Context: an optimization exercise on an open-source flow, tuned for small area. The choices shown serve that exercise and are no tape-out recipe.
RTL that was checked went through simulation tests only; none was proved equivalent to the original.
The series may have gaps, and a smaller design here may also do less where the tests do not look.
For runs 3 to 6, only the layout was checked, not whether the RTL still works.
Power figures rest on the tool's default switching activity, not on a simulated workload.

===== flow/design.v =====
module debounce (
    input clk,
    input rst,
    input btn_in,      
    output reg state   
);
    localparam STABLE_CYCLES = 7'd99;
    reg [6:0] count;
    reg last_btn;
    always @(posedge clk) begin
        if (rst) begin
            count <= 0;
            last_btn <= 1'b1;
            state <= 1'b0;
        end else if (btn_in == last_btn) begin
            if (count < STABLE_CYCLES) count <= count + 1;
            else state <= ~btn_in;  
        end else begin
            count <= 0;
            last_btn <= btn_in;
        end
    end
endmodule
module lfsr (
    input clk,
    input rst,
    output reg [15:0] random_out
);
    always @(posedge clk) begin
        if (rst)
            random_out <= 16'hACE1;
        else if (random_out == 0) 
            random_out <= 16'hACE1;
        else begin
            random_out <= {random_out[14:0], 
                           random_out[15] ^ random_out[13] ^ random_out[12] ^ random_out[10]};
        end
    end
endmodule
module slot_machine_controller (
    input clk,
    input rst,
    input btn_spin,      
    input btn_reset,     
    input cheat_mode,    
    input [2:0] sw_bet,  
    input [15:0] random_seed, 
    output reg [2:0] symbol_left,
    output reg [2:0] symbol_right,
    output reg [9:0] leds,
    output wire [9:0] current_credits, 
    output wire [3:0] current_bet      
);
	 localparam START_CREDITS = 12'd100; 
    localparam MULT_SEVEN    = 20;
    localparam MULT_CHERRY   = 5;
    localparam MULT_BAR      = 2;
    localparam MULT_QUEST    = 1;
    localparam STATE_IDLE = 2'd0;
    localparam STATE_SPIN = 2'd1;
    localparam STATE_WIN  = 2'd2; 
    localparam TIME_STOP_LEFT  = 14'd10_000; 
    localparam TIME_STOP_RIGHT = 14'd15_000; 
    localparam TIME_FLASH_SPD  = 14'd1_250; 
    localparam TIME_ANIM       = 9'd500;
    localparam TIME_LED        = 8'd250;
    reg [1:0] state;
    reg [13:0] spin_timer;      
    reg [8:0] animation_speed;
    reg [7:0] led_timer;       
    reg prev_spin, prev_reset;
    wire start_spin = (btn_spin && !prev_spin);
    wire do_reset   = (btn_reset && !prev_reset);
    reg [2:0] target_left;
    reg [2:0] target_right;
    reg [3:0] flash_count;
    reg [11:0] balance; 
    reg [3:0] active_bet; 
    assign current_credits = balance[9:0];
    assign current_bet = {1'b0, sw_bet} + 4'd1;
    always @(posedge clk) begin
      if (rst) begin
        prev_spin <= 1'b0;
        prev_reset <= 1'b0;
        balance <= START_CREDITS;
        state <= STATE_IDLE;
        leds <= 10'b0;
        active_bet <= 4'd0;
        spin_timer <= 0;
        animation_speed <= 0;
        led_timer <= 0;
        target_left <= 3'd0;
        target_right <= 3'd0;
        flash_count <= 4'd0;
        symbol_left <= 3'd0;
        symbol_right <= 3'd0;
      end else begin
        prev_spin  <= btn_spin;
        prev_reset <= btn_reset;
        if (do_reset) begin
            balance <= START_CREDITS; 
            state <= STATE_IDLE;
            leds <= 10'b0;
        end 
        else case (state)
            STATE_IDLE: begin
                leds <= 10'b0; 
                if (start_spin) begin
                    if (balance >= current_bet) begin
                        active_bet <= current_bet;       
                        balance <= balance - current_bet; 
                        state <= STATE_SPIN;
                        spin_timer <= 0;
                        animation_speed <= 0;
                        led_timer <= 0;
                        leds <= 10'b1000000000; 
                        target_left <= random_seed[1:0]; 
                        if (cheat_mode) target_right <= random_seed[1:0]; 
                        else target_right <= random_seed[3:2]; 
                    end
                end
            end
            STATE_SPIN: begin
                spin_timer <= spin_timer + 1;
                if (animation_speed < TIME_ANIM) animation_speed <= animation_speed + 1;
                else begin
                    animation_speed <= 0;
                    if (spin_timer < TIME_STOP_LEFT) 
                        if (symbol_left >= 3'd3) symbol_left <= 0; else symbol_left <= symbol_left + 1;
                    if (spin_timer < TIME_STOP_RIGHT) 
                        if (symbol_right >= 3'd3) symbol_right <= 0; else symbol_right <= symbol_right + 1;
                end
                if (led_timer < TIME_LED) led_timer <= led_timer + 1;
                else begin
                    led_timer <= 0;
                    leds <= {leds[0], leds[9:1]}; 
                end
                if (spin_timer == TIME_STOP_LEFT) symbol_left <= target_left;
                if (spin_timer >= TIME_STOP_RIGHT) begin
                    symbol_right <= target_right;
                    if (target_left == target_right) begin
                        state <= STATE_WIN;
                        spin_timer <= 0;
                        flash_count <= 0;
                        leds <= 10'b1111111111; 
                    end else begin
                        state <= STATE_IDLE; 
                    end
                end
            end
            STATE_WIN: begin
                spin_timer <= spin_timer + 1;
                if (spin_timer >= TIME_FLASH_SPD) begin
                    spin_timer <= 0;
                    leds <= ~leds; 
                    if (leds[0] == 1'b1) begin 
                        if (flash_count < 3) begin
                            flash_count <= flash_count + 1;
                        end else begin
                            state <= STATE_IDLE;
                            case (target_left)
                                3'd0: begin  
                                    if ((balance + (active_bet * MULT_SEVEN)) > 12'd999) balance <= 12'd999;
                                    else balance <= balance + (active_bet * MULT_SEVEN);
                                end
                                3'd1: begin  
                                    if ((balance + (active_bet * MULT_CHERRY)) > 12'd999) balance <= 12'd999;
                                    else balance <= balance + (active_bet * MULT_CHERRY);
                                end
                                3'd2: begin  
                                    if ((balance + (active_bet * MULT_BAR)) > 12'd999) balance <= 12'd999;
                                    else balance <= balance + (active_bet * MULT_BAR);
                                end
                                3'd3: begin  
                                    if ((balance + (active_bet * MULT_QUEST)) > 12'd999) balance <= 12'd999;
                                    else balance <= balance + (active_bet * MULT_QUEST);
                                end
                                default: balance <= balance;
                            endcase
                        end
                    end
                end
            end
        endcase
      end
    end
endmodule
module seven_seg_decoder (
    input [3:0] num,
    output reg [6:0] seg  
);
    always @(*) begin
        case (num)
            4'd0: seg = 7'b1000000;
            4'd1: seg = 7'b1111001;
            4'd2: seg = 7'b0100100;
            4'd3: seg = 7'b0110000;
            4'd4: seg = 7'b0011001;
            4'd5: seg = 7'b0010010;
            4'd6: seg = 7'b0000010;
            4'd7: seg = 7'b1111000;
            4'd8: seg = 7'b0000000;
            4'd9: seg = 7'b0010000;
            default: seg = 7'b1111111; 
        endcase
    end
endmodule
module symbol_rom (
    input [2:0] symbol_id,
    input [2:0] row_idx,
    output reg [7:0] pixels
);
    always @(*) begin
        case (symbol_id)
            3'd0: begin
                 case (row_idx)
                    3'd0: pixels = 8'b00110000; 
                    3'd1: pixels = 8'b00110000; 
                    3'd2: pixels = 8'b00110000; 
                    3'd3: pixels = 8'b00011000; 
                    3'd4: pixels = 8'b00001100; 
                    3'd5: pixels = 8'b00000110; 
                    3'd6: pixels = 8'b01111110; 
                    3'd7: pixels = 8'b01111110; 
                endcase
            end
            3'd1: begin
                case (row_idx)
                    3'd0: pixels = 8'b00011000; 
                    3'd1: pixels = 8'b00111100; 
                    3'd2: pixels = 8'b00111100; 
                    3'd3: pixels = 8'b00011000; 
                    3'd4: pixels = 8'b00001000; 
                    3'd5: pixels = 8'b00000100; 
                    3'd6: pixels = 8'b00000010; 
                    3'd7: pixels = 8'b00001100; 
                endcase
            end
            3'd2: begin
                case (row_idx)
                    3'd0: pixels = 8'b00000000; 
                    3'd1: pixels = 8'b01111110; 
                    3'd2: pixels = 8'b01111110; 
                    3'd3: pixels = 8'b00000000; 
                    3'd4: pixels = 8'b00000000; 
                    3'd5: pixels = 8'b01111110; 
                    3'd6: pixels = 8'b01111110; 
                    3'd7: pixels = 8'b00000000;
                endcase
            end
            3'd3: begin
                 case (row_idx)
                    3'd0: pixels = 8'b00011000; 
                    3'd1: pixels = 8'b00000000;
                    3'd2: pixels = 8'b00011000; 
                    3'd3: pixels = 8'b00011100; 
                    3'd4: pixels = 8'b00001110; 
                    3'd5: pixels = 8'b01100110; 
                    3'd6: pixels = 8'b01111110; 
                    3'd7: pixels = 8'b00111100; 
                endcase
            end
            default: pixels = 8'b00000000;
        endcase
    end
endmodule
module matrix_driver (
    input clk,
    input rst,
    input [7:0] pixels_left,
    input [7:0] pixels_right,
    output reg [2:0] current_row,
    output reg [7:0] rows,       
    output reg [7:0] cols_left,  
    output reg [7:0] cols_right  
);
    reg [3:0] scan_timer;
    always @(posedge clk) begin
        if (rst) begin
            scan_timer <= 0;
            current_row <= 0;
        end else begin
            scan_timer <= scan_timer + 1;
            if (scan_timer == 0) begin
                current_row <= current_row + 1;
            end
        end
    end
    always @(*) begin
        case (current_row)
            3'd0: rows = 8'b11111110; 
            3'd1: rows = 8'b11111101;
            3'd2: rows = 8'b11111011;
            3'd3: rows = 8'b11110111;
            3'd4: rows = 8'b11101111;
            3'd5: rows = 8'b11011111;
            3'd6: rows = 8'b10111111;
            3'd7: rows = 8'b01111111;
            default: rows = 8'b11111111;
        endcase
        cols_left  = pixels_left;
        cols_right = pixels_right;
    end
endmodule
module slot_machine_v2 (
    input MAX10_CLK1_50,
    input RST,    
    input KEY0,  
    input KEY1,  
    input SW0, SW1, SW2,  
    input SW9,            
    output LEDR0, LEDR1, LEDR2, LEDR3, LEDR4, LEDR5, LEDR6, LEDR7, LEDR8, LEDR9,
    output HEX00, HEX01, HEX02, HEX03, HEX04, HEX05, HEX06, 
    output HEX30, HEX31, HEX32, HEX33, HEX34, HEX35, HEX36, 
    output HEX40, HEX41, HEX42, HEX43, HEX44, HEX45, HEX46, 
    output HEX50, HEX51, HEX52, HEX53, HEX54, HEX55, HEX56, 
    output DMR0, DMR1, DMR2, DMR3, DMR4, DMR5, DMR6, DMR7,
    output DMC10, DMC11, DMC12, DMC13, DMC14, DMC15, DMC16, DMC17,
    output DMC00, DMC01, DMC02, DMC03, DMC04, DMC05, DMC06, DMC07
);
    wire btn_spin_clean;
    wire btn_reset_clean;
    wire [2:0] idx_L, idx_R;
    wire [7:0] pixels_L, pixels_R;
    wire [2:0] row_scan_idx;
    wire [15:0] rng_value;
    wire [9:0] led_wires;
    wire [9:0] credits_wire;
    wire [3:0] bet_wire;
    debounce db_spin  (.clk(MAX10_CLK1_50), .rst(RST), .btn_in(KEY0), .state(btn_spin_clean));
    debounce db_reset (.clk(MAX10_CLK1_50), .rst(RST), .btn_in(KEY1), .state(btn_reset_clean));
    lfsr rng_inst (.clk(MAX10_CLK1_50), .rst(RST), .random_out(rng_value));
    slot_machine_controller logic_inst (
        .clk(MAX10_CLK1_50),
        .rst(RST),
        .btn_spin(btn_spin_clean),
        .btn_reset(btn_reset_clean),
        .cheat_mode(SW9),             
        .sw_bet({SW2, SW1, SW0}), 
        .random_seed(rng_value), 
        .symbol_left(idx_L),  
        .symbol_right(idx_R),
        .leds(led_wires),
        .current_credits(credits_wire),
        .current_bet(bet_wire)
    );
    wire [6:0] hex0_out, hex3_out, hex4_out, hex5_out;
    seven_seg_decoder hex0_dec (.num(bet_wire), .seg(hex0_out));
    seven_seg_decoder hex3_dec (.num(credits_wire % 10), .seg(hex3_out));
    seven_seg_decoder hex4_dec (.num((credits_wire / 10) % 10), .seg(hex4_out));
    seven_seg_decoder hex5_dec (.num((credits_wire / 100) % 10), .seg(hex5_out));
    assign HEX00=hex0_out[0]; assign HEX01=hex0_out[1]; assign HEX02=hex0_out[2]; assign HEX03=hex0_out[3]; assign HEX04=hex0_out[4]; assign HEX05=hex0_out[5]; assign HEX06=hex0_out[6];
    assign HEX30=hex3_out[0]; assign HEX31=hex3_out[1]; assign HEX32=hex3_out[2]; assign HEX33=hex3_out[3]; assign HEX34=hex3_out[4]; assign HEX35=hex3_out[5]; assign HEX36=hex3_out[6];
    assign HEX40=hex4_out[0]; assign HEX41=hex4_out[1]; assign HEX42=hex4_out[2]; assign HEX43=hex4_out[3]; assign HEX44=hex4_out[4]; assign HEX45=hex4_out[5]; assign HEX46=hex4_out[6];
    assign HEX50=hex5_out[0]; assign HEX51=hex5_out[1]; assign HEX52=hex5_out[2]; assign HEX53=hex5_out[3]; assign HEX54=hex5_out[4]; assign HEX55=hex5_out[5]; assign HEX56=hex5_out[6];
    assign LEDR0 = led_wires[0]; assign LEDR1 = led_wires[1]; assign LEDR2 = led_wires[2]; assign LEDR3 = led_wires[3]; assign LEDR4 = led_wires[4];
    assign LEDR5 = led_wires[5]; assign LEDR6 = led_wires[6]; assign LEDR7 = led_wires[7]; assign LEDR8 = led_wires[8]; assign LEDR9 = led_wires[9];
    symbol_rom rom_left  (.symbol_id(idx_L), .row_idx(row_scan_idx), .pixels(pixels_L));
    symbol_rom rom_right (.symbol_id(idx_R), .row_idx(row_scan_idx), .pixels(pixels_R));
    matrix_driver driver_inst (
        .clk(MAX10_CLK1_50),
        .rst(RST),
        .pixels_left(pixels_L), .pixels_right(pixels_R), .current_row(row_scan_idx),
        .rows({DMR7, DMR6, DMR5, DMR4, DMR3, DMR2, DMR1, DMR0}),
        .cols_left({DMC17, DMC16, DMC15, DMC14, DMC13, DMC12, DMC11, DMC10}),
        .cols_right({DMC07, DMC06, DMC05, DMC04, DMC03, DMC02, DMC01, DMC00})
    );
endmodule

===== flow/run.sh =====
#!/bin/bash
# synth_recipe.tcl (not shown) runs the flow's synth.tcl, then flattens the netlist and writes it again
# the make line also repeats each setting of config.mk as NAME=value (left out here)
make -C /OpenROAD-flow-scripts/flow DESIGN_CONFIG=/design/flow/config.mk WORK_HOME=/design/flow/orfs CLKGATE_MAP_FILE= SYNTH_SCRIPT=/design/flow/synth_recipe.tcl finish

===== flow/config.mk =====
export PLATFORM = sky130hd
export DESIGN_NAME = slot_machine_v2
export DESIGN_NICKNAME = slot_machine_v2
export VERILOG_FILES = /design/flow/design.v
export SDC_FILE = /design/flow/constraint.sdc
export NUM_CORES = 4
export LEC_CHECK = 0
export CAP_MARGIN = 20
export CORE_MARGIN = 2
export CORE_UTILIZATION = 40
export SLEW_MARGIN = 20

===== flow/constraint.sdc =====
create_clock -name core_clock -period 15.0 [get_ports {MAX10_CLK1_50}]
set_input_delay 3.0000 -clock core_clock [delete_from_list [all_inputs] [get_ports {MAX10_CLK1_50}]]
set_output_delay 3.0000 -clock core_clock [all_outputs]
set_load 0.01 [all_outputs]

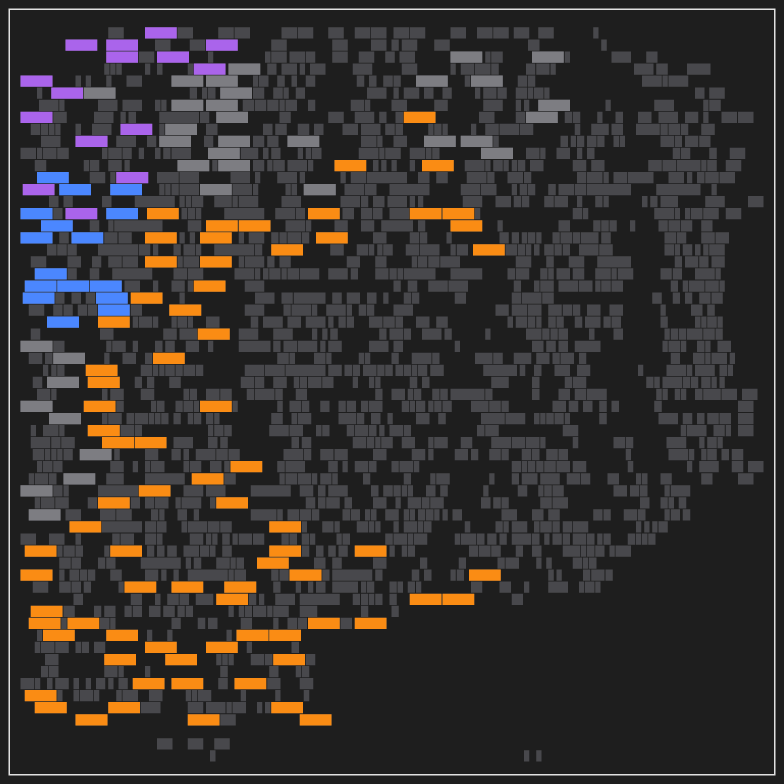
Fig. 1. Flops by top-level scope (run 1).
Other sequential cells in the stronger grey, the rest of the logic in the fainter grey.
rng_inst: marked blue, placed flops 16. driver_inst: marked purple, placed flops 15, where north-west. logic_inst: marked orange, placed flops 75.
Another 35 sequential cells are not coloured.

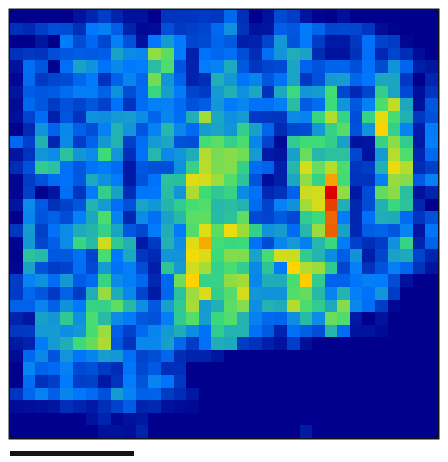
Fig. 2. Routed metal per tile (run 1).
Scale bar: 50 um. 34 x 34 tiles, from dark blue (low) to red (high), scaled to the fullest tile. Values are wire area over tile area, all layers added.
The fullest tile reaches 0.71. The emptiest ninth of the die: south-east. 10% of the tiles are over half the peak. The densest ninth of the die: centre. The mean over all tiles is 0.16.
final wirelength: 30000 um
post-DR wirelength/cell: 15.9 um
Global Route Usage Sum: 20.3%
detailed-route via count: 10700

==> impl_results.html, run 1 <==
<table>
<tr><th>Metric</th><th>Value</th></tr>
<tr><th colspan="2">STA</th></tr>
<tr><td>Minimum period implied by the final worst setup slack</td><td>11.09 ns</td></tr>
<tr><td>Total negative slack</td><td>0 ns</td></tr>
<tr><td>Clock skew after layout</td><td>0.0111 ns</td></tr>
<tr><td>Worst Hold Margin</td><td>0.440 ns</td></tr>
<tr><td>Pins Over Slew Limit</td><td>0</td></tr>
<tr><td>Fin crit share</td><td>74.0%</td></tr>
<tr><td>Normalized max-slew margin</td><td>33.1%</td></tr>
<tr><td>Fmax</td><td>90.1 MHz</td></tr>
<tr><td>Setup repair after global routing missed its margin</td><td>no</td></tr>
<tr><td>Count of endpoints failing setup in the final report</td><td>0</td></tr>
<tr><th colspan="2">Logic synthesis</th></tr>
<tr><td>Syn Inst Count</td><td>1477</td></tr>
<tr><td>Synthesized-area fraction occupied by xor and xnor cells</td><td>7.02%</td></tr>
<tr><td>Proportion of synthesized chip area in sequential cells</td><td>24.9%</td></tr>
<tr><td>Dominant combinational cell family by area after synthesis</td><td>compound AO/OA/AOI/OAI gates</td></tr>
<tr><td>Compound-Gate Fraction of Synth Area</td><td>26.6%</td></tr>
<tr><td>Area share of the leading cell type in the synthesized netlist</td><td>24.9%</td></tr>
<tr><td>Mux cell area share after synthesis</td><td>3.03%</td></tr>
<tr><td>Yosys reg bits</td><td>141</td></tr>
<tr><td>Average cell area after synthesis</td><td>7.69 um^2</td></tr>
<tr><td>Synth Area in Simple Gates</td><td>22.0%</td></tr>
<tr><td>Combined area of all synthesized cells</td><td>11400 um^2</td></tr>
<tr><td>Adder-cell share of the synthesized area</td><td>11.0%</td></tr>
<tr><td>Number of synthesized flops with an enable pin</td><td>0</td></tr>
<tr><td>Commonest register cell after synthesis</td><td>sky130_fd_sc_hd__dfxtp_1</td></tr>
<tr><th colspan="2">Final layout</th></tr>
<tr><td>Commonest cells after routing, fill and taps aside</td><td>178 x sky130_fd_sc_hd__nor2_1, 141 x sky130_fd_sc_hd__dfxtp_1, 115 x sky130_fd_sc_hd__nand2_1</td></tr>
<tr><td># diodes</td><td>0</td></tr>
<tr><td>Most common cell after layout, fill and taps aside</td><td>sky130_fd_sc_hd__nor2_1</td></tr>
<tr><td>Storage cell area</td><td>2820 um^2</td></tr>
<tr><th colspan="2">Floorplan</th></tr>
<tr><td>Die area</td><td>29700 um^2</td></tr>
<tr><td>Core Footprint</td><td>27900 um^2</td></tr>
<tr><td>I/O pin count</td><td>70</td></tr>
<tr><td>Die X</td><td>172 um</td></tr>
<tr><td>Die height</td><td>172 um</td></tr>
<tr><td>Row Count</td><td>61</td></tr>
<tr><th colspan="2">Critical path</th></tr>
<tr><td>CP required</td><td>12.00 ns</td></tr>
<tr><td>Crit. End Element</td><td>output port</td></tr>
<tr><td>Data arrival time at the worst-slack endpoint</td><td>8.09 ns</td></tr>
<tr><td>CP max FO</td><td>29</td></tr>
<tr><td>Startpoint of the most critical register-to-register path</td><td>logic_inst.balance[2]$_SDFFE_PP1P_</td></tr>
<tr><td>Kind of start point of the critical path</td><td>flop</td></tr>
<tr><td>Kind of critical path</td><td>reg2out</td></tr>
<tr><td>Most used cell, CP</td><td>sky130_fd_sc_hd__ha_1</td></tr>
<tr><td>Slowest library cell on the worst path</td><td>sky130_fd_sc_hd__clkdlybuf4s50_1</td></tr>
<tr><th colspan="2">Detailed routing</th></tr>
<tr><td>DR WL met2</td><td>14200 um</td></tr>
<tr><td>Sum of met3 wire segment lengths after detailed routing</td><td>1040 um</td></tr>
<tr><td>Residual DRC count</td><td>0</td></tr>
<tr><td>Uppermost metal layer occupied by signal nets</td><td>met4</td></tr>
<tr><td>Average via count per standard cell</td><td>5.64</td></tr>
<tr><td>Number of nets with antenna violations after detailed routing</td><td>0</td></tr>
<tr><td>DRT Pass-1 Iters</td><td>5</td></tr>
<tr><td>Met1 wire length</td><td>13700 um</td></tr>
<tr><th colspan="2">Global routing</th></tr>
<tr><td>Global routing's busiest layer</td><td>met2</td></tr>
<tr><td>Met2 track utilization from global routing</td><td>34.4%</td></tr>
<tr><td>Via count of the first global-routing pass</td><td>10100</td></tr>
<tr><td>Total congestion overflow</td><td>0</td></tr>
<tr><td>Antenna violations before repair</td><td>0</td></tr>
<tr><td>Met1 Use GR</td><td>25.7%</td></tr>
<tr><td>Met3 demand-to-capacity share in global routing</td><td>2.66%</td></tr>
<tr><th colspan="2">Power and ir drop</th></tr>
<tr><td>Maximum vdd ir drop</td><td>0.0864 mV</td></tr>
<tr><td>Total net switching power</td><td>0.455 mW</td></tr>
<tr><td>Power Combinational</td><td>0.448 mW</td></tr>
<tr><td>Pwr per Cell Area</td><td>100 nW/um^2</td></tr>
<tr><td>Switching power share of the total</td><td>35.3%</td></tr>
<tr><td>Clock net power</td><td>0.434 mW</td></tr>
<tr><td>P_int</td><td>0.835 mW</td></tr>
<tr><td>Flop pwr share</td><td>31.7%</td></tr>
<tr><td>Main power group</td><td>combinational cells</td></tr>
<tr><th colspan="2">Clocking</th></tr>
<tr><td>Number of clock buffers inserted by TritonCTS</td><td>17</td></tr>
<tr><td>Post-cts hold buffer count</td><td>0</td></tr>
<tr><td>Master cell of the clock root buffer</td><td>sky130_fd_sc_hd__clkbuf_16</td></tr>
<tr><td>Worst-Skew Late Latency</td><td>0.42 ns</td></tr>
<tr><td>Gates resized, CTS repair</td><td>0</td></tr>
<tr><td>Clock tree from TritonCTS</td><td>yes</td></tr>
<tr><td>Number of buffers inserted to repair setup after CTS</td><td>0</td></tr>
<tr><td>H-Tree Level Count</td><td>4</td></tr>
<tr><td>Clock net sink count</td><td>141</td></tr>
<tr><th colspan="2">Hold path</th></tr>
<tr><td>Start point of the worst hold path</td><td>rng_inst.random_out[14]$_SDFF_PP0_</td></tr>
<tr><td>Worst hold path type</td><td>reg2reg</td></tr>
<tr><th colspan="2">Place</th></tr>
<tr><td>Routability cong.</td><td>0.892</td></tr>
<tr><td>IO Port Bufs</td><td>65</td></tr>
<tr><th colspan="2">Outcome</th></tr>
<tr><td>Result of the run</td><td>timing/DRC/antenna clean</td></tr>
</table>
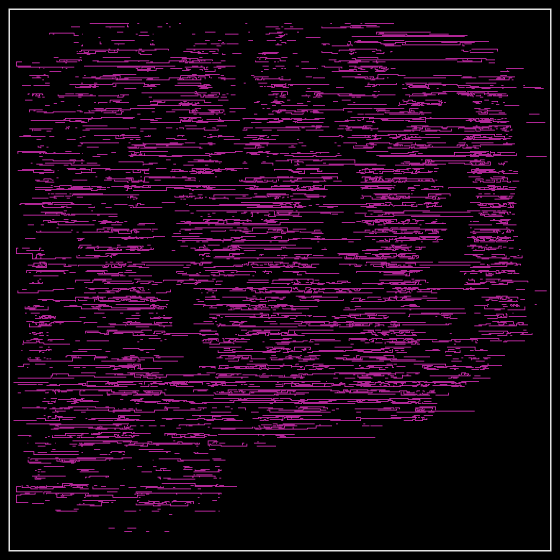
Fig. 3. M1 wires (run 1).
The longest straight run is 40.9 um. The layer carries 13700 um of wire.

## run 1: cells in the mapped netlist, types with 8 or more instances
cell type / n
sky130_fd_sc_hd__o21ai_0: 86
sky130_fd_sc_hd__nand2_1: 115
sky130_fd_sc_hd__o31ai_1: 8
sky130_fd_sc_hd__a211oi_1: 18
sky130_fd_sc_hd__nand3_1: 38
sky130_fd_sc_hd__o211ai_1: 14
sky130_fd_sc_hd__a31oi_1: 28
sky130_fd_sc_hd__a21oi_1: 114
sky130_fd_sc_hd__mux2i_1: 28
sky130_fd_sc_hd__nor3_1: 24
sky130_fd_sc_hd__xor2_1: 37
sky130_fd_sc_hd__buf_2: 11
sky130_fd_sc_hd__o21bai_1: 11
sky130_fd_sc_hd__o21ai_1: 13
sky130_fd_sc_hd__nand4_1: 23
sky130_fd_sc_hd__buf_1: 11
sky130_fd_sc_hd__nor4_1: 10
sky130_fd_sc_hd__nand2b_1: 25
sky130_fd_sc_hd__and3_1: 13
sky130_fd_sc_hd__a22oi_1: 30
sky130_fd_sc_hd__a211o_1: 10
sky130_fd_sc_hd__ha_1: 92
sky130_fd_sc_hd__xnor2_1: 54
sky130_fd_sc_hd__dfxtp_1: 141
sky130_fd_sc_hd__and2_1: 17
sky130_fd_sc_hd__a21o_1: 23
sky130_fd_sc_hd__nor2_1: 178
sky130_fd_sc_hd__clkbuf_1: 46
sky130_fd_sc_hd__nor2b_1: 18
sky130_fd_sc_hd__o22ai_1: 18
sky130_fd_sc_hd__inv_1: 69
## run 1: area by class of cell
cell class / count / share of cell area (%)
flip-flops and latches: 141 / 22.0
repair buffers: 74 / 5.59
inverters: 76 / 2.22
well taps: 378 / 3.68
multi-input cells: 1188 / 61.8
clock inverters: 14 / 1.32
clock buffers: 18 / 3.42
## run 1: metrics by stage
step	instance area [um^2]	power (mW)	cells	utilization (%)	setup slack (ns)
floorplan	11400	0.683	1480	-	5.90
global placement	12200	0.862	1857	43.9	4.74
detailed placement	12200	0.865	1857	43.9	4.46
CTS	12800	1.31	1889	46.1	3.99
global route	12800	1.37	1889	46.1	3.28
finish	12800	1.29	1889	46.1	3.91
## run 1: final timing paths
path / endpoint / cells after the start
max reg2reg: logic_inst.balance[3]$_SDFFE_PP0P_ / 16
min: rng_inst.random_out[15]$_SDFF_PP1_ / 1
max: HEX46 / 29
min reg2reg: rng_inst.random_out[15]$_SDFF_PP1_ / 1
==> run 2: a larger rewrite; changed files in full <==
==> flow/design.v <==
module debounce (
    input clk,
    input rst,
    input btn_in,      
    output reg state   
);
    localparam [6:0] END = 7'd75;
    reg [6:0] count;
    reg last_btn;
    always @(posedge clk) begin
        if (rst) begin
            count <= 7'd0;
            last_btn <= 1'b1;
            state <= 1'b0;
        end else begin
            last_btn <= btn_in;
            if (btn_in == last_btn) begin
                count <= {count[5:0], ~(count[6] ^ count[5])};
                if (count == END) state <= ~btn_in;
            end else begin
                count <= 7'd0;
            end
        end
    end
endmodule
module lfsr (
    input clk,
    input rst,
    output reg [15:0] random_out
);
    always @(posedge clk) begin
        if (rst)
            random_out <= 16'hACE1;
        else
            random_out <= {random_out[14:0],
                           random_out[15] ^ random_out[13] ^ random_out[12] ^ random_out[10]};
    end
endmodule
module slot_machine_controller (
    input clk,
    input rst,
    input btn_spin,
    input btn_reset,
    input cheat_mode,
    input [2:0] sw_bet,
    input [3:0] random_seed,
    output reg [1:0] symbol_left,
    output reg [1:0] symbol_right,
    output [9:0] leds,
    output reg [3:0] bal_h,      
    output reg [3:0] bal_t,      
    output reg [3:0] bal_o       
);
    localparam [1:0] IDLE      = 2'd0;
    localparam [1:0] IDLE_SHOW = 2'd1;
    localparam [1:0] SPIN      = 2'd2;
    localparam [1:0] WIN       = 2'd3;
    reg [1:0] state;
    reg [7:0] d;
    reg [5:0] n;
    reg [3:0] pos;
    reg [2:0] bet;           
    reg [1:0] target_left;
    reg [1:0] target_right;
    reg prev_spin, prev_reset;
    wire start_spin = btn_spin & ~prev_spin;
    wire do_reset   = btn_reset & ~prev_reset;
    wire d_zero   = (d == 8'd0);
    wire anim     = n[0] & (d == {3'd0, n[5:1]});
    wire stop_l   = (n == 6'd41) & (d == 8'd39);
    wire stop_r   = (n == 6'd61) & (d == 8'd59);
    wire flash    = (n == 6'd6) & (d == 8'd4);
    wire is_win = state[1] & state[0];
    reg [3:0] xh, xt, xo;
    wire [3:0] b_plus1 = {1'b0, bet} + 4'd1;                           
    wire [3:0] b2_ones = {1'b0, bet[1:0], 1'b0} + {2'd0, ~bet[2], 1'b0};  
    always @(*) begin
        if (!is_win) begin
            xh = 4'd9; xt = 4'd9; xo = 4'd9 - {1'b0, sw_bet};
        end else begin
            case (symbol_left)
                2'd0: begin  
                    xh = {3'd0, bet[2]}; xt = b2_ones; xo = 4'd0;
                end
                2'd1: begin  
                    xh = 4'd0; xt = {1'b0, b_plus1[3:1]}; xo = bet[0] ? 4'd0 : 4'd5;
                end
                2'd2: begin  
                    xh = 4'd0; xt = {3'd0, bet[2]}; xo = b2_ones;
                end
                default: begin  
                    xh = 4'd0; xt = 4'd0; xo = b_plus1;
                end
            endcase
        end
    end
    wire [4:0] so = bal_o + xo;
    wire co = (so > 5'd9);
    wire [3:0] ro = co ? so[3:0] + 4'd6 : so[3:0];
    wire [4:0] st_ = bal_t + xt + {4'd0, co};
    wire ct = (st_ > 5'd9);
    wire [3:0] rt = ct ? st_[3:0] + 4'd6 : st_[3:0];
    wire [4:0] sh = bal_h + xh + {4'd0, ct};
    wire ch = (sh > 5'd9);
    wire [3:0] rh = ch ? sh[3:0] + 4'd6 : sh[3:0];
    assign leds = (state == WIN) ? {10{pos[0]}} :
                  (state == IDLE) ? 10'd0 : (10'd1 << pos);
    always @(posedge clk) begin
        prev_spin  <= btn_spin;
        prev_reset <= btn_reset;
        d <= d_zero ? 8'd250 : d - 8'd1;
        if (d_zero) n <= n + 6'd1;
        if (rst) begin
            state <= IDLE;
            bal_h <= 4'd1; bal_t <= 4'd0; bal_o <= 4'd0;
            symbol_left <= 2'd0;
            symbol_right <= 2'd0;
        end else if (do_reset) begin
            bal_h <= 4'd1; bal_t <= 4'd0; bal_o <= 4'd0;
            state <= IDLE;
        end else case (state)
            IDLE, IDLE_SHOW: begin
                state <= IDLE;
                if (start_spin && ch) begin
                    bet <= sw_bet;
                    bal_h <= rh; bal_t <= rt; bal_o <= ro;
                    state <= SPIN;
                    d <= 8'd250;
                    n <= 6'd2;
                    pos <= 4'd9;
                    target_left <= random_seed[1:0];
                    target_right <= cheat_mode ? random_seed[1:0] : random_seed[3:2];
                end
            end
            SPIN: begin
                if (d_zero) pos <= (pos == 4'd0) ? 4'd9 : pos - 4'd1;
                if (anim) begin
                    if (n < 6'd40) symbol_left <= symbol_left + 2'd1;
                    symbol_right <= symbol_right + 2'd1;
                end
                if (stop_l) symbol_left <= target_left;
                if (stop_r) begin
                    symbol_right <= target_right;
                    if (symbol_left == target_right) begin
                        state <= WIN;
                        d <= 8'd250;
                        n <= 6'd2;
                        pos <= 4'd9;
                    end else begin
                        state <= IDLE_SHOW;
                    end
                end
            end
            default: begin  
                if (flash) begin
                    d <= 8'd250;
                    n <= 6'd2;
                    pos <= pos - 4'd1;
                    if (pos == 4'd3) begin
                        state <= IDLE;
                        if (ch) begin
                            bal_h <= 4'd9; bal_t <= 4'd9; bal_o <= 4'd9;
                        end else begin
                            bal_h <= rh; bal_t <= rt; bal_o <= ro;
                        end
                    end
                end
            end
        endcase
    end
endmodule
module seven_seg_decoder (
    input [3:0] num,    
    output [6:0] seg    
);
    wire A = num[3], B = num[2], C = num[1], D = num[0];
    assign seg[0] = ~(A | C | (B & D) | (~B & ~D));
    assign seg[1] = ~(~B | (~C & ~D) | (C & D));
    assign seg[2] = ~(B | ~C | D);
    assign seg[3] = ~(A | (~B & ~D) | (~B & C) | (C & ~D) | (B & ~C & D));
    assign seg[4] = ~((~B & ~D) | (C & ~D));
    assign seg[5] = ~(A | (~C & ~D) | (B & ~C) | (B & ~D));
    assign seg[6] = ~(A | (~B & C) | (B & ~C) | (C & ~D));
endmodule
module symbol_rom (
    input [1:0] symbol_id,
    input [2:0] row_idx,
    output reg [7:0] pixels
);
    always @(*) begin
        case ({symbol_id, row_idx})
            5'd0:  pixels = 8'b00110000;
            5'd1:  pixels = 8'b00110000;
            5'd2:  pixels = 8'b00110000;
            5'd3:  pixels = 8'b00011000;
            5'd4:  pixels = 8'b00001100;
            5'd5:  pixels = 8'b00000110;
            5'd6:  pixels = 8'b01111110;
            5'd7:  pixels = 8'b01111110;
            5'd8:  pixels = 8'b00011000;
            5'd9:  pixels = 8'b00111100;
            5'd10: pixels = 8'b00111100;
            5'd11: pixels = 8'b00011000;
            5'd12: pixels = 8'b00001000;
            5'd13: pixels = 8'b00000100;
            5'd14: pixels = 8'b00000010;
            5'd15: pixels = 8'b00001100;
            5'd16: pixels = 8'b00000000;
            5'd17: pixels = 8'b01111110;
            5'd18: pixels = 8'b01111110;
            5'd19: pixels = 8'b00000000;
            5'd20: pixels = 8'b00000000;
            5'd21: pixels = 8'b01111110;
            5'd22: pixels = 8'b01111110;
            5'd23: pixels = 8'b00000000;
            5'd24: pixels = 8'b00011000;
            5'd25: pixels = 8'b00000000;
            5'd26: pixels = 8'b00011000;
            5'd27: pixels = 8'b00011100;
            5'd28: pixels = 8'b00001110;
            5'd29: pixels = 8'b01100110;
            5'd30: pixels = 8'b01111110;
            default: pixels = 8'b00111100;
        endcase
    end
endmodule
module matrix_driver (
    input clk,
    input rst,
    output [2:0] current_row,
    output reg [7:0] rows        
);
    reg [6:0] scan;
    always @(posedge clk) begin
        if (rst) scan <= 7'd15;
        else     scan <= scan + 7'd1;
    end
    assign current_row = scan[6:4];
    always @(*) begin
        case (current_row)
            3'd0: rows = 8'b11111110;
            3'd1: rows = 8'b11111101;
            3'd2: rows = 8'b11111011;
            3'd3: rows = 8'b11110111;
            3'd4: rows = 8'b11101111;
            3'd5: rows = 8'b11011111;
            3'd6: rows = 8'b10111111;
            default: rows = 8'b01111111;
        endcase
    end
endmodule
module slot_machine_v2 (
    input MAX10_CLK1_50,
    input RST,    
    input KEY0,  
    input KEY1,  
    input SW0, SW1, SW2,  
    input SW9,            
    output LEDR0, LEDR1, LEDR2, LEDR3, LEDR4, LEDR5, LEDR6, LEDR7, LEDR8, LEDR9,
    output HEX00, HEX01, HEX02, HEX03, HEX04, HEX05, HEX06,
    output HEX30, HEX31, HEX32, HEX33, HEX34, HEX35, HEX36,
    output HEX40, HEX41, HEX42, HEX43, HEX44, HEX45, HEX46,
    output HEX50, HEX51, HEX52, HEX53, HEX54, HEX55, HEX56,
    output DMR0, DMR1, DMR2, DMR3, DMR4, DMR5, DMR6, DMR7,
    output DMC10, DMC11, DMC12, DMC13, DMC14, DMC15, DMC16, DMC17,
    output DMC00, DMC01, DMC02, DMC03, DMC04, DMC05, DMC06, DMC07
);
    wire btn_spin_clean;
    wire btn_reset_clean;
    wire [1:0] idx_L, idx_R;
    wire [7:0] pixels_L, pixels_R;
    wire [2:0] row_scan_idx;
    wire [15:0] rng_value;
    wire [9:0] led_wires;
    wire [3:0] bal_h, bal_t, bal_o;
    debounce db_spin  (.clk(MAX10_CLK1_50), .rst(RST), .btn_in(KEY0), .state(btn_spin_clean));
    debounce db_reset (.clk(MAX10_CLK1_50), .rst(RST), .btn_in(KEY1), .state(btn_reset_clean));
    lfsr rng_inst (.clk(MAX10_CLK1_50), .rst(RST), .random_out(rng_value));
    slot_machine_controller logic_inst (
        .clk(MAX10_CLK1_50),
        .rst(RST),
        .btn_spin(btn_spin_clean),
        .btn_reset(btn_reset_clean),
        .cheat_mode(SW9),
        .sw_bet({SW2, SW1, SW0}),
        .random_seed(rng_value[3:0]),
        .symbol_left(idx_L),
        .symbol_right(idx_R),
        .leds(led_wires),
        .bal_h(bal_h), .bal_t(bal_t), .bal_o(bal_o)
    );
    wire [6:0] hex0_out, hex3_out, hex4_out, hex5_out;
    seven_seg_decoder hex0_dec (.num({1'b0, SW2, SW1, SW0} + 4'd1), .seg(hex0_out));
    seven_seg_decoder hex3_dec (.num(bal_o), .seg(hex3_out));
    seven_seg_decoder hex4_dec (.num(bal_t), .seg(hex4_out));
    seven_seg_decoder hex5_dec (.num(bal_h), .seg(hex5_out));
    assign HEX00=hex0_out[0]; assign HEX01=hex0_out[1]; assign HEX02=hex0_out[2]; assign HEX03=hex0_out[3]; assign HEX04=hex0_out[4]; assign HEX05=hex0_out[5]; assign HEX06=hex0_out[6];
    assign HEX30=hex3_out[0]; assign HEX31=hex3_out[1]; assign HEX32=hex3_out[2]; assign HEX33=hex3_out[3]; assign HEX34=hex3_out[4]; assign HEX35=hex3_out[5]; assign HEX36=hex3_out[6];
    assign HEX40=hex4_out[0]; assign HEX41=hex4_out[1]; assign HEX42=hex4_out[2]; assign HEX43=hex4_out[3]; assign HEX44=hex4_out[4]; assign HEX45=hex4_out[5]; assign HEX46=hex4_out[6];
    assign HEX50=hex5_out[0]; assign HEX51=hex5_out[1]; assign HEX52=hex5_out[2]; assign HEX53=hex5_out[3]; assign HEX54=hex5_out[4]; assign HEX55=hex5_out[5]; assign HEX56=hex5_out[6];
    assign LEDR0 = led_wires[0]; assign LEDR1 = led_wires[1]; assign LEDR2 = led_wires[2]; assign LEDR3 = led_wires[3]; assign LEDR4 = led_wires[4];
    assign LEDR5 = led_wires[5]; assign LEDR6 = led_wires[6]; assign LEDR7 = led_wires[7]; assign LEDR8 = led_wires[8]; assign LEDR9 = led_wires[9];
    symbol_rom rom_left  (.symbol_id(idx_L), .row_idx(row_scan_idx), .pixels(pixels_L));
    symbol_rom rom_right (.symbol_id(idx_R), .row_idx(row_scan_idx), .pixels(pixels_R));
    matrix_driver driver_inst (
        .clk(MAX10_CLK1_50),
        .rst(RST),
        .current_row(row_scan_idx),
        .rows({DMR7, DMR6, DMR5, DMR4, DMR3, DMR2, DMR1, DMR0})
    );
    assign {DMC17, DMC16, DMC15, DMC14, DMC13, DMC12, DMC11, DMC10} = pixels_L;
    assign {DMC07, DMC06, DMC05, DMC04, DMC03, DMC02, DMC01, DMC00} = pixels_R;
endmodule
==> flow/config.mk <==
export PLATFORM = sky130hd
export DESIGN_NAME = slot_machine_v2
export DESIGN_NICKNAME = slot_machine_v2
export VERILOG_FILES = /design/flow/design.v
export SDC_FILE = /design/flow/constraint.sdc
export NUM_CORES = 4
export LEC_CHECK = 0
export ABC_AREA = 1
export CAP_MARGIN = 20
export CORE_MARGIN = 2
export CORE_UTILIZATION = 40
export SLEW_MARGIN = 20
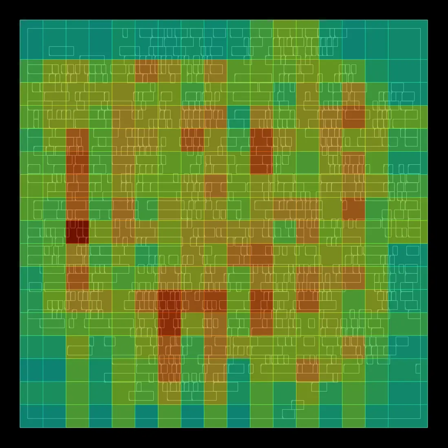
Fig. 4. Routing congestion map (run 2).
met2 track utilization from global routing: 28.8%
utilization after layout: 48.5%
post-DR wirelength/cell: 12.1 um
met3 demand-to-capacity share in global routing: 3.00%
Global Route Usage Sum: 18.0%

==> run 2 against run 1 <==
Net effect:
- sequential share of layout area is 5.4 points higher
- critical path depth is 7 higher
- final cell count is 44% lower
- cell area is 48% lower
- critical endpoint is now logic_inst.bal_h[0]$_SDFFE_PN1P_
==> impl_results.html, run 2 <==
<table>
<tr><th>Metric</th><th>Value</th></tr>
<tr><th colspan="2">Floorplan</th></tr>
<tr><td>Die area</td><td>14900 um^2</td></tr>
<tr><td>Die height</td><td>122 um</td></tr>
<tr><td>Core Footprint</td><td>13800 um^2</td></tr>
<tr><th colspan="2">Logic synthesis</th></tr>
<tr><td>Commonest register cell after synthesis</td><td>sky130_fd_sc_hd__dfxtp_1</td></tr>
<tr><td>Average cell area after synthesis</td><td>6.87 um^2</td></tr>
<tr><td>Number of synthesized flops with an enable pin</td><td>11</td></tr>
<tr><td>Most frequent cell after synthesis</td><td>sky130_fd_sc_hd__nand2_1</td></tr>
<tr><td>Yosys reg bits</td><td>86</td></tr>
<tr><td>Area share of the leading cell type in the synthesized netlist</td><td>26.9%</td></tr>
<tr><td>Proportion of synthesized chip area in sequential cells</td><td>32.8%</td></tr>
<tr><td>Combined area of all synthesized cells</td><td>5590 um^2</td></tr>
<tr><td>Syn Inst Count</td><td>814</td></tr>
<tr><th colspan="2">Place</th></tr>
<tr><td>Dpl ws</td><td>5.68 ns</td></tr>
<tr><th colspan="2">STA</th></tr>
<tr><td>Final WS setup</td><td>6.05 ns</td></tr>
<tr><td>Fin crit share</td><td>59.6%</td></tr>
<tr><td>Fmax</td><td>112 MHz</td></tr>
<tr><td>Clock skew after layout</td><td>0.0123 ns</td></tr>
<tr><th colspan="2">Critical path</th></tr>
<tr><td>Startpoint of the most critical register-to-register path</td><td>logic_inst.state[1]$_SDFFE_PN0P_</td></tr>
<tr><td>CP required</td><td>15.19 ns</td></tr>
<tr><td>Crit. End Element</td><td>flop</td></tr>
<tr><td>Worst R2R End</td><td>logic_inst.bal_h[0]$_SDFFE_PN1P_</td></tr>
<tr><td>Slowest library cell on the worst path</td><td>sky130_fd_sc_hd__clkdlybuf4s50_1</td></tr>
<tr><td>Kind of start point of the critical path</td><td>primary input</td></tr>
<tr><th colspan="2">Power and ir drop</th></tr>
<tr><td>Maximum vdd ir drop</td><td>0.0725 mV</td></tr>
<tr><td>Total net switching power</td><td>0.223 mW</td></tr>
<tr><td>Flop pwr share</td><td>43.1%</td></tr>
<tr><td>Pwr per Cell Area</td><td>100 nW/um^2</td></tr>
<tr><th colspan="2">Clocking</th></tr>
<tr><td>Number of buffers inserted to repair setup after CTS</td><td>0</td></tr>
<tr><td>Clock net sink count</td><td>86</td></tr>
<tr><td>Worst-Skew Late Latency</td><td>0.35 ns</td></tr>
<tr><td>Number of clock buffers inserted by TritonCTS</td><td>9</td></tr>
<tr><td>H-Tree Level Count</td><td>3</td></tr>
<tr><th colspan="2">Detailed routing</th></tr>
<tr><td>Number of nets with antenna violations after detailed routing</td><td>0</td></tr>
<tr><td>DRT Pass-1 Iters</td><td>5</td></tr>
<tr><td>Residual DRC count</td><td>0</td></tr>
<tr><th colspan="2">Global routing</th></tr>
<tr><td>Antenna violations before repair</td><td>0</td></tr>
<tr><td>Global routing's busiest layer</td><td>met2</td></tr>
<tr><th colspan="2">Hold path</th></tr>
<tr><td>Start point of the worst hold path</td><td>db_reset.state$_SDFFE_PP0P_</td></tr>
<tr><td>Worst hold path depth</td><td>0</td></tr>
<tr><th colspan="2">Outcome</th></tr>
<tr><td>Result of the run</td><td>timing/DRC/antenna clean</td></tr>
</table>
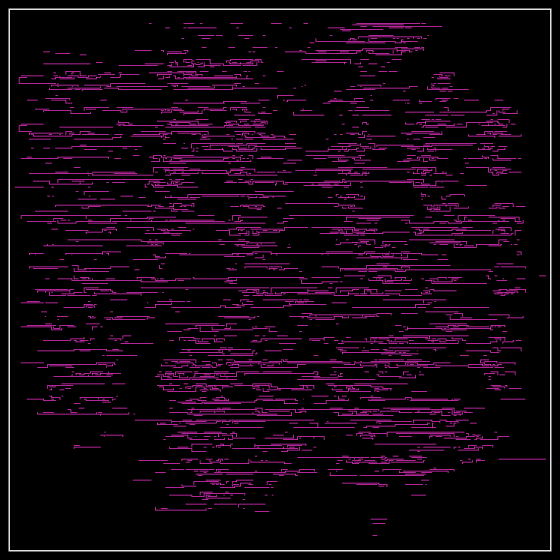
Fig. 5. M1 wires (run 2).
The layer carries 6480 um of wire. 842 nets have wire on it. The layer holds 51% of the routed length. The wires run mostly horizontal. The longest straight run is 29.0 um.
met1 Use GR: 24.9%
final wirelength: 12800 um
detailed-route via count: 5171

==> run 2: cell types whose count changed after synthesis, sizes merged, moves of 40 or more <==
cell   before  now
dfxtp     141   75
ha         92   44
nor2      180  125
a21oi     115   45
inv        74  126
xnor2      54    8
o21ai     103   63
==> run 2: final cells by class <==
type                    count  area (um^2)  share of cell area [%]
clock buffers              11          264                    3.95
clock inverters             5         43.8                   0.655
inverters                 129          484                    7.24
multi-input cells         583         3180                    47.5
flip-flops and latches     86         1830                    27.4
well taps                 180          225                    3.37
repair buffers             66          658                    9.84
==> run 2: cells by family (layout without fill, tap and decap cells) <==
group                      count (synthesis)  after routing  share of synthesized area, %
xor gates and xnor gates                  14             14                          2.19
DFF                                       86             86                          32.8
AOI/OAI and AO/OA                        139            139                          14.2
buffers and inverters                    148            211                          10.5
other                                      1              4                        0.0671
and+or+nand+nor                          378            378                          28.9
adders and majority gates                 48             48                          11.3
==> run 2: how the worst max path moves through the flow <==
stage | endpoint | from | slack [ns] | cells after the start
5_1_grt | logic_inst.bal_o[1]$_SDFFE_PN0P_ | SW1 | 5.30 | 37
3_5_place_dp | logic_inst.bal_h[0]$_SDFFE_PN1P_ | SW1 | 5.68 | 36
2_1_floorplan | logic_inst.bet[0]$_DFFE_PP_ | SW1 | 7.03 | 32
3_3_place_gp | logic_inst.bal_h[0]$_SDFFE_PN1P_ | SW1 | 5.89 | 36
6_report | logic_inst.bal_h[0]$_SDFFE_PN1P_ | SW1 | 6.05 | 36
4_1_cts | logic_inst.bal_h[0]$_SDFFE_PN1P_ | SW1 | 6.04 | 36
==> run 2: routing by layer <==
layer / vias to the layer above / wire (um)
li1: 2763 / -
met1: 2303 / 6480
met2: 97 / 5700
met3: 8 / 482
met4: 0 / 119
met5: - / 0
==> run 2: power groups by stage <==
stage	Combinational (mW)	Clock [mW]	Sequential (mW)
4_1_cts	0.154	0.235	0.289
6_report	0.154	0.228	0.289
5_1_grt	0.180	0.244	0.294
3_5_place_dp	0.153	0	0.294
2_1_floorplan	0.124	0	0.280
3_3_place_gp	0.153	0	0.294
==> run 2: metrics by stage <==
step,instance area [um^2],std cells,utilization (%),hold slack (ns)
after floorplan,5600,817,-,0.331
after global placement,6380,1044,46.3,0.332
after detailed placement,6380,1044,46.3,0.337
after CTS,6690,1060,48.5,0.351
after global routing,6690,1060,48.5,0.358
final,6690,1060,48.5,0.349
==> run 2 -> run 3 <==
--- a/flow/design.v
+++ b/flow/design.v
@@ -2,24 +2,27 @@
     input clk,
     input rst,
     input btn_in,      
-    output reg state   
+    output state,      
+    output rise        
 );
-    localparam [6:0] END = 7'd75;
+    localparam [6:0] S100 = 7'd22;
     reg [6:0] count;
     reg last_btn;
+    reg state_d;       
+    assign state = (count == S100) ? ~last_btn : state_d;
+    assign rise  = state & ~state_d;
     always @(posedge clk) begin
         if (rst) begin
             count <= 7'd0;
             last_btn <= 1'b1;
-            state <= 1'b0;
+            state_d <= 1'b0;
         end else begin
             last_btn <= btn_in;
-            if (btn_in == last_btn) begin
+            state_d <= state;
+            if (btn_in == last_btn)
                 count <= {count[5:0], ~(count[6] ^ count[5])};
-                if (count == END) state <= ~btn_in;
-            end else begin
+            else
                 count <= 7'd0;
-            end
         end
     end
 endmodule
@@ -39,8 +42,8 @@
 module slot_machine_controller (
     input clk,
     input rst,
-    input btn_spin,
-    input btn_reset,
+    input start_spin,    
+    input do_reset,      
     input cheat_mode,
     input [2:0] sw_bet,
     input [3:0] random_seed,
@@ -62,9 +65,6 @@
     reg [2:0] bet;           
     reg [1:0] target_left;
     reg [1:0] target_right;
-    reg prev_spin, prev_reset;
-    wire start_spin = btn_spin & ~prev_spin;
-    wire do_reset   = btn_reset & ~prev_reset;
     wire d_zero   = (d == 8'd0);
     wire anim     = n[0] & (d == {3'd0, n[5:1]});
     wire stop_l   = (n == 6'd41) & (d == 8'd39);
@@ -106,8 +106,6 @@
     assign leds = (state == WIN) ? {10{pos[0]}} :
                   (state == IDLE) ? 10'd0 : (10'd1 << pos);
     always @(posedge clk) begin
-        prev_spin  <= btn_spin;
-        prev_reset <= btn_reset;
         d <= d_zero ? 8'd250 : d - 8'd1;
         if (d_zero) n <= n + 6'd1;
         if (rst) begin
@@ -273,14 +271,15 @@
     wire [15:0] rng_value;
     wire [9:0] led_wires;
     wire [3:0] bal_h, bal_t, bal_o;
-    debounce db_spin  (.clk(MAX10_CLK1_50), .rst(RST), .btn_in(KEY0), .state(btn_spin_clean));
-    debounce db_reset (.clk(MAX10_CLK1_50), .rst(RST), .btn_in(KEY1), .state(btn_reset_clean));
+    wire spin_rise, reset_rise;
+    debounce db_spin  (.clk(MAX10_CLK1_50), .rst(RST), .btn_in(KEY0), .state(btn_spin_clean), .rise(spin_rise));
+    debounce db_reset (.clk(MAX10_CLK1_50), .rst(RST), .btn_in(KEY1), .state(btn_reset_clean), .rise(reset_rise));
     lfsr rng_inst (.clk(MAX10_CLK1_50), .rst(RST), .random_out(rng_value));
     slot_machine_controller logic_inst (
         .clk(MAX10_CLK1_50),
         .rst(RST),
-        .btn_spin(btn_spin_clean),
-        .btn_reset(btn_reset_clean),
+        .start_spin(spin_rise),
+        .do_reset(reset_rise),
         .cheat_mode(SW9),
         .sw_bet({SW2, SW1, SW0}),
         .random_seed(rng_value[3:0]),
==> flow/flow/run.sh (new file) <==
#!/bin/bash
# Own layout flow: the standard synthesis, then a stronger area re-mapping of the
# combinational logic between the (unchanged) registers, then the standard
# ORFS layout with small port buffers.
set -euo pipefail
WORK=$(pwd)
R=$WORK/orfs/results/$FLOW_PLATFORM/slot_machine_v2/base
YOSYS=${FLOW_HOME}/../tools/install/yosys/bin/yosys
[ -x "$YOSYS" ] || YOSYS=yosys

bash standard.sh synth > "$WORK/log_synth.txt" 2>&1

cp "$R/1_2_yosys.v" "$WORK/std_synth.v"
LIB=$FLOW_HOME/platforms/$FLOW_PLATFORM/lib/sky130_fd_sc_hd__tt_025C_1v80.lib \
IN=$WORK/std_synth.v OUT=$WORK/reopt.v SCRIPT=$WORK/flow/area.abc \
  "$YOSYS" -c "$WORK/flow/reopt.tcl" > "$WORK/log_reopt.txt" 2>&1
cp "$WORK/reopt.v" "$R/1_2_yosys.v"
rm -f "$R/1_synth.odb"

EXTRA=("BUFFER_PORTS_ARGS=-buffer_cell sky130_fd_sc_hd__buf_1")
if [ -f "$WORK/flow/cts_args.txt" ]; then
  EXTRA+=("CTS_ARGS=$(cat "$WORK/flow/cts_args.txt")")
fi
bash standard.sh "${EXTRA[@]}" finish > "$WORK/log_layout.txt" 2>&1
==> flow/flow/area.abc (new file) <==
strash
balance -l
resub -K 6 -l
rewrite -l
resub -K 6 -N 2 -l
refactor -l
resub -K 8 -l
balance -l
resub -K 8 -N 2 -l
rewrite -l
resub -K 10 -l
rewrite -z -l
resub -K 10 -N 2 -l
balance -l
resub -K 12 -l
refactor -z -l
resub -K 12 -N 2 -l
rewrite -z -l
balance -l
balance -l
resub -K 6 -l
rewrite -l
resub -K 6 -N 2 -l
refactor -l
resub -K 8 -l
balance -l
resub -K 8 -N 2 -l
rewrite -l
resub -K 10 -l
rewrite -z -l
resub -K 10 -N 2 -l
balance -l
resub -K 12 -l
refactor -z -l
resub -K 12 -N 2 -l
rewrite -z -l
balance -l
dch -f
amap
==> flow/flow/cts_args.txt (new file) <==
-sink_clustering_enable -repair_clock_nets -dont_use_dummy_load
==> flow/flow/reopt.tcl (new file) <==
# Re-map the combinational logic of the standard synthesis for area. Registers
# keep their instances, names and cell types.
yosys -import
set lib $::env(LIB)
read_liberty -ignore_miss_func $lib
read_verilog $::env(IN)
hierarchy -top slot_machine_v2
# registers stay cell instances; every other cell is flattened into its function
blackbox sky130_fd_sc_hd__df* sky130_fd_sc_hd__edf* sky130_fd_sc_hd__sdf*
flatten
opt_clean -purge
tee -o $::env(OUT).before.txt stat -liberty $lib
set du {}
foreach c {probe_p_8 probec_p_8 lpflow_bleeder_1 lpflow_clkbufkapwr_1 lpflow_clkbufkapwr_16 lpflow_clkbufkapwr_2 lpflow_clkbufkapwr_4 lpflow_clkbufkapwr_8 lpflow_clkinvkapwr_1 lpflow_clkinvkapwr_16 lpflow_clkinvkapwr_2 lpflow_clkinvkapwr_4 lpflow_clkinvkapwr_8 lpflow_decapkapwr_12 lpflow_decapkapwr_3 lpflow_decapkapwr_4 lpflow_decapkapwr_6 lpflow_decapkapwr_8 lpflow_inputiso0n_1 lpflow_inputiso0p_1 lpflow_inputiso1n_1 lpflow_inputiso1p_1 lpflow_inputisolatch_1 lpflow_isobufsrc_1 lpflow_isobufsrc_16 lpflow_isobufsrc_2 lpflow_isobufsrc_4 lpflow_isobufsrc_8 lpflow_isobufsrckapwr_16 lpflow_lsbuf_lh_hl_isowell_tap_1 lpflow_lsbuf_lh_hl_isowell_tap_2 lpflow_lsbuf_lh_hl_isowell_tap_4 lpflow_lsbuf_lh_isowell_4 lpflow_lsbuf_lh_isowell_tap_1 lpflow_lsbuf_lh_isowell_tap_2 lpflow_lsbuf_lh_isowell_tap_4} {
  lappend du -dont_use sky130_fd_sc_hd__$c
}
abc -liberty $lib {*}$du -script $::env(SCRIPT) slot_machine_v2
opt_clean -purge
read_liberty -lib -overwrite -ignore_miss_func $lib
hilomap -singleton -hicell sky130_fd_sc_hd__conb_1 HI -locell sky130_fd_sc_hd__conb_1 LO
insbuf -buf sky130_fd_sc_hd__buf_1 A X
opt_clean -purge
yosys rename -enumerate -pattern _r%_
tee -o $::env(OUT).after.txt stat -liberty $lib
check -assert
write_verilog -noattr -nohex -nodec $::env(OUT)
==> flow/standard.sh (new file) <==
#!/bin/bash
# synth_recipe.tcl (not shown) runs the flow's synth.tcl, then flattens the netlist and writes it again
# the make line also repeats each setting of config.mk as NAME=value (left out here)
make -C /OpenROAD-flow-scripts/flow DESIGN_CONFIG=/design/flow/config.mk WORK_HOME=/design/flow/orfs CLKGATE_MAP_FILE= SYNTH_SCRIPT=/design/flow/synth_recipe.tcl "${@:-finish}"
removed: flow/run.sh
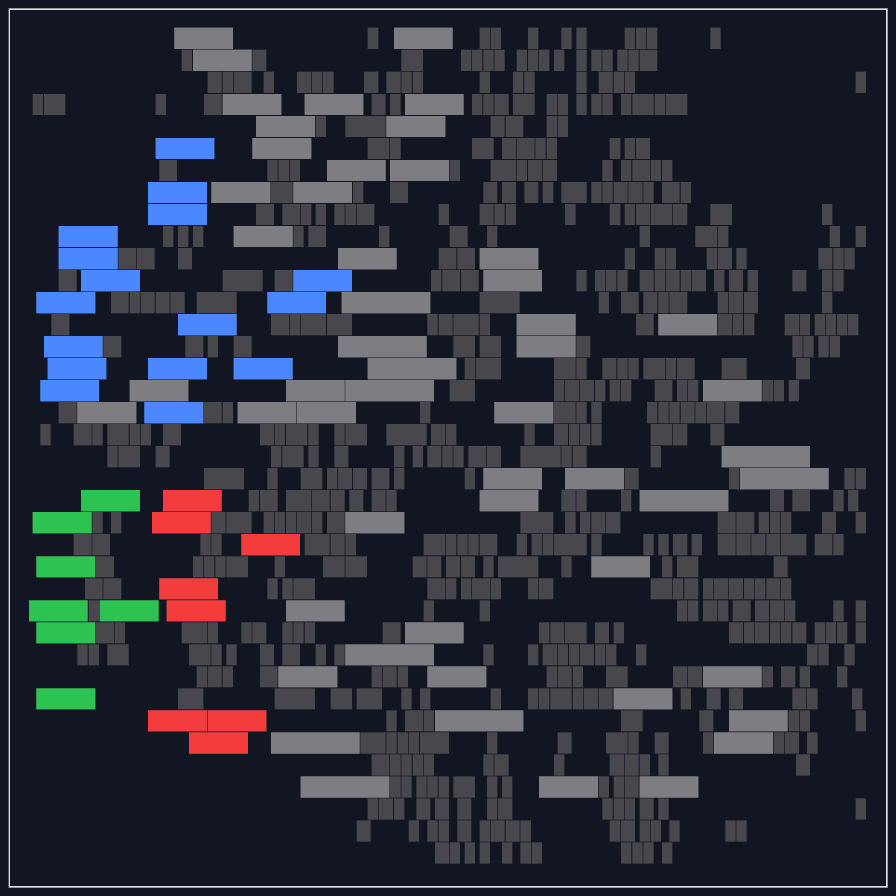
Fig. 6. Sequential cells grouped by signal name (run 3).
Other sequential cells in the stronger grey, the rest of the logic in the fainter grey.
rng_inst.random_out: marked blue, placed flops 16. logic_inst.d: marked red, placed flops 8. db_reset.count: marked green, placed flops 7.
Another 53 sequential cells are not coloured.
power in sequential cells: 0.270 mW
utilization after layout: 45.7%

==> run 3 against run 2 <==
Net effect:
- setup slack better by 0.53 ns
- synthesized area down 22%
- register-to-register slack gained 0.08 ns
- total power down 31%
- critical path depth shrank 3
- critical endpoint is now logic_inst.bal_t[2]$_SDFFE_PN0P_
- highest routed layer unchanged
==> impl_results.html, run 3 <==
<table>
<tr><th>Metric</th><th>Value</th></tr>
<tr><th colspan="2">Place</th></tr>
<tr><td>IO Port Bufs</td><td>65</td></tr>
<tr><td>Routability cong.</td><td>0.856</td></tr>
<tr><td>Dpl ws</td><td>6.20 ns</td></tr>
<tr><td>Total instance count after detailed placement</td><td>820</td></tr>
<tr><td>Area after detailed placement</td><td>4770 um^2</td></tr>
<tr><th colspan="2">STA</th></tr>
<tr><td>Total negative slack</td><td>0 ns</td></tr>
<tr><td>Count of endpoints failing setup in the final report</td><td>0</td></tr>
<tr><td>Clock skew after layout</td><td>0.0179 ns</td></tr>
<tr><td>Setup repair after global routing missed its margin</td><td>no</td></tr>
<tr><td>Minimum period implied by the final worst setup slack</td><td>8.42 ns</td></tr>
<tr><td>Fmax</td><td>119 MHz</td></tr>
<tr><td>Pins Over Slew Limit</td><td>0</td></tr>
<tr><td>Fin crit share</td><td>56.1%</td></tr>
<tr><td>Worst Hold Margin</td><td>0.420 ns</td></tr>
<tr><th colspan="2">Detailed routing</th></tr>
<tr><td>DR WL met2</td><td>5290 um</td></tr>
<tr><td>Residual DRC count</td><td>0</td></tr>
<tr><td>DRT Pass-1 Iters</td><td>4</td></tr>
<tr><td>Sum of met3 wire segment lengths after detailed routing</td><td>440 um</td></tr>
<tr><td>Number of nets with antenna violations after detailed routing</td><td>0</td></tr>
<tr><td>Average via count per standard cell</td><td>5.24</td></tr>
<tr><td>Met1 wire length</td><td>4830 um</td></tr>
<tr><td>Post-DR wirelength/cell</td><td>12.9 um</td></tr>
<tr><td>Final wirelength</td><td>10700 um</td></tr>
<tr><th colspan="2">Critical path</th></tr>
<tr><td>CP max FO</td><td>11</td></tr>
<tr><td>Worst R2R End</td><td>logic_inst.bal_t[2]$_SDFFE_PN0P_</td></tr>
<tr><td>Kind of start point of the critical path</td><td>primary input</td></tr>
<tr><td>Kind of critical path</td><td>in2reg</td></tr>
<tr><td>Slowest library cell on the worst path</td><td>sky130_fd_sc_hd__clkinv_1</td></tr>
<tr><td>Data arrival time at the worst-slack endpoint</td><td>8.64 ns</td></tr>
<tr><td>Crit. End Element</td><td>flop</td></tr>
<tr><td>Startpoint of the most critical register-to-register path</td><td>logic_inst.state[1]$_SDFFE_PN0P_</td></tr>
<tr><th colspan="2">Floorplan</th></tr>
<tr><td>Die area</td><td>11700 um^2</td></tr>
<tr><td>Die height</td><td>108 um</td></tr>
<tr><td>I/O pin count</td><td>70</td></tr>
<tr><td>Die X</td><td>108 um</td></tr>
<tr><th colspan="2">Clocking</th></tr>
<tr><td>Clock tree from TritonCTS</td><td>yes</td></tr>
<tr><td>Number of clock buffers inserted by TritonCTS</td><td>9</td></tr>
<tr><td>Number of buffers inserted to repair setup after CTS</td><td>0</td></tr>
<tr><td>Clock net sink count</td><td>84</td></tr>
<tr><td>Post-cts hold buffer count</td><td>0</td></tr>
<tr><td>Gates resized, CTS repair</td><td>0</td></tr>
<tr><th colspan="2">Power and ir drop</th></tr>
<tr><td>Total Power</td><td>0.464 mW</td></tr>
<tr><td>Maximum vdd ir drop</td><td>0.0559 mV</td></tr>
<tr><td>Pwr per Cell Area</td><td>94.9 nW/um^2</td></tr>
<tr><th colspan="2">Hold path</th></tr>
<tr><td>Worst hold path type</td><td>reg2reg</td></tr>
<tr><th colspan="2">Logic synthesis</th></tr>
<tr><td>Syn Inst Count</td><td>615</td></tr>
<tr><td>Combined area of all synthesized cells</td><td>4350 um^2</td></tr>
<tr><th colspan="2">Final layout</th></tr>
<tr><td>Total non-filler cell area in the finished layout</td><td>4890 um^2</td></tr>
<tr><td>Commonest cells after routing, fill and taps aside</td><td>139 x sky130_fd_sc_hd__nor2_1, 88 x sky130_fd_sc_hd__clkinv_1, 73 x sky130_fd_sc_hd__dfxtp_1</td></tr>
<tr><td># diodes</td><td>0</td></tr>
<tr><th colspan="2">Global routing</th></tr>
<tr><td>Total congestion overflow</td><td>0</td></tr>
<tr><td>Global Route Usage Sum</td><td>19.2%</td></tr>
<tr><td>Antenna violations before repair</td><td>0</td></tr>
<tr><td>Via count of the first global-routing pass</td><td>4016</td></tr>
<tr><th colspan="2">Outcome</th></tr>
<tr><td>Result of the run</td><td>timing/DRC/antenna clean</td></tr>
</table>
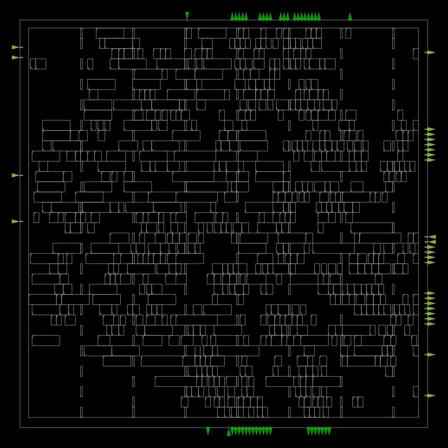
Fig. 7. Cell outlines without signal wires (run 3).
count of inserted tapcells: 140
Core Footprint: 10700 um^2
post-route insts no fill: 829

-- run 3: changes by cell type in the layout (fill, tap and decap cells not counted), moves of 18 or more --
cell | previous run | this run
sky130_fd_sc_hd__buf_1 | 0 | 65
sky130_fd_sc_hd__clkdlybuf4s50_1 | 65 | 0
sky130_fd_sc_hd__clkinv_1 | 3 | 88
sky130_fd_sc_hd__ha_1 | 44 | 0
sky130_fd_sc_hd__inv_1 | 123 | 0
sky130_fd_sc_hd__nand2_1 | 146 | 52
sky130_fd_sc_hd__nand3_1 | 44 | 8
sky130_fd_sc_hd__nor2b_1 | 0 | 18
-- run 3: worst max-delay path, delay by kind of cell --
family | cells | cell delay (ns)
compound gates | 11 | 2.23
buf+inv | 5 | 1.14
simple gates | 17 | 2.27
-- run 3: report_power, final --
part / switching, mW / internal, mW
Sequential: 0.0204 / 0.250
Clock: 0.0687 / 0.0537
Combinational: 0.0428 / 0.0291
Total: 0.132 / 0.332
-- run 3: worst min-delay path by stage --
stage	slack (ns)	end	cells past startpoint	start
4_1_cts	0.42	db_spin.count[2]$_SDFF_PP0_	2	db_spin.count[1]$_SDFF_PP0_
6_report	0.42	driver_inst.scan[0]$_SDFF_PP1_	1	driver_inst.scan[0]$_SDFF_PP1_
2_1_floorplan	0.38	driver_inst.scan[0]$_SDFF_PP1_	1	driver_inst.scan[0]$_SDFF_PP1_
3_3_place_gp	0.40	driver_inst.scan[0]$_SDFF_PP1_	1	driver_inst.scan[0]$_SDFF_PP1_
5_1_grt	0.43	db_reset.count[3]$_SDFF_PP0_	2	db_reset.count[2]$_SDFF_PP0_
3_5_place_dp	0.40	driver_inst.scan[0]$_SDFF_PP1_	1	driver_inst.scan[0]$_SDFF_PP1_
-- run 3: routing by layer --
| layer | vias to the layer above | track usage [%] |
|---|---|---|
| met3 | 16 | 4.34 |
| met4 | 0 | 7.97 |
| met1 | 1962 | 23.3 |
| li1 | 2263 | - |
| met5 | - | 0 |
| met2 | 101 | 32.8 |
-- run 3: final cells by class --
class	instances	area [um^2]	share of cell area, %
Inverter	88	330	6.75
Clock buffer	9	124	2.53
Sequential cell	84	1790	36.6
Multi-Input combinational cell	442	2220	45.4
Timing Repair Buffer	66	251	5.14
Tap cell	140	175	3.58
==> run 3 -> run 4 <==
--- a/flow/config.mk
+++ b/flow/config.mk
@@ -8,5 +8,5 @@
 export ABC_AREA = 1
 export CAP_MARGIN = 20
 export CORE_MARGIN = 2
-export CORE_UTILIZATION = 40
+export CORE_UTILIZATION = 70
 export SLEW_MARGIN = 20
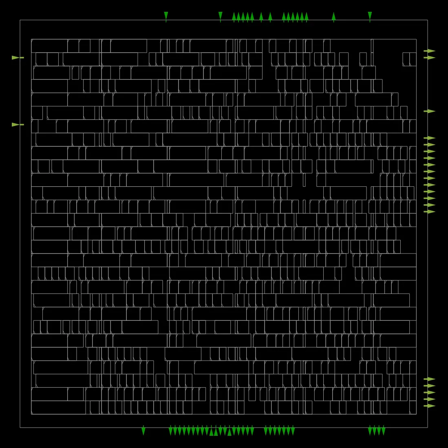
Fig. 8. Cell outlines without signal wires (run 4).
Core Footprint: 5960 um^2
post-route insts no fill: 764
share of the final layout cell area in sequential cells: 37.2%
Row Count: 28

==> run 4 against run 3 <==
Net effect:
- still clean
- register-to-register slack worse by 0.41 ns
- global-route usage up 16 points
- first-iteration DRC count up 100%
- maximum frequency down 5.6%
- count of clock-buffer cells in the layout unchanged
- die area down 41%
- final cell count down 7.8%
- synthesized cell count unchanged
- sequential share of layout area up 0.62 points
- cell area down 1.7%
- largest cell class unchanged
==> impl_results.html, run 4 <==
<table>
<tr><th>Metric</th><th>Value</th></tr>
<tr><th colspan="2">Clocking</th></tr>
<tr><td>Worst-Skew Late Latency</td><td>0.37 ns</td></tr>
<tr><td>Clock net sink count</td><td>84</td></tr>
<tr><td>H-Tree Level Count</td><td>3</td></tr>
<tr><td>Master cell of the clock root buffer</td><td>sky130_fd_sc_hd__clkbuf_8</td></tr>
<tr><td>Gates resized, CTS repair</td><td>0</td></tr>
<tr><td>Clock tree from TritonCTS</td><td>yes</td></tr>
<tr><td>Post-cts hold buffer count</td><td>0</td></tr>
<tr><th colspan="2">Critical path</th></tr>
<tr><td>Kind of start point of the critical path</td><td>primary input</td></tr>
<tr><td>Kind of critical path</td><td>in2reg</td></tr>
<tr><td>Slowest library cell on the worst path</td><td>sky130_fd_sc_hd__clkinv_1</td></tr>
<tr><td>CP Buf/Inv Count</td><td>5</td></tr>
<tr><td>Startpoint of the most critical register-to-register path</td><td>logic_inst.symbol_left[1]$_SDFFE_PP0P_</td></tr>
<tr><td>Crit. End Element</td><td>flop</td></tr>
<tr><td>Start point of the critical path</td><td>SW1</td></tr>
<tr><td>Largest delay contributor family on the critical path</td><td>simple AND/OR/NAND/NOR gates</td></tr>
<tr><th colspan="2">Hold path</th></tr>
<tr><td>Start point of the worst hold path</td><td>rng_inst.random_out[5]$_SDFF_PP1_</td></tr>
<tr><td>Worst hold path depth</td><td>1</td></tr>
<tr><th colspan="2">Floorplan</th></tr>
<tr><td>Die X</td><td>82.8 um</td></tr>
<tr><td>I/O pin count</td><td>70</td></tr>
<tr><td>Die area</td><td>6850 um^2</td></tr>
<tr><th colspan="2">STA</th></tr>
<tr><td>Setup repair after global routing missed its margin</td><td>no</td></tr>
<tr><td>Pins Over Slew Limit</td><td>0</td></tr>
<tr><td>Normalized max-slew margin</td><td>41.1%</td></tr>
<tr><td>Fmax</td><td>112 MHz</td></tr>
<tr><td>Count of endpoints failing setup in the final report</td><td>0</td></tr>
<tr><th colspan="2">Global routing</th></tr>
<tr><td>Via count of the first global-routing pass</td><td>4319</td></tr>
<tr><td>Total congestion overflow</td><td>0</td></tr>
<tr><td>Global Route Usage Sum</td><td>35.2%</td></tr>
<tr><th colspan="2">Place</th></tr>
<tr><td>Routability cong.</td><td>0.956</td></tr>
<tr><td>Dpl ws</td><td>6.08 ns</td></tr>
<tr><th colspan="2">Detailed routing</th></tr>
<tr><td>Average via count per standard cell</td><td>6.22</td></tr>
<tr><td>Detailed-route via count</td><td>4754</td></tr>
<tr><td>Post-DR wirelength/cell</td><td>15.0 um</td></tr>
<tr><td>Final wirelength</td><td>11400 um</td></tr>
<tr><td>Number of nets with antenna violations after detailed routing</td><td>0</td></tr>
<tr><th colspan="2">Final layout</th></tr>
<tr><td>Most common cell after layout, fill and taps aside</td><td>sky130_fd_sc_hd__nor2_1</td></tr>
<tr><td>Utilization after layout</td><td>80.8%</td></tr>
<tr><td># diodes</td><td>0</td></tr>
<tr><td>Commonest cells after routing, fill and taps aside</td><td>139 x sky130_fd_sc_hd__nor2_1, 88 x sky130_fd_sc_hd__clkinv_1, 73 x sky130_fd_sc_hd__dfxtp_1</td></tr>
<tr><th colspan="2">Logic synthesis</th></tr>
<tr><td>Syn Inst Count</td><td>615</td></tr>
<tr><td>Average cell area after synthesis</td><td>7.07 um^2</td></tr>
<tr><th colspan="2">Power and ir drop</th></tr>
<tr><td>Combinational group share of total power</td><td>16.0%</td></tr>
<tr><td>Total net switching power</td><td>0.138 mW</td></tr>
<tr><td>Flop pwr share</td><td>57.8%</td></tr>
<tr><td>Pwr per Cell Area</td><td>97.9 nW/um^2</td></tr>
<tr><td>P_int</td><td>0.333 mW</td></tr>
<tr><td>Switching power share of the total</td><td>29.4%</td></tr>
<tr><th colspan="2">Outcome</th></tr>
<tr><td>Result of the run</td><td>timing/DRC/antenna clean</td></tr>
</table>
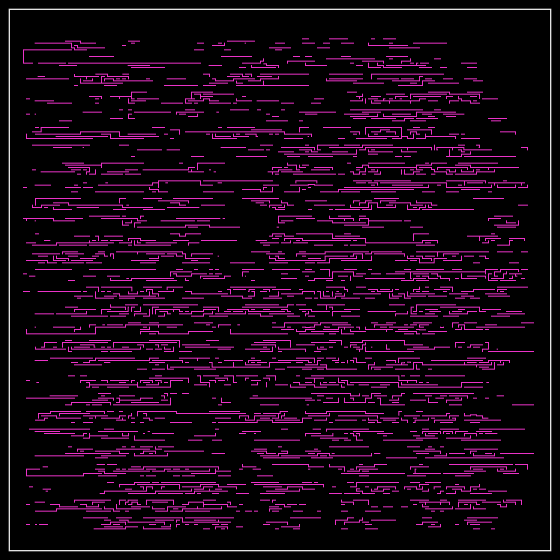
Fig. 9. M1 wires (run 4).
The longest straight run is 20.2 um. 654 nets have wire on it. The layer carries 4280 um of wire.

## run 4: worst max-delay path by stage
stage	end	slack [ns]	cells after the start
final	logic_inst.bal_h[2]$_SDFFE_PN0P_	6.08	34
after global routing	logic_inst.bal_h[1]$_SDFFE_PN0P_	5.35	34
after CTS	logic_inst.bal_t[0]$_SDFFE_PN0P_	6.34	34
after detailed placement	logic_inst.bal_t[0]$_SDFFE_PN0P_	6.08	34
after global placement	logic_inst.bal_t[0]$_SDFFE_PN0P_	6.72	34
after floorplan	logic_inst.bal_t[0]$_SDFFE_PN0P_	7.46	32
## run 4: power groups by stage
stage               Sequential [mW]  Clock (mW)  Combinational (mW)
floorplan                     0.270           0              0.0562
global placement              0.274           0              0.0687
detailed placement            0.276           0              0.0724
CTS                           0.271       0.122              0.0739
global route                  0.275       0.131              0.0832
finish                        0.272       0.124              0.0753
## run 4: area by class of cell
class	count	area, um^2	share of cell area [%]
timing repair buffer	66	251	5.23
sequential	84	1790	37.2
multi-input combinational	442	2220	46.1
inverter	88	330	6.87
clock buffer	9	124	2.57
tap	75	93.8	1.95
## run 4: layer usage
metal,up-vias,track usage (%),share of wire [%]
met3,68,9.20,8.6
met4,0,20.3,4.1
met1,2140,39.6,37
met5,-,0,0
li1,2255,-,-
met2,291,60.1,50
==> run 4 -> run 5 <==
==> flow/flow/cts_args.txt (replaced) <==
-sink_clustering_enable -repair_clock_nets -dont_use_dummy_load -buf_list sky130_fd_sc_hd__clkbuf_8 -sink_clustering_size 25
--- a/flow/config.mk
+++ b/flow/config.mk
@@ -8,5 +8,5 @@
 export ABC_AREA = 1
 export CAP_MARGIN = 20
 export CORE_MARGIN = 2
-export CORE_UTILIZATION = 70
+export CORE_UTILIZATION = 40
 export SLEW_MARGIN = 20
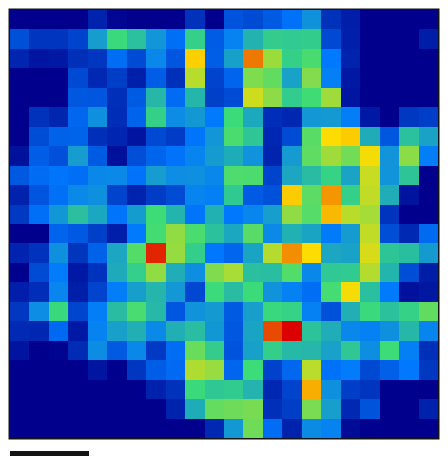
Fig. 10. Routed metal per tile (run 5).
Scale bar: 20 um. 22 x 22 tiles, from dark blue (low) to red (high), scaled to the fullest tile. Values are wire area over tile area, all layers added.
The mean over all tiles is 0.14. The fullest tile reaches 0.55. The emptiest ninth of the die: south-west. 14% of the tiles are over half the peak. 18% of the tiles are nearly empty.

==> run 5 against run 4 <==
Net effect:
- via count shrank 8.7%
- synthesized cell count is the same
- clock skew shrank 0.015 ns
- cell area grew 1.7%
- register-to-register slack gained 0.41 ns
- combinational power shrank 4.5%
- largest cell class unchanged
- first-iteration DRC count shrank 50%
- still clean on timing, DRC and antenna
- utilization shrank 35 points
- final cell count grew 8.5%
==> impl_results.html, run 5 <==
<table>
<tr><th>Metric</th><th>Value</th></tr>
<tr><th colspan="2">Outcome</th></tr>
<tr><td>Result of the run</td><td>timing/DRC/antenna clean</td></tr>
<tr><th colspan="2">Final layout</th></tr>
<tr><td>Nets</td><td>699</td></tr>
<tr><td># diodes</td><td>0</td></tr>
<tr><td>Layout cell share with drive strength beyond 1</td><td>1.45%</td></tr>
<tr><td>Most common cell after layout, fill and taps aside</td><td>sky130_fd_sc_hd__nor2_1</td></tr>
<tr><td>Total non-filler cell area in the finished layout</td><td>4890 um^2</td></tr>
<tr><td>Register containing the most flip-flops in the final layout</td><td>rng_inst.random_out</td></tr>
<tr><td>Utilization after layout</td><td>45.7%</td></tr>
<tr><td>Commonest cells after routing, fill and taps aside</td><td>139 x sky130_fd_sc_hd__nor2_1, 88 x sky130_fd_sc_hd__clkinv_1, 73 x sky130_fd_sc_hd__dfxtp_1</td></tr>
<tr><td>Max FFs per register</td><td>16</td></tr>
<tr><td>Number of fill cells</td><td>1069</td></tr>
<tr><th colspan="2">Detailed routing</th></tr>
<tr><td>First DRT Iteration DRCs</td><td>229</td></tr>
<tr><td>Final wirelength</td><td>10700 um</td></tr>
<tr><td>Number of nets with antenna violations after detailed routing</td><td>0</td></tr>
<tr><td>Detailed-route via count</td><td>4342</td></tr>
<tr><td>Residual DRC count</td><td>0</td></tr>
<tr><td>DRT Pass-1 Iters</td><td>4</td></tr>
<tr><td>Average via count per standard cell</td><td>5.24</td></tr>
<tr><th colspan="2">STA</th></tr>
<tr><td>Minimum period implied by the final worst setup slack</td><td>8.42 ns</td></tr>
<tr><td>Setup repair after global routing missed its margin</td><td>no</td></tr>
<tr><td>Fmax</td><td>119 MHz</td></tr>
<tr><td>Pins Over Slew Limit</td><td>0</td></tr>
<tr><td>Transition time at the pin with the least slew margin</td><td>0.847 ns</td></tr>
<tr><td>Fin crit share</td><td>56.1%</td></tr>
<tr><td>Worst Hold Margin</td><td>0.420 ns</td></tr>
<tr><td>Count of endpoints failing setup in the final report</td><td>0</td></tr>
<tr><td>Clock skew after layout</td><td>0.0179 ns</td></tr>
<tr><td>Total negative slack</td><td>0 ns</td></tr>
<tr><td>Normalized max-slew margin</td><td>42.1%</td></tr>
<tr><td>Final Hold Viols</td><td>0</td></tr>
<tr><th colspan="2">Power and ir drop</th></tr>
<tr><td>Total net switching power</td><td>0.132 mW</td></tr>
<tr><td>Total Power</td><td>0.464 mW</td></tr>
<tr><td>Pwr per Cell Area</td><td>94.9 nW/um^2</td></tr>
<tr><td>Flop pwr share</td><td>58.2%</td></tr>
<tr><td>Switching power share of the total</td><td>28.4%</td></tr>
<tr><td>Combinational group share of total power</td><td>15.5%</td></tr>
<tr><td>P_int</td><td>0.332 mW</td></tr>
<tr><td>Part of the power in the clock network</td><td>26.4%</td></tr>
<tr><td>Leakage</td><td>1.67 nW</td></tr>
<tr><td>Maximum vdd ir drop</td><td>0.0559 mV</td></tr>
<tr><th colspan="2">Floorplan</th></tr>
<tr><td>Die X</td><td>108 um</td></tr>
<tr><td>Core Footprint</td><td>10700 um^2</td></tr>
<tr><td>Die height</td><td>108 um</td></tr>
<tr><td>Die area</td><td>11700 um^2</td></tr>
<tr><td>I/O pin count</td><td>70</td></tr>
<tr><td>Row Count</td><td>38</td></tr>
<tr><th colspan="2">Clocking</th></tr>
<tr><td>Reg clk slew, reported paths</td><td>0.08 ns</td></tr>
<tr><td>Post-cts hold buffer count</td><td>0</td></tr>
<tr><td>Gates resized, CTS repair</td><td>0</td></tr>
<tr><td>Master cell of the clock root buffer</td><td>sky130_fd_sc_hd__clkbuf_8</td></tr>
<tr><td>H-Tree Level Count</td><td>3</td></tr>
<tr><td>Clock tree from TritonCTS</td><td>yes</td></tr>
<tr><td>Worst-Skew Late Latency</td><td>0.35 ns</td></tr>
<tr><td>Number of buffers inserted to repair setup after CTS</td><td>0</td></tr>
<tr><td>Clock net sink count</td><td>84</td></tr>
<tr><td>Number of clock buffers inserted by TritonCTS</td><td>9</td></tr>
<tr><th colspan="2">Critical path</th></tr>
<tr><td>Most used cell, CP</td><td>sky130_fd_sc_hd__nor2_1</td></tr>
<tr><td>Crit-path max cell delay</td><td>0.47 ns</td></tr>
<tr><td>Slowest library cell on the worst path</td><td>sky130_fd_sc_hd__clkinv_1</td></tr>
<tr><td>Data arrival time at the worst-slack endpoint</td><td>8.64 ns</td></tr>
<tr><td>CP required</td><td>15.22 ns</td></tr>
<tr><td>Kind of critical path</td><td>in2reg</td></tr>
<tr><td>CP max FO</td><td>11</td></tr>
<tr><td>Kind of start point of the critical path</td><td>primary input</td></tr>
<tr><td>Crit. End Element</td><td>flop</td></tr>
<tr><th colspan="2">Logic synthesis</th></tr>
<tr><td>Combined area of all synthesized cells</td><td>4350 um^2</td></tr>
<tr><td>Average cell area after synthesis</td><td>7.07 um^2</td></tr>
<tr><td>Syn Inst Count</td><td>615</td></tr>
<tr><th colspan="2">Place</th></tr>
<tr><td>Area after detailed placement</td><td>4770 um^2</td></tr>
<tr><td>Routability cong.</td><td>0.856</td></tr>
<tr><td>IO Port Bufs</td><td>65</td></tr>
<tr><th colspan="2">Global routing</th></tr>
<tr><td>Via count of the first global-routing pass</td><td>4016</td></tr>
<tr><td>Global Route Usage Sum</td><td>19.2%</td></tr>
<tr><td>Antenna violations before repair</td><td>0</td></tr>
<tr><td>Largest net degree at the start of global routing</td><td>28</td></tr>
<tr><td>Total congestion overflow</td><td>0</td></tr>
<tr><th colspan="2">Hold path</th></tr>
<tr><td>Worst hold path type</td><td>reg2reg</td></tr>
</table>
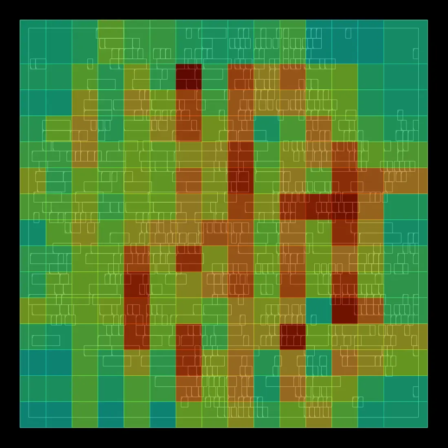
Fig. 11. Routing congestion map (run 5).
met1 Use GR: 23.3%
global routing's busiest layer: met2
post-DR wirelength/cell: 12.9 um
met3 demand-to-capacity share in global routing: 4.34%

-- run 5: final cells by class --
type | instances | area (um^2) | area share [%]
multi-input cells | 442 | 2220 | 45.4
flip-flops and latches | 84 | 1790 | 36.6
inverters | 88 | 330 | 6.75
repair buffers | 66 | 251 | 5.14
well taps | 140 | 175 | 3.58
clock buffers | 9 | 124 | 2.53
-- run 5: per-layer routing --
| metal | part of all wire [%] | track usage [%] | vias up | routed length, um |
|---|---|---|---|---|
| met5 | 0 | 0 | - | 0 |
| met4 | 1.6 | 7.97 | 0 | 174 |
| met3 | 4.1 | 4.34 | 16 | 440 |
| met2 | 49 | 32.8 | 101 | 5290 |
| met1 | 45 | 23.3 | 1962 | 4830 |
| li1 | - | - | 2263 | - |
-- run 5: final timing paths --
| check | slack, ns | depth (start not counted) | to | start |
|---|---|---|---|---|
| worst max register to register | 8.32 | 35 | logic_inst.bal_t[2]$_SDFFE_PN0P_ | logic_inst.state[1]$_SDFFE_PN0P_ |
| worst max-delay path | 6.58 | 33 | logic_inst.bal_t[2]$_SDFFE_PN0P_ | SW1 |
| worst min register to register | 0.42 | 1 | driver_inst.scan[0]$_SDFF_PP1_ | driver_inst.scan[0]$_SDFF_PP1_ |
| worst min-delay path | 0.42 | 1 | driver_inst.scan[0]$_SDFF_PP1_ | driver_inst.scan[0]$_SDFF_PP1_ |
-- run 5: stage by stage --
step,setup slack [ns],std cells
final,6.58,829
after global routing,5.84,829
after CTS,6.55,829
after detailed placement,6.20,820
after global placement,6.60,820
after floorplan,7.46,618
-- run 5: worst max-delay path: cells and delay by family --
kind / cells / cell delay, ns
buf+inv: 5 / 1.14
compound gates: 11 / 2.23
simple gates: 17 / 2.27
-- run 5: power groups by stage --
| stage | clock (mW) | sequential, mW | combinational (mW) |
|---|---|---|---|
| final | 0.122 | 0.270 | 0.0719 |
| after global routing | 0.137 | 0.274 | 0.0832 |
| after CTS | 0.127 | 0.270 | 0.0719 |
| after detailed placement | 0 | 0.275 | 0.0716 |
| after global placement | 0 | 0.275 | 0.0706 |
| after floorplan | 0 | 0.270 | 0.0562 |
==> run 5 -> run 6 <==
==> flow/flow/cts_args.txt (replaced) <==
-sink_clustering_enable -repair_clock_nets -dont_use_dummy_load -buf_list {sky130_fd_sc_hd__clkbuf_8 sky130_fd_sc_hd__clkbuf_16} -sink_clustering_size 40 -sink_clustering_max_diameter 300
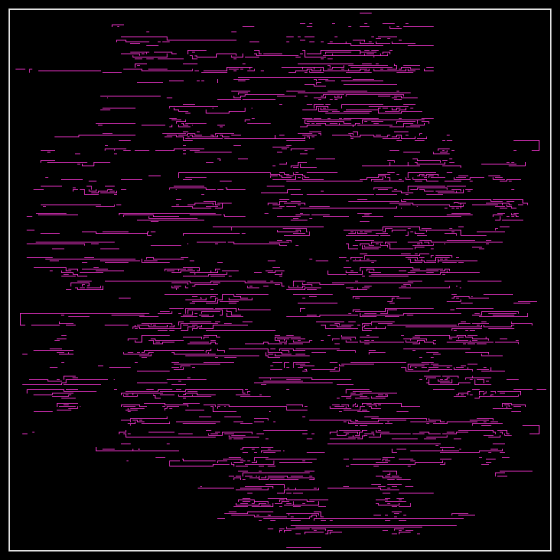
Fig. 12. M1 wires (run 6).
final wirelength: 10700 um
detailed-route via count: 4342

==> run 6 against run 5 <==
Net effect:
- clock skew unchanged
- combinational power about the same
- worst hold slack unchanged
- die area unchanged
- synthesized area unchanged
- final cell count unchanged
- via count unchanged
- critical endpoint unchanged
- largest cell class unchanged
- highest routed layer unchanged
==> impl_results.html, run 6 <==
<table>
<tr><th>Metric</th><th>Value</th></tr>
<tr><th colspan="2">Global routing</th></tr>
<tr><td>Wire length of the first global-routing pass</td><td>18100 um</td></tr>
<tr><td>Antenna violations before repair</td><td>0</td></tr>
<tr><td>Global Route Usage Sum</td><td>19.2%</td></tr>
<tr><td>Via count of the first global-routing pass</td><td>4016</td></tr>
<tr><td>Largest net degree at the start of global routing</td><td>28</td></tr>
<tr><td>Total congestion overflow</td><td>0</td></tr>
<tr><th colspan="2">Clocking</th></tr>
<tr><td>Clock net sink count</td><td>84</td></tr>
<tr><td>Post-cts hold buffer count</td><td>0</td></tr>
<tr><td>Gates resized, CTS repair</td><td>0</td></tr>
<tr><td>Number of buffers inserted to repair setup after CTS</td><td>0</td></tr>
<tr><td>Clock tree from TritonCTS</td><td>yes</td></tr>
<tr><td>Worst-Skew Late Latency</td><td>0.35 ns</td></tr>
<tr><td>Number of clock buffers inserted by TritonCTS</td><td>9</td></tr>
<tr><td>Master cell of the clock root buffer</td><td>sky130_fd_sc_hd__clkbuf_8</td></tr>
<tr><td>Reg clk slew, reported paths</td><td>0.08 ns</td></tr>
<tr><td>H-Tree Level Count</td><td>3</td></tr>
<tr><td>Longest Clk Path Bufs</td><td>2</td></tr>
<tr><th colspan="2">Power and ir drop</th></tr>
<tr><td>Pwr per Cell Area</td><td>94.9 nW/um^2</td></tr>
<tr><td>Part of the power in the clock network</td><td>26.4%</td></tr>
<tr><td>Maximum vdd ir drop</td><td>0.0559 mV</td></tr>
<tr><td>Flop pwr share</td><td>58.2%</td></tr>
<tr><td>Total net switching power</td><td>0.132 mW</td></tr>
<tr><td>Combinational group share of total power</td><td>15.5%</td></tr>
<tr><td>Switching power share of the total</td><td>28.4%</td></tr>
<tr><td>Leakage</td><td>1.67 nW</td></tr>
<tr><td>P_int</td><td>0.332 mW</td></tr>
<tr><th colspan="2">Critical path</th></tr>
<tr><td>Slowest library cell on the worst path</td><td>sky130_fd_sc_hd__clkinv_1</td></tr>
<tr><td>Startpoint of the most critical register-to-register path</td><td>logic_inst.state[1]$_SDFFE_PN0P_</td></tr>
<tr><td>Worst R2R End</td><td>logic_inst.bal_t[2]$_SDFFE_PN0P_</td></tr>
<tr><td>Start point of the critical path</td><td>SW1</td></tr>
<tr><td>Data arrival time at the worst-slack endpoint</td><td>8.64 ns</td></tr>
<tr><td>Kind of critical path</td><td>in2reg</td></tr>
<tr><td>Crit-path max cell delay</td><td>0.47 ns</td></tr>
<tr><td>Flop-to-flop setup slack</td><td>8.32 ns</td></tr>
<tr><td>Kind of start point of the critical path</td><td>primary input</td></tr>
<tr><td>Crit. End Element</td><td>flop</td></tr>
<tr><td>CP required</td><td>15.22 ns</td></tr>
<tr><td>Depth of the worst register-to-register path</td><td>35</td></tr>
<tr><td>CP max FO</td><td>11</td></tr>
<tr><td>Most used cell, CP</td><td>sky130_fd_sc_hd__nor2_1</td></tr>
<tr><th colspan="2">STA</th></tr>
<tr><td>Pins Over Slew Limit</td><td>0</td></tr>
<tr><td>Clock skew after layout</td><td>0.0179 ns</td></tr>
<tr><td>Transition time at the pin with the least slew margin</td><td>0.847 ns</td></tr>
<tr><td>Minimum period implied by the final worst setup slack</td><td>8.42 ns</td></tr>
<tr><td>Final Hold Viols</td><td>0</td></tr>
<tr><td>Count of endpoints failing setup in the final report</td><td>0</td></tr>
<tr><td>Setup repair after global routing missed its margin</td><td>no</td></tr>
<tr><td>Fmax</td><td>119 MHz</td></tr>
<tr><td>Final WS setup</td><td>6.58 ns</td></tr>
<tr><td>Fin crit share</td><td>56.1%</td></tr>
<tr><td>Normalized max-slew margin</td><td>42.1%</td></tr>
<tr><td>Total negative slack</td><td>0 ns</td></tr>
<tr><th colspan="2">Hold path</th></tr>
<tr><td>Start point of the worst hold path</td><td>driver_inst.scan[0]$_SDFF_PP1_</td></tr>
<tr><td>Worst hold path type</td><td>reg2reg</td></tr>
<tr><td>Worst hold path depth</td><td>1</td></tr>
<tr><td>End point of the most critical hold path</td><td>driver_inst.scan[0]$_SDFF_PP1_</td></tr>
<tr><th colspan="2">Place</th></tr>
<tr><td>HPWL Detailed</td><td>8370 um</td></tr>
<tr><td>Dpl ws</td><td>6.20 ns</td></tr>
<tr><td>Routability cong.</td><td>0.856</td></tr>
<tr><td>IO Port Bufs</td><td>65</td></tr>
<tr><th colspan="2">Detailed routing</th></tr>
<tr><td>Post-DR wirelength/cell</td><td>12.9 um</td></tr>
<tr><td>Uppermost metal layer occupied by signal nets</td><td>met4</td></tr>
<tr><td>DR WL met2</td><td>5290 um</td></tr>
<tr><td>Sum of met3 wire segment lengths after detailed routing</td><td>440 um</td></tr>
<tr><td>DRT Pass-1 Iters</td><td>4</td></tr>
<tr><td>Residual DRC count</td><td>0</td></tr>
<tr><td>First DRT Iteration DRCs</td><td>229</td></tr>
<tr><td>Number of nets with antenna violations after detailed routing</td><td>0</td></tr>
<tr><td>Met1 wire length</td><td>4830 um</td></tr>
<tr><td>Average via count per standard cell</td><td>5.24</td></tr>
<tr><th colspan="2">Final layout</th></tr>
<tr><td>Area growth from synthesis to layout</td><td>12.6%</td></tr>
<tr><td>Max FFs per register</td><td>16</td></tr>
<tr><td>Nets</td><td>699</td></tr>
<tr><td>Layout cell share with drive strength beyond 1</td><td>1.45%</td></tr>
<tr><td>Register containing the most flip-flops in the final layout</td><td>rng_inst.random_out</td></tr>
<tr><td>Most common cell after layout, fill and taps aside</td><td>sky130_fd_sc_hd__nor2_1</td></tr>
<tr><td>Commonest cells after routing, fill and taps aside</td><td>139 x sky130_fd_sc_hd__nor2_1, 88 x sky130_fd_sc_hd__clkinv_1, 73 x sky130_fd_sc_hd__dfxtp_1</td></tr>
<tr><td>Biggest regs</td><td>rng_inst.random_out x16, logic_inst.d x8</td></tr>
<tr><td># diodes</td><td>0</td></tr>
<tr><th colspan="2">Outcome</th></tr>
<tr><td>Result of the run</td><td>timing/DRC/antenna clean</td></tr>
<tr><th colspan="2">Floorplan</th></tr>
<tr><td>Core Footprint</td><td>10700 um^2</td></tr>
<tr><td>Die X</td><td>108 um</td></tr>
<tr><td>Starting utilization of the core area</td><td>40.6%</td></tr>
<tr><td>Row Count</td><td>38</td></tr>
<tr><td>Die height</td><td>108 um</td></tr>
<tr><td>I/O pin count</td><td>70</td></tr>
<tr><th colspan="2">Logic synthesis</th></tr>
<tr><td>Combined area of all synthesized cells</td><td>4350 um^2</td></tr>
<tr><td>Average cell area after synthesis</td><td>7.07 um^2</td></tr>
<tr><td>Synthesis Warnings</td><td>5</td></tr>
<tr><td>Syn Inst Count</td><td>615</td></tr>
<tr><th colspan="2">Job</th></tr>
<tr><td>MaxCap Viol Count</td><td>0</td></tr>
</table>
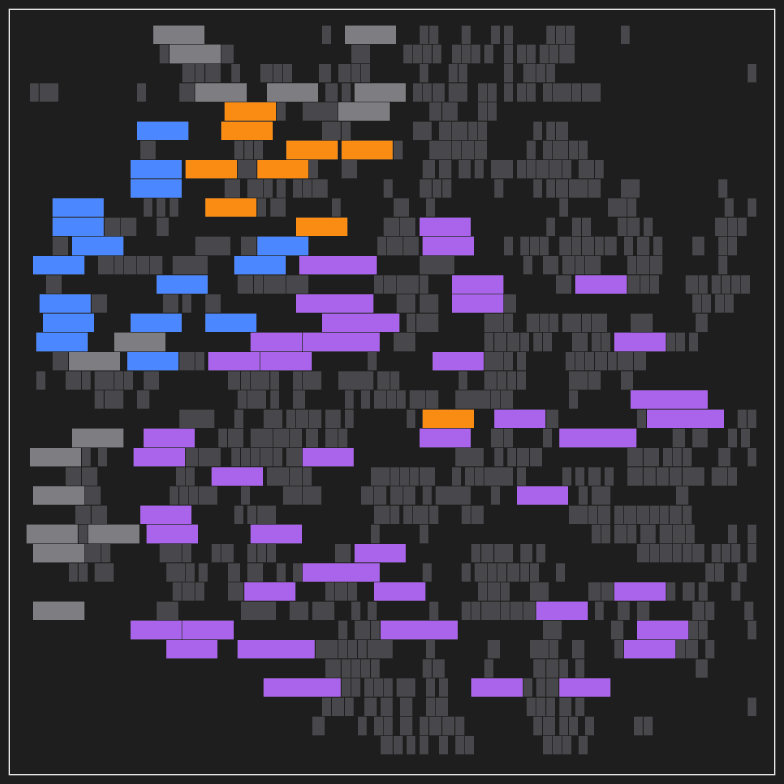
Fig. 13. Flops by top-level scope (run 6).
Other sequential cells in the stronger grey, the rest of the logic in the fainter grey.
db_spin: marked orange, placed flops 9. rng_inst: marked blue, placed flops 16. logic_inst: marked purple, placed flops 43.
die area: 11700 um^2
post-route insts no fill: 829

-- run 6: cell counts in the layout (fill, tap and decap cells not counted) --
Identical to the previous run, type by type.
-- run 6: area by class of cell --
cell class / count / area (um^2)
fill: 1069 / 5810
multi-input combinational: 442 / 2220
sequential: 84 / 1790
inverter: 88 / 330
timing repair buffer: 66 / 251
tap: 140 / 175
clock buffer: 9 / 124
-- run 6: power by group through the flow --
stage                     Clock, mW  Combinational [mW]  Sequential [mW]
after detailed placement          0              0.0716            0.275
after CTS                     0.127              0.0719            0.270
after floorplan                   0              0.0562            0.270
after global placement            0              0.0706            0.275
final                         0.122              0.0719            0.270
after global routing          0.137              0.0832            0.274
-- run 6: worst max path at each step --
stage / slack (ns) / endpoint
global route: 5.84 / logic_inst.bal_t[0]$_SDFFE_PN0P_
detailed placement: 6.20 / logic_inst.bal_t[0]$_SDFFE_PN0P_
finish: 6.58 / logic_inst.bal_t[2]$_SDFFE_PN0P_
global placement: 6.60 / logic_inst.bal_t[0]$_SDFFE_PN0P_
floorplan: 7.46 / logic_inst.bal_t[0]$_SDFFE_PN0P_
CTS: 6.55 / logic_inst.bal_t[0]$_SDFFE_PN0P_
-- run 6: layer usage --
metal	vias up	GRT usage (%)
met5	-	0
met3	16	4.34
met4	0	7.97
met2	101	32.8
li1	2263	-
met1	1962	23.3
-- run 6: through the flow --
stage                     std cells  hold slack, ns  total power [mW]  cell area [um^2]  utilization (%)
final                           829           0.420             0.464              4890             45.7
after global routing            829           0.431             0.494              4890             45.7
after CTS                       829           0.423             0.469              4890             45.7
after detailed placement        820           0.405             0.347              4770             44.6
after global placement          820           0.396             0.345              4770             44.6
after floorplan                 618           0.385             0.326              4360                -
-- run 6: critical path: cells and delay by family --
kind	cells	cell delay, ns
buffers and inverters	5	1.14
and+or+nand+nor	17	2.27
AOI/OAI and AO/OA	11	2.23
==> run 6 -> run 7 <==
--- a/flow/design.v
+++ b/flow/design.v
@@ -2,27 +2,24 @@
     input clk,
     input rst,
     input btn_in,      
-    output state,      
-    output rise        
+    output reg state   
 );
-    localparam [6:0] S100 = 7'd22;
+    localparam [6:0] END = 7'd75;
     reg [6:0] count;
     reg last_btn;
-    reg state_d;       
-    assign state = (count == S100) ? ~last_btn : state_d;
-    assign rise  = state & ~state_d;
     always @(posedge clk) begin
         if (rst) begin
             count <= 7'd0;
             last_btn <= 1'b1;
-            state_d <= 1'b0;
+            state <= 1'b0;
         end else begin
             last_btn <= btn_in;
-            state_d <= state;
-            if (btn_in == last_btn)
+            if (btn_in == last_btn) begin
                 count <= {count[5:0], ~(count[6] ^ count[5])};
-            else
+                if (count == END) state <= ~btn_in;
+            end else begin
                 count <= 7'd0;
+            end
         end
     end
 endmodule
@@ -42,8 +39,8 @@
 module slot_machine_controller (
     input clk,
     input rst,
-    input start_spin,    
-    input do_reset,      
+    input btn_spin,
+    input btn_reset,
     input cheat_mode,
     input [2:0] sw_bet,
     input [3:0] random_seed,
@@ -65,6 +62,9 @@
     reg [2:0] bet;           
     reg [1:0] target_left;
     reg [1:0] target_right;
+    reg prev_spin, prev_reset;
+    wire start_spin = btn_spin & ~prev_spin;
+    wire do_reset   = btn_reset & ~prev_reset;
     wire d_zero   = (d == 8'd0);
     wire anim     = n[0] & (d == {3'd0, n[5:1]});
     wire stop_l   = (n == 6'd41) & (d == 8'd39);
@@ -106,6 +106,8 @@
     assign leds = (state == WIN) ? {10{pos[0]}} :
                   (state == IDLE) ? 10'd0 : (10'd1 << pos);
     always @(posedge clk) begin
+        prev_spin  <= btn_spin;
+        prev_reset <= btn_reset;
         d <= d_zero ? 8'd250 : d - 8'd1;
         if (d_zero) n <= n + 6'd1;
         if (rst) begin
@@ -271,15 +273,14 @@
     wire [15:0] rng_value;
     wire [9:0] led_wires;
     wire [3:0] bal_h, bal_t, bal_o;
-    wire spin_rise, reset_rise;
-    debounce db_spin  (.clk(MAX10_CLK1_50), .rst(RST), .btn_in(KEY0), .state(btn_spin_clean), .rise(spin_rise));
-    debounce db_reset (.clk(MAX10_CLK1_50), .rst(RST), .btn_in(KEY1), .state(btn_reset_clean), .rise(reset_rise));
+    debounce db_spin  (.clk(MAX10_CLK1_50), .rst(RST), .btn_in(KEY0), .state(btn_spin_clean));
+    debounce db_reset (.clk(MAX10_CLK1_50), .rst(RST), .btn_in(KEY1), .state(btn_reset_clean));
     lfsr rng_inst (.clk(MAX10_CLK1_50), .rst(RST), .random_out(rng_value));
     slot_machine_controller logic_inst (
         .clk(MAX10_CLK1_50),
         .rst(RST),
-        .start_spin(spin_rise),
-        .do_reset(reset_rise),
+        .btn_spin(btn_spin_clean),
+        .btn_reset(btn_reset_clean),
         .cheat_mode(SW9),
         .sw_bet({SW2, SW1, SW0}),
         .random_seed(rng_value[3:0]),
--- a/flow/flow/run.sh
+++ b/flow/flow/run.sh
@@ -17,8 +17,4 @@
 cp "$WORK/reopt.v" "$R/1_2_yosys.v"
 rm -f "$R/1_synth.odb"
 
-EXTRA=("BUFFER_PORTS_ARGS=-buffer_cell sky130_fd_sc_hd__buf_1")
-if [ -f "$WORK/flow/cts_args.txt" ]; then
-  EXTRA+=("CTS_ARGS=$(cat "$WORK/flow/cts_args.txt")")
-fi
-bash standard.sh "${EXTRA[@]}" finish > "$WORK/log_layout.txt" 2>&1
+bash standard.sh "BUFFER_PORTS_ARGS=-buffer_cell sky130_fd_sc_hd__buf_1" finish > "$WORK/log_layout.txt" 2>&1
removed: flow/flow/cts_args.txt
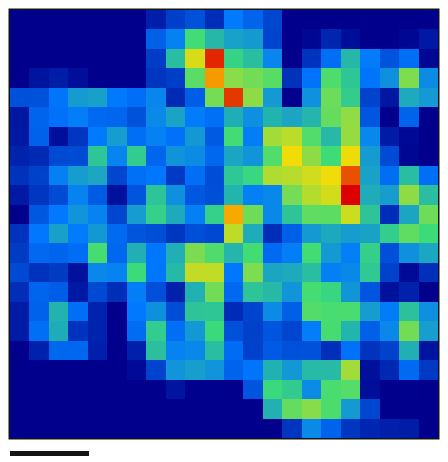
Fig. 14. Routed metal per tile (run 7).
Scale bar: 20 um. 22 x 22 tiles, from dark blue (low) to red (high), scaled to the fullest tile. Values are wire area over tile area, all layers added.
The fullest tile reaches 0.59. The emptiest ninth of the die: south-west. The densest ninth of the die: east. 13% of the tiles are over half the peak.
detailed-route via count: 4370
final wirelength: 10500 um
Global Route Usage Sum: 17.9%
post-DR wirelength/cell: 12.6 um

==> run 7 against run 6 <==
Net effect:
- wire length decreased by 2.5%
- critical path depth increased by 3
- synthesized cell count decreased by 0.65%
- clock skew decreased by 0.0013 ns
- count of clock-buffer cells in the layout increased by 1
- via count increased by 0.64%
- utilization increased by 0.60 points
- setup slack got worse by 0.20 ns
- sequential share of layout area increased by 0.17 points
- synthesized area increased by 0.66%
- first-iteration DRC count increased by 62%
- total power increased by 6.4%
==> impl_results.html, run 7 <==
<table>
<tr><th>Metric</th><th>Value</th></tr>
<tr><th colspan="2">Critical path</th></tr>
<tr><td>Kind of critical path</td><td>in2reg</td></tr>
<tr><td>CP max FO</td><td>8</td></tr>
<tr><td>Kind of start point of the critical path</td><td>primary input</td></tr>
<tr><td>Crit. End Element</td><td>flop</td></tr>
<tr><td>Crit-path max cell delay</td><td>0.59 ns</td></tr>
<tr><td>Data arrival time at the worst-slack endpoint</td><td>8.86 ns</td></tr>
<tr><td>Slowest library cell on the worst path</td><td>sky130_fd_sc_hd__or4b_1</td></tr>
<tr><td>CP required</td><td>15.24 ns</td></tr>
<tr><th colspan="2">Global routing</th></tr>
<tr><td>Global routing's busiest layer</td><td>met2</td></tr>
<tr><td>Wire length of the first global-routing pass</td><td>16900 um</td></tr>
<tr><td>Met1 Use GR</td><td>23.1%</td></tr>
<tr><td>Via count of the first global-routing pass</td><td>3746</td></tr>
<tr><td>Met2 track utilization from global routing</td><td>30.0%</td></tr>
<tr><td>Total congestion overflow</td><td>0</td></tr>
<tr><td>Antenna violations before repair</td><td>0</td></tr>
<tr><td>Largest net degree at the start of global routing</td><td>31</td></tr>
<tr><th colspan="2">Power and ir drop</th></tr>
<tr><td>Leakage</td><td>1.71 nW</td></tr>
<tr><td>Maximum vdd ir drop</td><td>0.0707 mV</td></tr>
<tr><td>Pwr per Cell Area</td><td>99.2 nW/um^2</td></tr>
<tr><td>Total Power</td><td>0.494 mW</td></tr>
<tr><th colspan="2">STA</th></tr>
<tr><td>Setup repair after global routing missed its margin</td><td>no</td></tr>
<tr><td>Clock skew after layout</td><td>0.0166 ns</td></tr>
<tr><td>Normalized max-slew margin</td><td>36.4%</td></tr>
<tr><td>Minimum period implied by the final worst setup slack</td><td>8.62 ns</td></tr>
<tr><td>Count of endpoints failing setup in the final report</td><td>0</td></tr>
<tr><td>Transition time at the pin with the least slew margin</td><td>0.945 ns</td></tr>
<tr><td>Total negative slack</td><td>0 ns</td></tr>
<tr><td>Fin crit share</td><td>57.5%</td></tr>
<tr><td>Final WS setup</td><td>6.38 ns</td></tr>
<tr><td>Fmax</td><td>116 MHz</td></tr>
<tr><th colspan="2">Place</th></tr>
<tr><td>Routability cong.</td><td>0.905</td></tr>
<tr><td>Dpl ws</td><td>6.11 ns</td></tr>
<tr><td>HPWL Detailed</td><td>7990 um</td></tr>
<tr><td>IO Port Bufs</td><td>65</td></tr>
<tr><th colspan="2">Clocking</th></tr>
<tr><td>Clock net sink count</td><td>86</td></tr>
<tr><td>Number of clock buffers inserted by TritonCTS</td><td>9</td></tr>
<tr><td>Gates resized, CTS repair</td><td>0</td></tr>
<tr><td>H-Tree Level Count</td><td>3</td></tr>
<tr><td>Post-cts hold buffer count</td><td>0</td></tr>
<tr><td>Reg clk slew, reported paths</td><td>0.09 ns</td></tr>
<tr><td>Worst-Skew Late Latency</td><td>0.37 ns</td></tr>
<tr><td>Number of buffers inserted to repair setup after CTS</td><td>0</td></tr>
<tr><th colspan="2">Floorplan</th></tr>
<tr><td>Starting utilization of the core area</td><td>40.7%</td></tr>
<tr><td>Die X</td><td>109 um</td></tr>
<tr><td>Core Footprint</td><td>10700 um^2</td></tr>
<tr><td>I/O pin count</td><td>70</td></tr>
<tr><td>Die height</td><td>109 um</td></tr>
<tr><th colspan="2">Logic synthesis</th></tr>
<tr><td>Synthesis Warnings</td><td>5</td></tr>
<tr><td>Combined area of all synthesized cells</td><td>4370 um^2</td></tr>
<tr><td>Syn Inst Count</td><td>611</td></tr>
<tr><td>Average cell area after synthesis</td><td>7.16 um^2</td></tr>
<tr><th colspan="2">Detailed routing</th></tr>
<tr><td>Residual DRC count</td><td>0</td></tr>
<tr><td>First DRT Iteration DRCs</td><td>370</td></tr>
<tr><td>Average via count per standard cell</td><td>5.25</td></tr>
<tr><td>Number of nets with antenna violations after detailed routing</td><td>0</td></tr>
<tr><th colspan="2">Final layout</th></tr>
<tr><td>Commonest cells after routing, fill and taps aside</td><td>136 x sky130_fd_sc_hd__nor2_1, 77 x sky130_fd_sc_hd__clkinv_1, 75 x sky130_fd_sc_hd__dfxtp_1</td></tr>
<tr><td>Layout cell share with drive strength beyond 1</td><td>2.31%</td></tr>
<tr><td># diodes</td><td>0</td></tr>
<tr><td>Most common cell after layout, fill and taps aside</td><td>sky130_fd_sc_hd__nor2_1</td></tr>
<tr><td>Register containing the most flip-flops in the final layout</td><td>rng_inst.random_out</td></tr>
<tr><td>Nets</td><td>695</td></tr>
<tr><td>Biggest regs</td><td>rng_inst.random_out x16, logic_inst.d x8</td></tr>
<tr><th colspan="2">Outcome</th></tr>
<tr><td>Result of the run</td><td>timing/DRC/antenna clean</td></tr>
<tr><th colspan="2">Hold path</th></tr>
<tr><td>Worst hold path depth</td><td>0</td></tr>
</table>
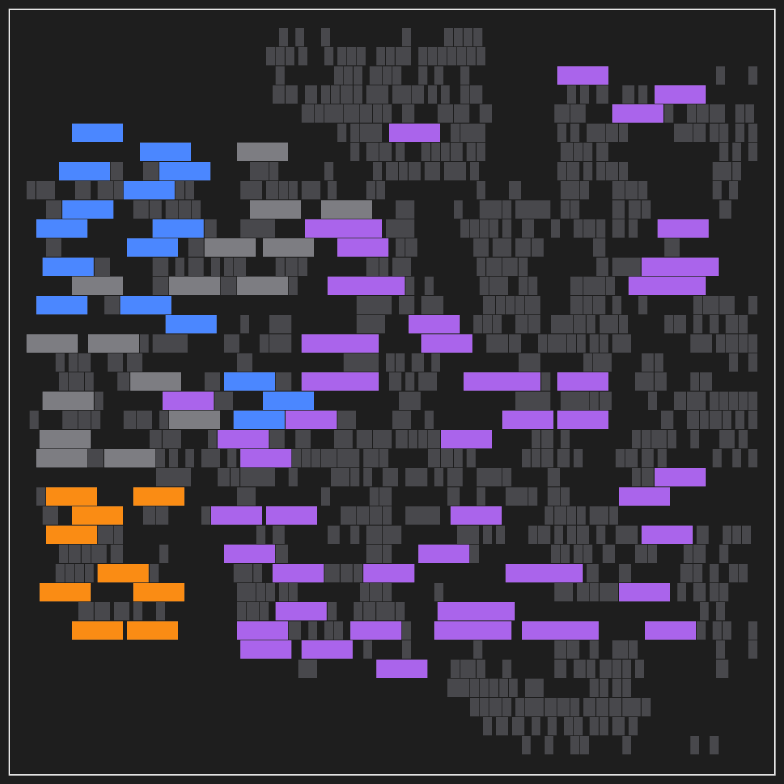
Fig. 15. Flops by top-level scope (run 7).
Other sequential cells in the stronger grey, the rest of the logic in the fainter grey.
rng_inst: marked blue, placed flops 16. logic_inst: marked purple, placed flops 45. db_spin: marked orange, placed flops 9, where south-west.
post-route insts no fill: 832
die area: 11800 um^2

[run 7: cell count changes in the layout (fill, tap and decap cells not counted), sizes merged, moves of 4 or more]
| cell | before | now |
|---|---|---|
| a21oi | 37 | 42 |
| nand2 | 52 | 58 |
| nor3 | 22 | 27 |
| a31oi | 9 | 4 |
| a22oi | 9 | 5 |
| clkinv | 88 | 78 |
| o21ai | 60 | 50 |
| inv | 0 | 4 |
| a211o | 4 | 0 |
[run 7: report_power, final]
| group | internal [mW] | leakage, nW | total (mW) | switching (mW) |
|---|---|---|---|---|
| sequential | 0.253 | 0.712 | 0.269 | 0.0162 |
| combinational | 0.0272 | 0.909 | 0.0721 | 0.0449 |
| clock | 0.0635 | 0.0898 | 0.153 | 0.0894 |
| total | 0.344 | 1.71 | 0.494 | 0.151 |
[run 7: metrics by stage]
step	instances	utilization, %	instance area, um^2	hold slack [ns]
2_1_floorplan	614	-	4390	0.338
3_3_place_gp	816	44.6	4800	0.357
3_5_place_dp	816	44.6	4800	0.362
4_1_cts	832	46.3	4980	0.376
5_1_grt	832	46.3	4980	0.387
6_report	832	46.3	4980	0.373
[run 7: routing by layer]
layer	share of wire (%)	wire, um
met1	47	4890
met2	47	4860
met3	4.9	511
met4	1.8	193
met5	0	0
[run 7: final cells by class]
class                   instances  area (um^2)
fillers                      1112         5770
multi-input cells             447         2250
flip-flops and latches         86         1830
inverters                      77          289
repair buffers                 66          251
well taps                     140          175
clock buffers                  10          128
clock inverters                 6         53.8
[run 7: worst paths after layout]
check	startpoint	to	slack, ns
worst max-delay path	SW1	logic_inst.d[2]$_DFF_P_	6.38
worst min-delay path	db_reset.state$_SDFFE_PP0P_	logic_inst.prev_reset$_DFF_P_	0.37
worst min register to register	db_reset.state$_SDFFE_PP0P_	logic_inst.prev_reset$_DFF_P_	0.37
worst max register to register	logic_inst.state[1]$_SDFFE_PN0P_	logic_inst.d[2]$_DFF_P_	8.06
[run 7: worst max-delay path, delay by kind of cell]
| kind | cells | cell delay [ns] |
|---|---|---|
| simple gates | 22 | 3.09 |
| buf+inv | 4 | 0.74 |
| compound gates | 10 | 2.02 |
==> run 7 -> run 8 <==
--- a/flow/design.v
+++ b/flow/design.v
@@ -2,24 +2,27 @@
     input clk,
     input rst,
     input btn_in,      
-    output reg state   
+    output state,      
+    output rise        
 );
-    localparam [6:0] END = 7'd75;
+    localparam [6:0] S100 = 7'd22;
     reg [6:0] count;
     reg last_btn;
+    reg state_d;       
+    assign state = (count == S100) ? ~last_btn : state_d;
+    assign rise  = state & ~state_d;
     always @(posedge clk) begin
         if (rst) begin
             count <= 7'd0;
             last_btn <= 1'b1;
-            state <= 1'b0;
+            state_d <= 1'b0;
         end else begin
             last_btn <= btn_in;
-            if (btn_in == last_btn) begin
+            state_d <= state;
+            if (btn_in == last_btn)
                 count <= {count[5:0], ~(count[6] ^ count[5])};
-                if (count == END) state <= ~btn_in;
-            end else begin
+            else
                 count <= 7'd0;
-            end
         end
     end
 endmodule
@@ -39,8 +42,8 @@
 module slot_machine_controller (
     input clk,
     input rst,
-    input btn_spin,
-    input btn_reset,
+    input start_spin,    
+    input do_reset,      
     input cheat_mode,
     input [2:0] sw_bet,
     input [3:0] random_seed,
@@ -58,13 +61,15 @@
     reg [1:0] state;
     reg [7:0] d;
     reg [5:0] n;
-    reg [3:0] pos;
+    reg [4:0] jc;
+    wire [4:0] jc_next = {jc[3:0], ~jc[4]};
+    wire [9:0] onehot = {~jc[4] & ~jc[0], jc[0] & ~jc[1], jc[1] & ~jc[2], jc[2] & ~jc[3], jc[3] & ~jc[4],
+                         jc[4] & jc[0], ~jc[0] & jc[1], ~jc[1] & jc[2], ~jc[2] & jc[3], ~jc[3] & jc[4]};
+    wire win_on = ~^jc;
+    wire win_last = ~jc[0] & jc[1];
     reg [2:0] bet;           
     reg [1:0] target_left;
     reg [1:0] target_right;
-    reg prev_spin, prev_reset;
-    wire start_spin = btn_spin & ~prev_spin;
-    wire do_reset   = btn_reset & ~prev_reset;
     wire d_zero   = (d == 8'd0);
     wire anim     = n[0] & (d == {3'd0, n[5:1]});
     wire stop_l   = (n == 6'd41) & (d == 8'd39);
@@ -103,13 +108,19 @@
     wire [4:0] sh = bal_h + xh + {4'd0, ct};
     wire ch = (sh > 5'd9);
     wire [3:0] rh = ch ? sh[3:0] + 4'd6 : sh[3:0];
-    assign leds = (state == WIN) ? {10{pos[0]}} :
-                  (state == IDLE) ? 10'd0 : (10'd1 << pos);
+    assign leds = (state == WIN) ? {10{win_on}} :
+                  (state == IDLE) ? 10'd0 : onehot;
     always @(posedge clk) begin
-        prev_spin  <= btn_spin;
-        prev_reset <= btn_reset;
         d <= d_zero ? 8'd250 : d - 8'd1;
         if (d_zero) n <= n + 6'd1;
+        if (!state[1]) begin
+            d <= 8'd250;
+            n <= 6'd2;
+            jc <= 5'd0;
+            bet <= sw_bet;
+            target_left <= random_seed[1:0];
+            target_right <= cheat_mode ? random_seed[1:0] : random_seed[3:2];
+        end
         if (rst) begin
             state <= IDLE;
             bal_h <= 4'd1; bal_t <= 4'd0; bal_o <= 4'd0;
@@ -122,18 +133,12 @@
             IDLE, IDLE_SHOW: begin
                 state <= IDLE;
                 if (start_spin && ch) begin
-                    bet <= sw_bet;
                     bal_h <= rh; bal_t <= rt; bal_o <= ro;
                     state <= SPIN;
-                    d <= 8'd250;
-                    n <= 6'd2;
-                    pos <= 4'd9;
-                    target_left <= random_seed[1:0];
-                    target_right <= cheat_mode ? random_seed[1:0] : random_seed[3:2];
                 end
             end
             SPIN: begin
-                if (d_zero) pos <= (pos == 4'd0) ? 4'd9 : pos - 4'd1;
+                if (d_zero) jc <= jc_next;
                 if (anim) begin
                     if (n < 6'd40) symbol_left <= symbol_left + 2'd1;
                     symbol_right <= symbol_right + 2'd1;
@@ -145,7 +150,7 @@
                         state <= WIN;
                         d <= 8'd250;
                         n <= 6'd2;
-                        pos <= 4'd9;
+                        jc <= 5'd0;
                     end else begin
                         state <= IDLE_SHOW;
                     end
@@ -155,8 +160,8 @@
                 if (flash) begin
                     d <= 8'd250;
                     n <= 6'd2;
-                    pos <= pos - 4'd1;
-                    if (pos == 4'd3) begin
+                    jc <= jc_next;
+                    if (win_last) begin
                         state <= IDLE;
                         if (ch) begin
                             bal_h <= 4'd9; bal_t <= 4'd9; bal_o <= 4'd9;
@@ -273,14 +278,15 @@
     wire [15:0] rng_value;
     wire [9:0] led_wires;
     wire [3:0] bal_h, bal_t, bal_o;
-    debounce db_spin  (.clk(MAX10_CLK1_50), .rst(RST), .btn_in(KEY0), .state(btn_spin_clean));
-    debounce db_reset (.clk(MAX10_CLK1_50), .rst(RST), .btn_in(KEY1), .state(btn_reset_clean));
+    wire spin_rise, reset_rise;
+    debounce db_spin  (.clk(MAX10_CLK1_50), .rst(RST), .btn_in(KEY0), .state(btn_spin_clean), .rise(spin_rise));
+    debounce db_reset (.clk(MAX10_CLK1_50), .rst(RST), .btn_in(KEY1), .state(btn_reset_clean), .rise(reset_rise));
     lfsr rng_inst (.clk(MAX10_CLK1_50), .rst(RST), .random_out(rng_value));
     slot_machine_controller logic_inst (
         .clk(MAX10_CLK1_50),
         .rst(RST),
-        .btn_spin(btn_spin_clean),
-        .btn_reset(btn_reset_clean),
+        .start_spin(spin_rise),
+        .do_reset(reset_rise),
         .cheat_mode(SW9),
         .sw_bet({SW2, SW1, SW0}),
         .random_seed(rng_value[3:0]),
==> flow/flow/run.sh (replaced) <==
#!/bin/bash
# Own layout flow: the standard synthesis, then a stronger area re-mapping of the
# combinational logic between the (unchanged) registers, then the standard
# ORFS layout with small port buffers.
set -euo pipefail
WORK=$(pwd)
R=$WORK/orfs/results/$FLOW_PLATFORM/slot_machine_v2/base
YOSYS=${FLOW_HOME}/../tools/install/yosys/bin/yosys
[ -x "$YOSYS" ] || YOSYS=yosys

bash standard.sh synth > "$WORK/log_synth.txt" 2>&1

cp "$R/1_2_yosys.v" "$WORK/std_synth.v"
# Re-map with a few ABC scripts and keep the smallest result.
best=""; best_area=""
for s in "$WORK"/flow/s_*.abc; do
  tag=$(basename "$s" .abc)
  LIB=$FLOW_HOME/platforms/$FLOW_PLATFORM/lib/sky130_fd_sc_hd__tt_025C_1v80.lib \
  IN=$WORK/std_synth.v OUT=$WORK/reopt_$tag.v SCRIPT=$s \
    "$YOSYS" -c "$WORK/flow/reopt.tcl" > "$WORK/log_reopt_$tag.txt" 2>&1 || continue
  a=$(awk '/Chip area for module/ {print $NF}' "$WORK/reopt_$tag.v.after.txt" | tail -1)
  echo "$tag $a" >> "$WORK/reopt_areas.txt"
  if [ -z "$best" ] || awk -v a="$a" -v b="$best_area" 'BEGIN{exit !(a<b)}'; then
    best=$WORK/reopt_$tag.v; best_area=$a
  fi
done
[ -n "$best" ] || { echo "no re-mapping succeeded" >&2; exit 1; }
cp "$best" "$R/1_2_yosys.v"
rm -f "$R/1_synth.odb"

EXTRA=("BUFFER_PORTS_ARGS=-buffer_cell sky130_fd_sc_hd__buf_1")
if [ -f "$WORK/flow/cts_args.txt" ]; then
  EXTRA+=("CTS_ARGS=$(cat "$WORK/flow/cts_args.txt")")
fi
bash standard.sh "${EXTRA[@]}" finish > "$WORK/log_layout.txt" 2>&1
==> flow/flow/cts_args.txt (new file) <==
-sink_clustering_enable -repair_clock_nets -dont_use_dummy_load
==> flow/flow/s_a1.abc (new file) <==
strash
balance -l
resub -K 6 -l
rewrite -l
resub -K 6 -N 2 -l
refactor -l
resub -K 8 -l
balance -l
resub -K 8 -N 2 -l
rewrite -l
resub -K 10 -l
rewrite -z -l
resub -K 10 -N 2 -l
balance -l
resub -K 12 -l
refactor -z -l
resub -K 12 -N 2 -l
rewrite -z -l
balance -l
balance -l
resub -K 6 -l
rewrite -l
resub -K 6 -N 2 -l
refactor -l
resub -K 8 -l
balance -l
resub -K 8 -N 2 -l
rewrite -l
resub -K 10 -l
rewrite -z -l
resub -K 10 -N 2 -l
balance -l
resub -K 12 -l
refactor -z -l
resub -K 12 -N 2 -l
rewrite -z -l
balance -l
dch -f
amap
==> flow/flow/s_b1.abc (new file) <==
strash
balance -l
resub -K 6 -l
rewrite -l
resub -K 6 -N 2 -l
refactor -l
resub -K 8 -l
balance -l
resub -K 8 -N 2 -l
rewrite -l
resub -K 10 -l
rewrite -z -l
resub -K 10 -N 2 -l
balance -l
resub -K 12 -l
refactor -z -l
resub -K 12 -N 2 -l
rewrite -z -l
balance -l
dch -f
amap
==> flow/flow/s_b4.abc (new file) <==
strash
balance -l
resub -K 6 -l
rewrite -l
resub -K 6 -N 2 -l
refactor -l
resub -K 8 -l
balance -l
resub -K 8 -N 2 -l
rewrite -l
resub -K 10 -l
rewrite -z -l
resub -K 10 -N 2 -l
balance -l
resub -K 12 -l
refactor -z -l
resub -K 12 -N 2 -l
rewrite -z -l
balance -l
balance -l
resub -K 6 -l
rewrite -l
resub -K 6 -N 2 -l
refactor -l
resub -K 8 -l
balance -l
resub -K 8 -N 2 -l
rewrite -l
resub -K 10 -l
rewrite -z -l
resub -K 10 -N 2 -l
balance -l
resub -K 12 -l
refactor -z -l
resub -K 12 -N 2 -l
rewrite -z -l
balance -l
balance -l
resub -K 6 -l
rewrite -l
resub -K 6 -N 2 -l
refactor -l
resub -K 8 -l
balance -l
resub -K 8 -N 2 -l
rewrite -l
resub -K 10 -l
rewrite -z -l
resub -K 10 -N 2 -l
balance -l
resub -K 12 -l
refactor -z -l
resub -K 12 -N 2 -l
rewrite -z -l
balance -l
dch -f
amap
==> flow/flow/s_b6.abc (new file) <==
strash
balance -l
resub -K 6 -l
rewrite -l
resub -K 6 -N 2 -l
refactor -l
resub -K 8 -l
balance -l
resub -K 8 -N 2 -l
rewrite -l
resub -K 10 -l
rewrite -z -l
resub -K 10 -N 2 -l
balance -l
resub -K 12 -l
refactor -z -l
resub -K 12 -N 2 -l
rewrite -z -l
balance -l
balance -l
resub -K 6 -l
rewrite -l
resub -K 6 -N 2 -l
refactor -l
resub -K 8 -l
balance -l
resub -K 8 -N 2 -l
rewrite -l
resub -K 10 -l
rewrite -z -l
resub -K 10 -N 2 -l
balance -l
resub -K 12 -l
refactor -z -l
resub -K 12 -N 2 -l
rewrite -z -l
balance -l
dch
amap
removed: flow/flow/area.abc
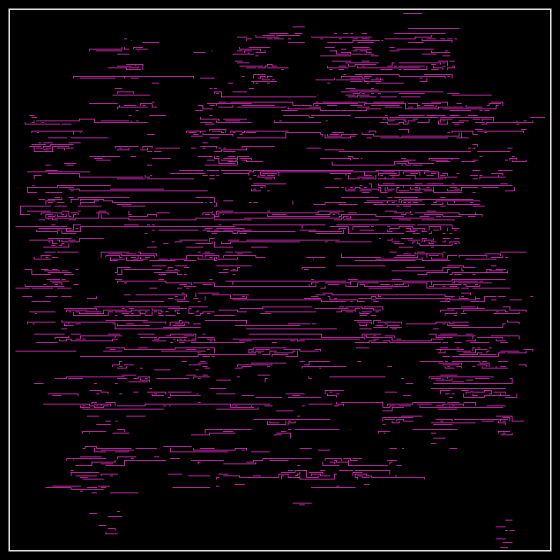
Fig. 16. M1 wires (run 8).
The longest straight run is 30.8 um. The layer holds 49% of the routed length. The layer carries 5030 um of wire.

==> run 8 against run 7 <==
Net effect:
- still clean
- sequential share of layout area decreased by 0.19 points
- die area decreased by 1.8%
- synthesized cell count decreased by 3.1%
- global-route usage about the same
- sequential power decreased by 11%
- critical path depth decreased by 5
- combinational power decreased by 56%
- register-to-register slack got worse by 0.67 ns
- final cell count decreased by 3.5%
- synthesized area decreased by 1.9%
- cell area decreased by 2.8%
==> impl_results.html, run 8 <==
<table>
<tr><th>Metric</th><th>Value</th></tr>
<tr><th colspan="2">Critical path</th></tr>
<tr><td>Largest delay contributor family on the critical path</td><td>compound AO/OA/AOI/OAI gates</td></tr>
<tr><td>CP required</td><td>15.22 ns</td></tr>
<tr><td>CP Buf/Inv Count</td><td>4</td></tr>
<tr><td>Startpoint of the most critical register-to-register path</td><td>logic_inst.state[1]$_SDFFE_PP0P_</td></tr>
<tr><td>Slowest library cell on the worst path</td><td>sky130_fd_sc_hd__o21ai_1</td></tr>
<tr><td>Crit-path max cell delay</td><td>0.47 ns</td></tr>
<tr><td>Worst R2R End</td><td>logic_inst.bal_o[1]$_SDFFE_PP0P_</td></tr>
<tr><td>Data arrival time at the worst-slack endpoint</td><td>8.76 ns</td></tr>
<tr><td>CP max FO</td><td>13</td></tr>
<tr><td>Crit. End Element</td><td>flop</td></tr>
<tr><td>Kind of start point of the critical path</td><td>primary input</td></tr>
<tr><td>Flop-to-flop setup slack</td><td>7.39 ns</td></tr>
<tr><td>Most used cell, CP</td><td>sky130_fd_sc_hd__nor2_1</td></tr>
<tr><td>Kind of critical path</td><td>in2reg</td></tr>
<tr><td>Depth of the worst register-to-register path</td><td>32</td></tr>
<tr><th colspan="2">Floorplan</th></tr>
<tr><td>I/O pin count</td><td>70</td></tr>
<tr><td>Die height</td><td>108 um</td></tr>
<tr><td>Row Count</td><td>37</td></tr>
<tr><td>Starting utilization of the core area</td><td>41.4%</td></tr>
<tr><td>Core Footprint</td><td>10400 um^2</td></tr>
<tr><td>Die X</td><td>108 um</td></tr>
<tr><th colspan="2">Power and ir drop</th></tr>
<tr><td>P_int</td><td>0.300 mW</td></tr>
<tr><td>Part of the power in the clock network</td><td>31.0%</td></tr>
<tr><td>Maximum vdd ir drop</td><td>0.0482 mV</td></tr>
<tr><td>Switching power share of the total</td><td>23.6%</td></tr>
<tr><td>Total net switching power</td><td>0.0927 mW</td></tr>
<tr><td>Combinational group share of total power</td><td>8.0%</td></tr>
<tr><td>Total Power</td><td>0.392 mW</td></tr>
<tr><td>Leakage</td><td>1.58 nW</td></tr>
<tr><td>Pwr per Cell Area</td><td>81.1 nW/um^2</td></tr>
<tr><td>Flop pwr share</td><td>61.0%</td></tr>
<tr><th colspan="2">Clocking</th></tr>
<tr><td>Clock tree from TritonCTS</td><td>yes</td></tr>
<tr><td>Longest Clk Path Bufs</td><td>2</td></tr>
<tr><td>H-Tree Level Count</td><td>3</td></tr>
<tr><td>Post-cts hold buffer count</td><td>0</td></tr>
<tr><td>Clock net sink count</td><td>85</td></tr>
<tr><td>Worst-Skew Late Latency</td><td>0.36 ns</td></tr>
<tr><td>Master cell of the clock root buffer</td><td>sky130_fd_sc_hd__clkbuf_8</td></tr>
<tr><td>Reg clk slew, reported paths</td><td>0.09 ns</td></tr>
<tr><td>Gates resized, CTS repair</td><td>0</td></tr>
<tr><td>Number of buffers inserted to repair setup after CTS</td><td>0</td></tr>
<tr><th colspan="2">Detailed routing</th></tr>
<tr><td>Post-DR wirelength/cell</td><td>12.7 um</td></tr>
<tr><td>Residual DRC count</td><td>0</td></tr>
<tr><td>Number of nets with antenna violations after detailed routing</td><td>0</td></tr>
<tr><td>First DRT Iteration DRCs</td><td>255</td></tr>
<tr><td>DRT Pass-1 Iters</td><td>5</td></tr>
<tr><td>Average via count per standard cell</td><td>5.29</td></tr>
<tr><td>Final wirelength</td><td>10200 um</td></tr>
<tr><td>Detailed-route via count</td><td>4247</td></tr>
<tr><th colspan="2">Logic synthesis</th></tr>
<tr><td>Combined area of all synthesized cells</td><td>4290 um^2</td></tr>
<tr><td>Synthesis Warnings</td><td>5</td></tr>
<tr><td>Syn Inst Count</td><td>592</td></tr>
<tr><th colspan="2">Final layout</th></tr>
<tr><td>Max FFs per register</td><td>16</td></tr>
<tr><td>Biggest regs</td><td>rng_inst.random_out x16, logic_inst.d x8</td></tr>
<tr><td># diodes</td><td>0</td></tr>
<tr><td>Most common cell after layout, fill and taps aside</td><td>sky130_fd_sc_hd__nor2_1</td></tr>
<tr><td>Commonest cells after routing, fill and taps aside</td><td>115 x sky130_fd_sc_hd__nor2_1, 85 x sky130_fd_sc_hd__clkinv_1, 78 x sky130_fd_sc_hd__dfxtp_1</td></tr>
<tr><td>Nets</td><td>677</td></tr>
<tr><td>Register containing the most flip-flops in the final layout</td><td>rng_inst.random_out</td></tr>
<tr><td>Layout cell share with drive strength beyond 1</td><td>1.65%</td></tr>
<tr><td>Area growth from synthesis to layout</td><td>12.8%</td></tr>
<tr><th colspan="2">Place</th></tr>
<tr><td>Routability cong.</td><td>0.935</td></tr>
<tr><td>HPWL Detailed</td><td>7850 um</td></tr>
<tr><th colspan="2">STA</th></tr>
<tr><td>Fmax</td><td>117 MHz</td></tr>
<tr><td>Count of endpoints failing setup in the final report</td><td>0</td></tr>
<tr><td>Fin crit share</td><td>56.9%</td></tr>
<tr><td>Final Hold Viols</td><td>0</td></tr>
<tr><td>Normalized max-slew margin</td><td>35.7%</td></tr>
<tr><td>Setup repair after global routing missed its margin</td><td>no</td></tr>
<tr><td>Clock skew after layout</td><td>0.0166 ns</td></tr>
<tr><td>Transition time at the pin with the least slew margin</td><td>0.954 ns</td></tr>
<tr><td>Total negative slack</td><td>0 ns</td></tr>
<tr><td>Pins Over Slew Limit</td><td>0</td></tr>
<tr><th colspan="2">Global routing</th></tr>
<tr><td>Total congestion overflow</td><td>0</td></tr>
<tr><td>Global Route Usage Sum</td><td>18.0%</td></tr>
<tr><td>Largest net degree at the start of global routing</td><td>30</td></tr>
<tr><td>Wire length of the first global-routing pass</td><td>16700 um</td></tr>
<tr><td>Antenna violations before repair</td><td>0</td></tr>
<tr><td>Via count of the first global-routing pass</td><td>3721</td></tr>
<tr><th colspan="2">Hold path</th></tr>
<tr><td>End point of the most critical hold path</td><td>rng_inst.random_out[3]$_SDFF_PP0_</td></tr>
<tr><td>Start point of the worst hold path</td><td>rng_inst.random_out[2]$_SDFF_PP0_</td></tr>
<tr><td>Worst hold path depth</td><td>2</td></tr>
<tr><th colspan="2">Outcome</th></tr>
<tr><td>Result of the run</td><td>timing/DRC/antenna clean</td></tr>
<tr><th colspan="2">Job</th></tr>
<tr><td>MaxCap Viol Count</td><td>0</td></tr>
</table>
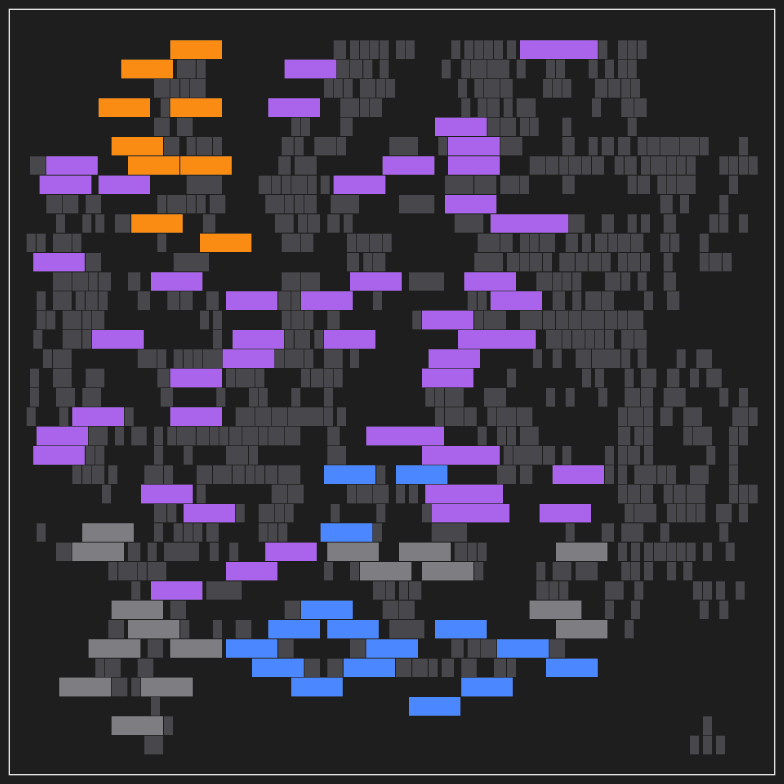
Fig. 17. Flops by top-level scope (run 8).
Other sequential cells in the stronger grey, the rest of the logic in the fainter grey.
utilization after layout: 46.7%
post-route insts no fill: 803
die area: 11600 um^2

==> run 8: cell type report <==
| cell class | instances | area, um^2 |
|---|---|---|
| Fill cell | 1080 | 5530 |
| Multi-Input combinational cell | 421 | 2200 |
| Sequential cell | 85 | 1770 |
| Inverter | 85 | 319 |
| Timing Repair Buffer | 67 | 259 |
| Tap cell | 136 | 170 |
| Clock buffer | 9 | 124 |
==> run 8: how the worst max path moves through the flow <==
stage	startpoint	to	cells after the start
after floorplan	SW2	logic_inst.bal_h[3]$_SDFFE_PP0P_	30
after global placement	SW1	logic_inst.bal_t[3]$_SDFFE_PP0P_	31
after detailed placement	SW1	logic_inst.bal_o[0]$_SDFFE_PP0P_	31
after CTS	SW1	logic_inst.bal_o[0]$_SDFFE_PP0P_	31
after global routing	SW1	logic_inst.bal_o[2]$_SDFFE_PP0P_	31
final	SW1	logic_inst.bal_o[1]$_SDFFE_PP0P_	31
==> run 8: through the flow <==
| stage | instances | hold slack (ns) | setup WS [ns] | instance area, um^2 | utilization [%] |
|---|---|---|---|---|---|
| after CTS | 803 | 0.407 | 6.47 | 4840 | 46.7 |
| final | 803 | 0.402 | 6.47 | 4840 | 46.7 |
| after global placement | 794 | 0.386 | 6.54 | 4720 | 45.5 |
| after global routing | 803 | 0.417 | 5.73 | 4840 | 46.7 |
| after detailed placement | 794 | 0.396 | 6.17 | 4720 | 45.5 |
| after floorplan | 595 | 0.376 | 6.85 | 4300 | - |
==> run 8: routing by layer <==
metal	up-vias	GRT usage, %	wire [um]
li1	2197	-	-
met1	1895	24.3	5030
met2	128	27.1	4310
met3	27	3.63	609
met4	0	8.88	258
met5	-	0	0
==> run 8: power by group through the flow <==
stage	clock, mW	combinational, mW	sequential (mW)
6_report	0.122	0.0314	0.239
5_1_grt	0.136	0.0356	0.240
3_3_place_gp	0	0.0307	0.244
4_1_cts	0.126	0.0314	0.239
3_5_place_dp	0	0.0313	0.245
2_1_floorplan	0	0.0222	0.244
==> run 8: tightest hold or removal path, cell delays in order, from the launching register on <==
cell and delay (ns):
sky130_fd_sc_hd__dfxtp_1 0.30, sky130_fd_sc_hd__clkinv_1 0.05, sky130_fd_sc_hd__nor2_1 0.03

## afterwards: timing with drivers on the ports
Ports are ideal in the flow. The routed layouts listed here were re-timed in OpenROAD. Step 1 sets driving cells, clkbuf_16 on the clock port and buf_2 on the other inputs (assumed; they add their load-dependent delay and slew). Step 2 moves the port delays by t, midway between the first and last clock arrival at a register: inputs arrive t later, outputs are due t later. That takes back most of the time a late clock gives input paths. a / b / c = ideal ports / drivers / drivers and shift; a / b = the first two.
run | t, ns | slack for setup (ns) | worst setup path after step 2 | latest minus earliest clock arrival (ns)
run 1 | 0.465 | 3.906 / 3.861 / 4.325 | register to output | 0.011 / 0.011
run 2 | 0.377 | 6.054 / 6.065 / 5.688 | input to register | 0.012 / 0.012
run 3 | 0.371 | 6.584 / 6.593 / 6.222 | input to register | 0.018 / 0.018
run 4 | 0.378 | 6.080 / 6.085 / 5.707 | input to register | 0.033 / 0.034
run 5 | 0.371 | 6.584 / 6.593 / 6.222 | input to register | 0.018 / 0.018
run 6 | 0.371 | 6.584 / 6.593 / 6.222 | input to register | 0.018 / 0.018
run 7 | 0.388 | 6.379 / 6.387 / 5.999 | input to register | 0.016 / 0.017
run 8 | 0.378 | 6.467 / 6.476 / 6.098 | input to register | 0.025 / 0.024
After both steps setup and hold are still met in every run listed. For run 7, which loses most, drivers alone change the setup slack by +0.008 ns; drivers and shift together by -0.380 ns.
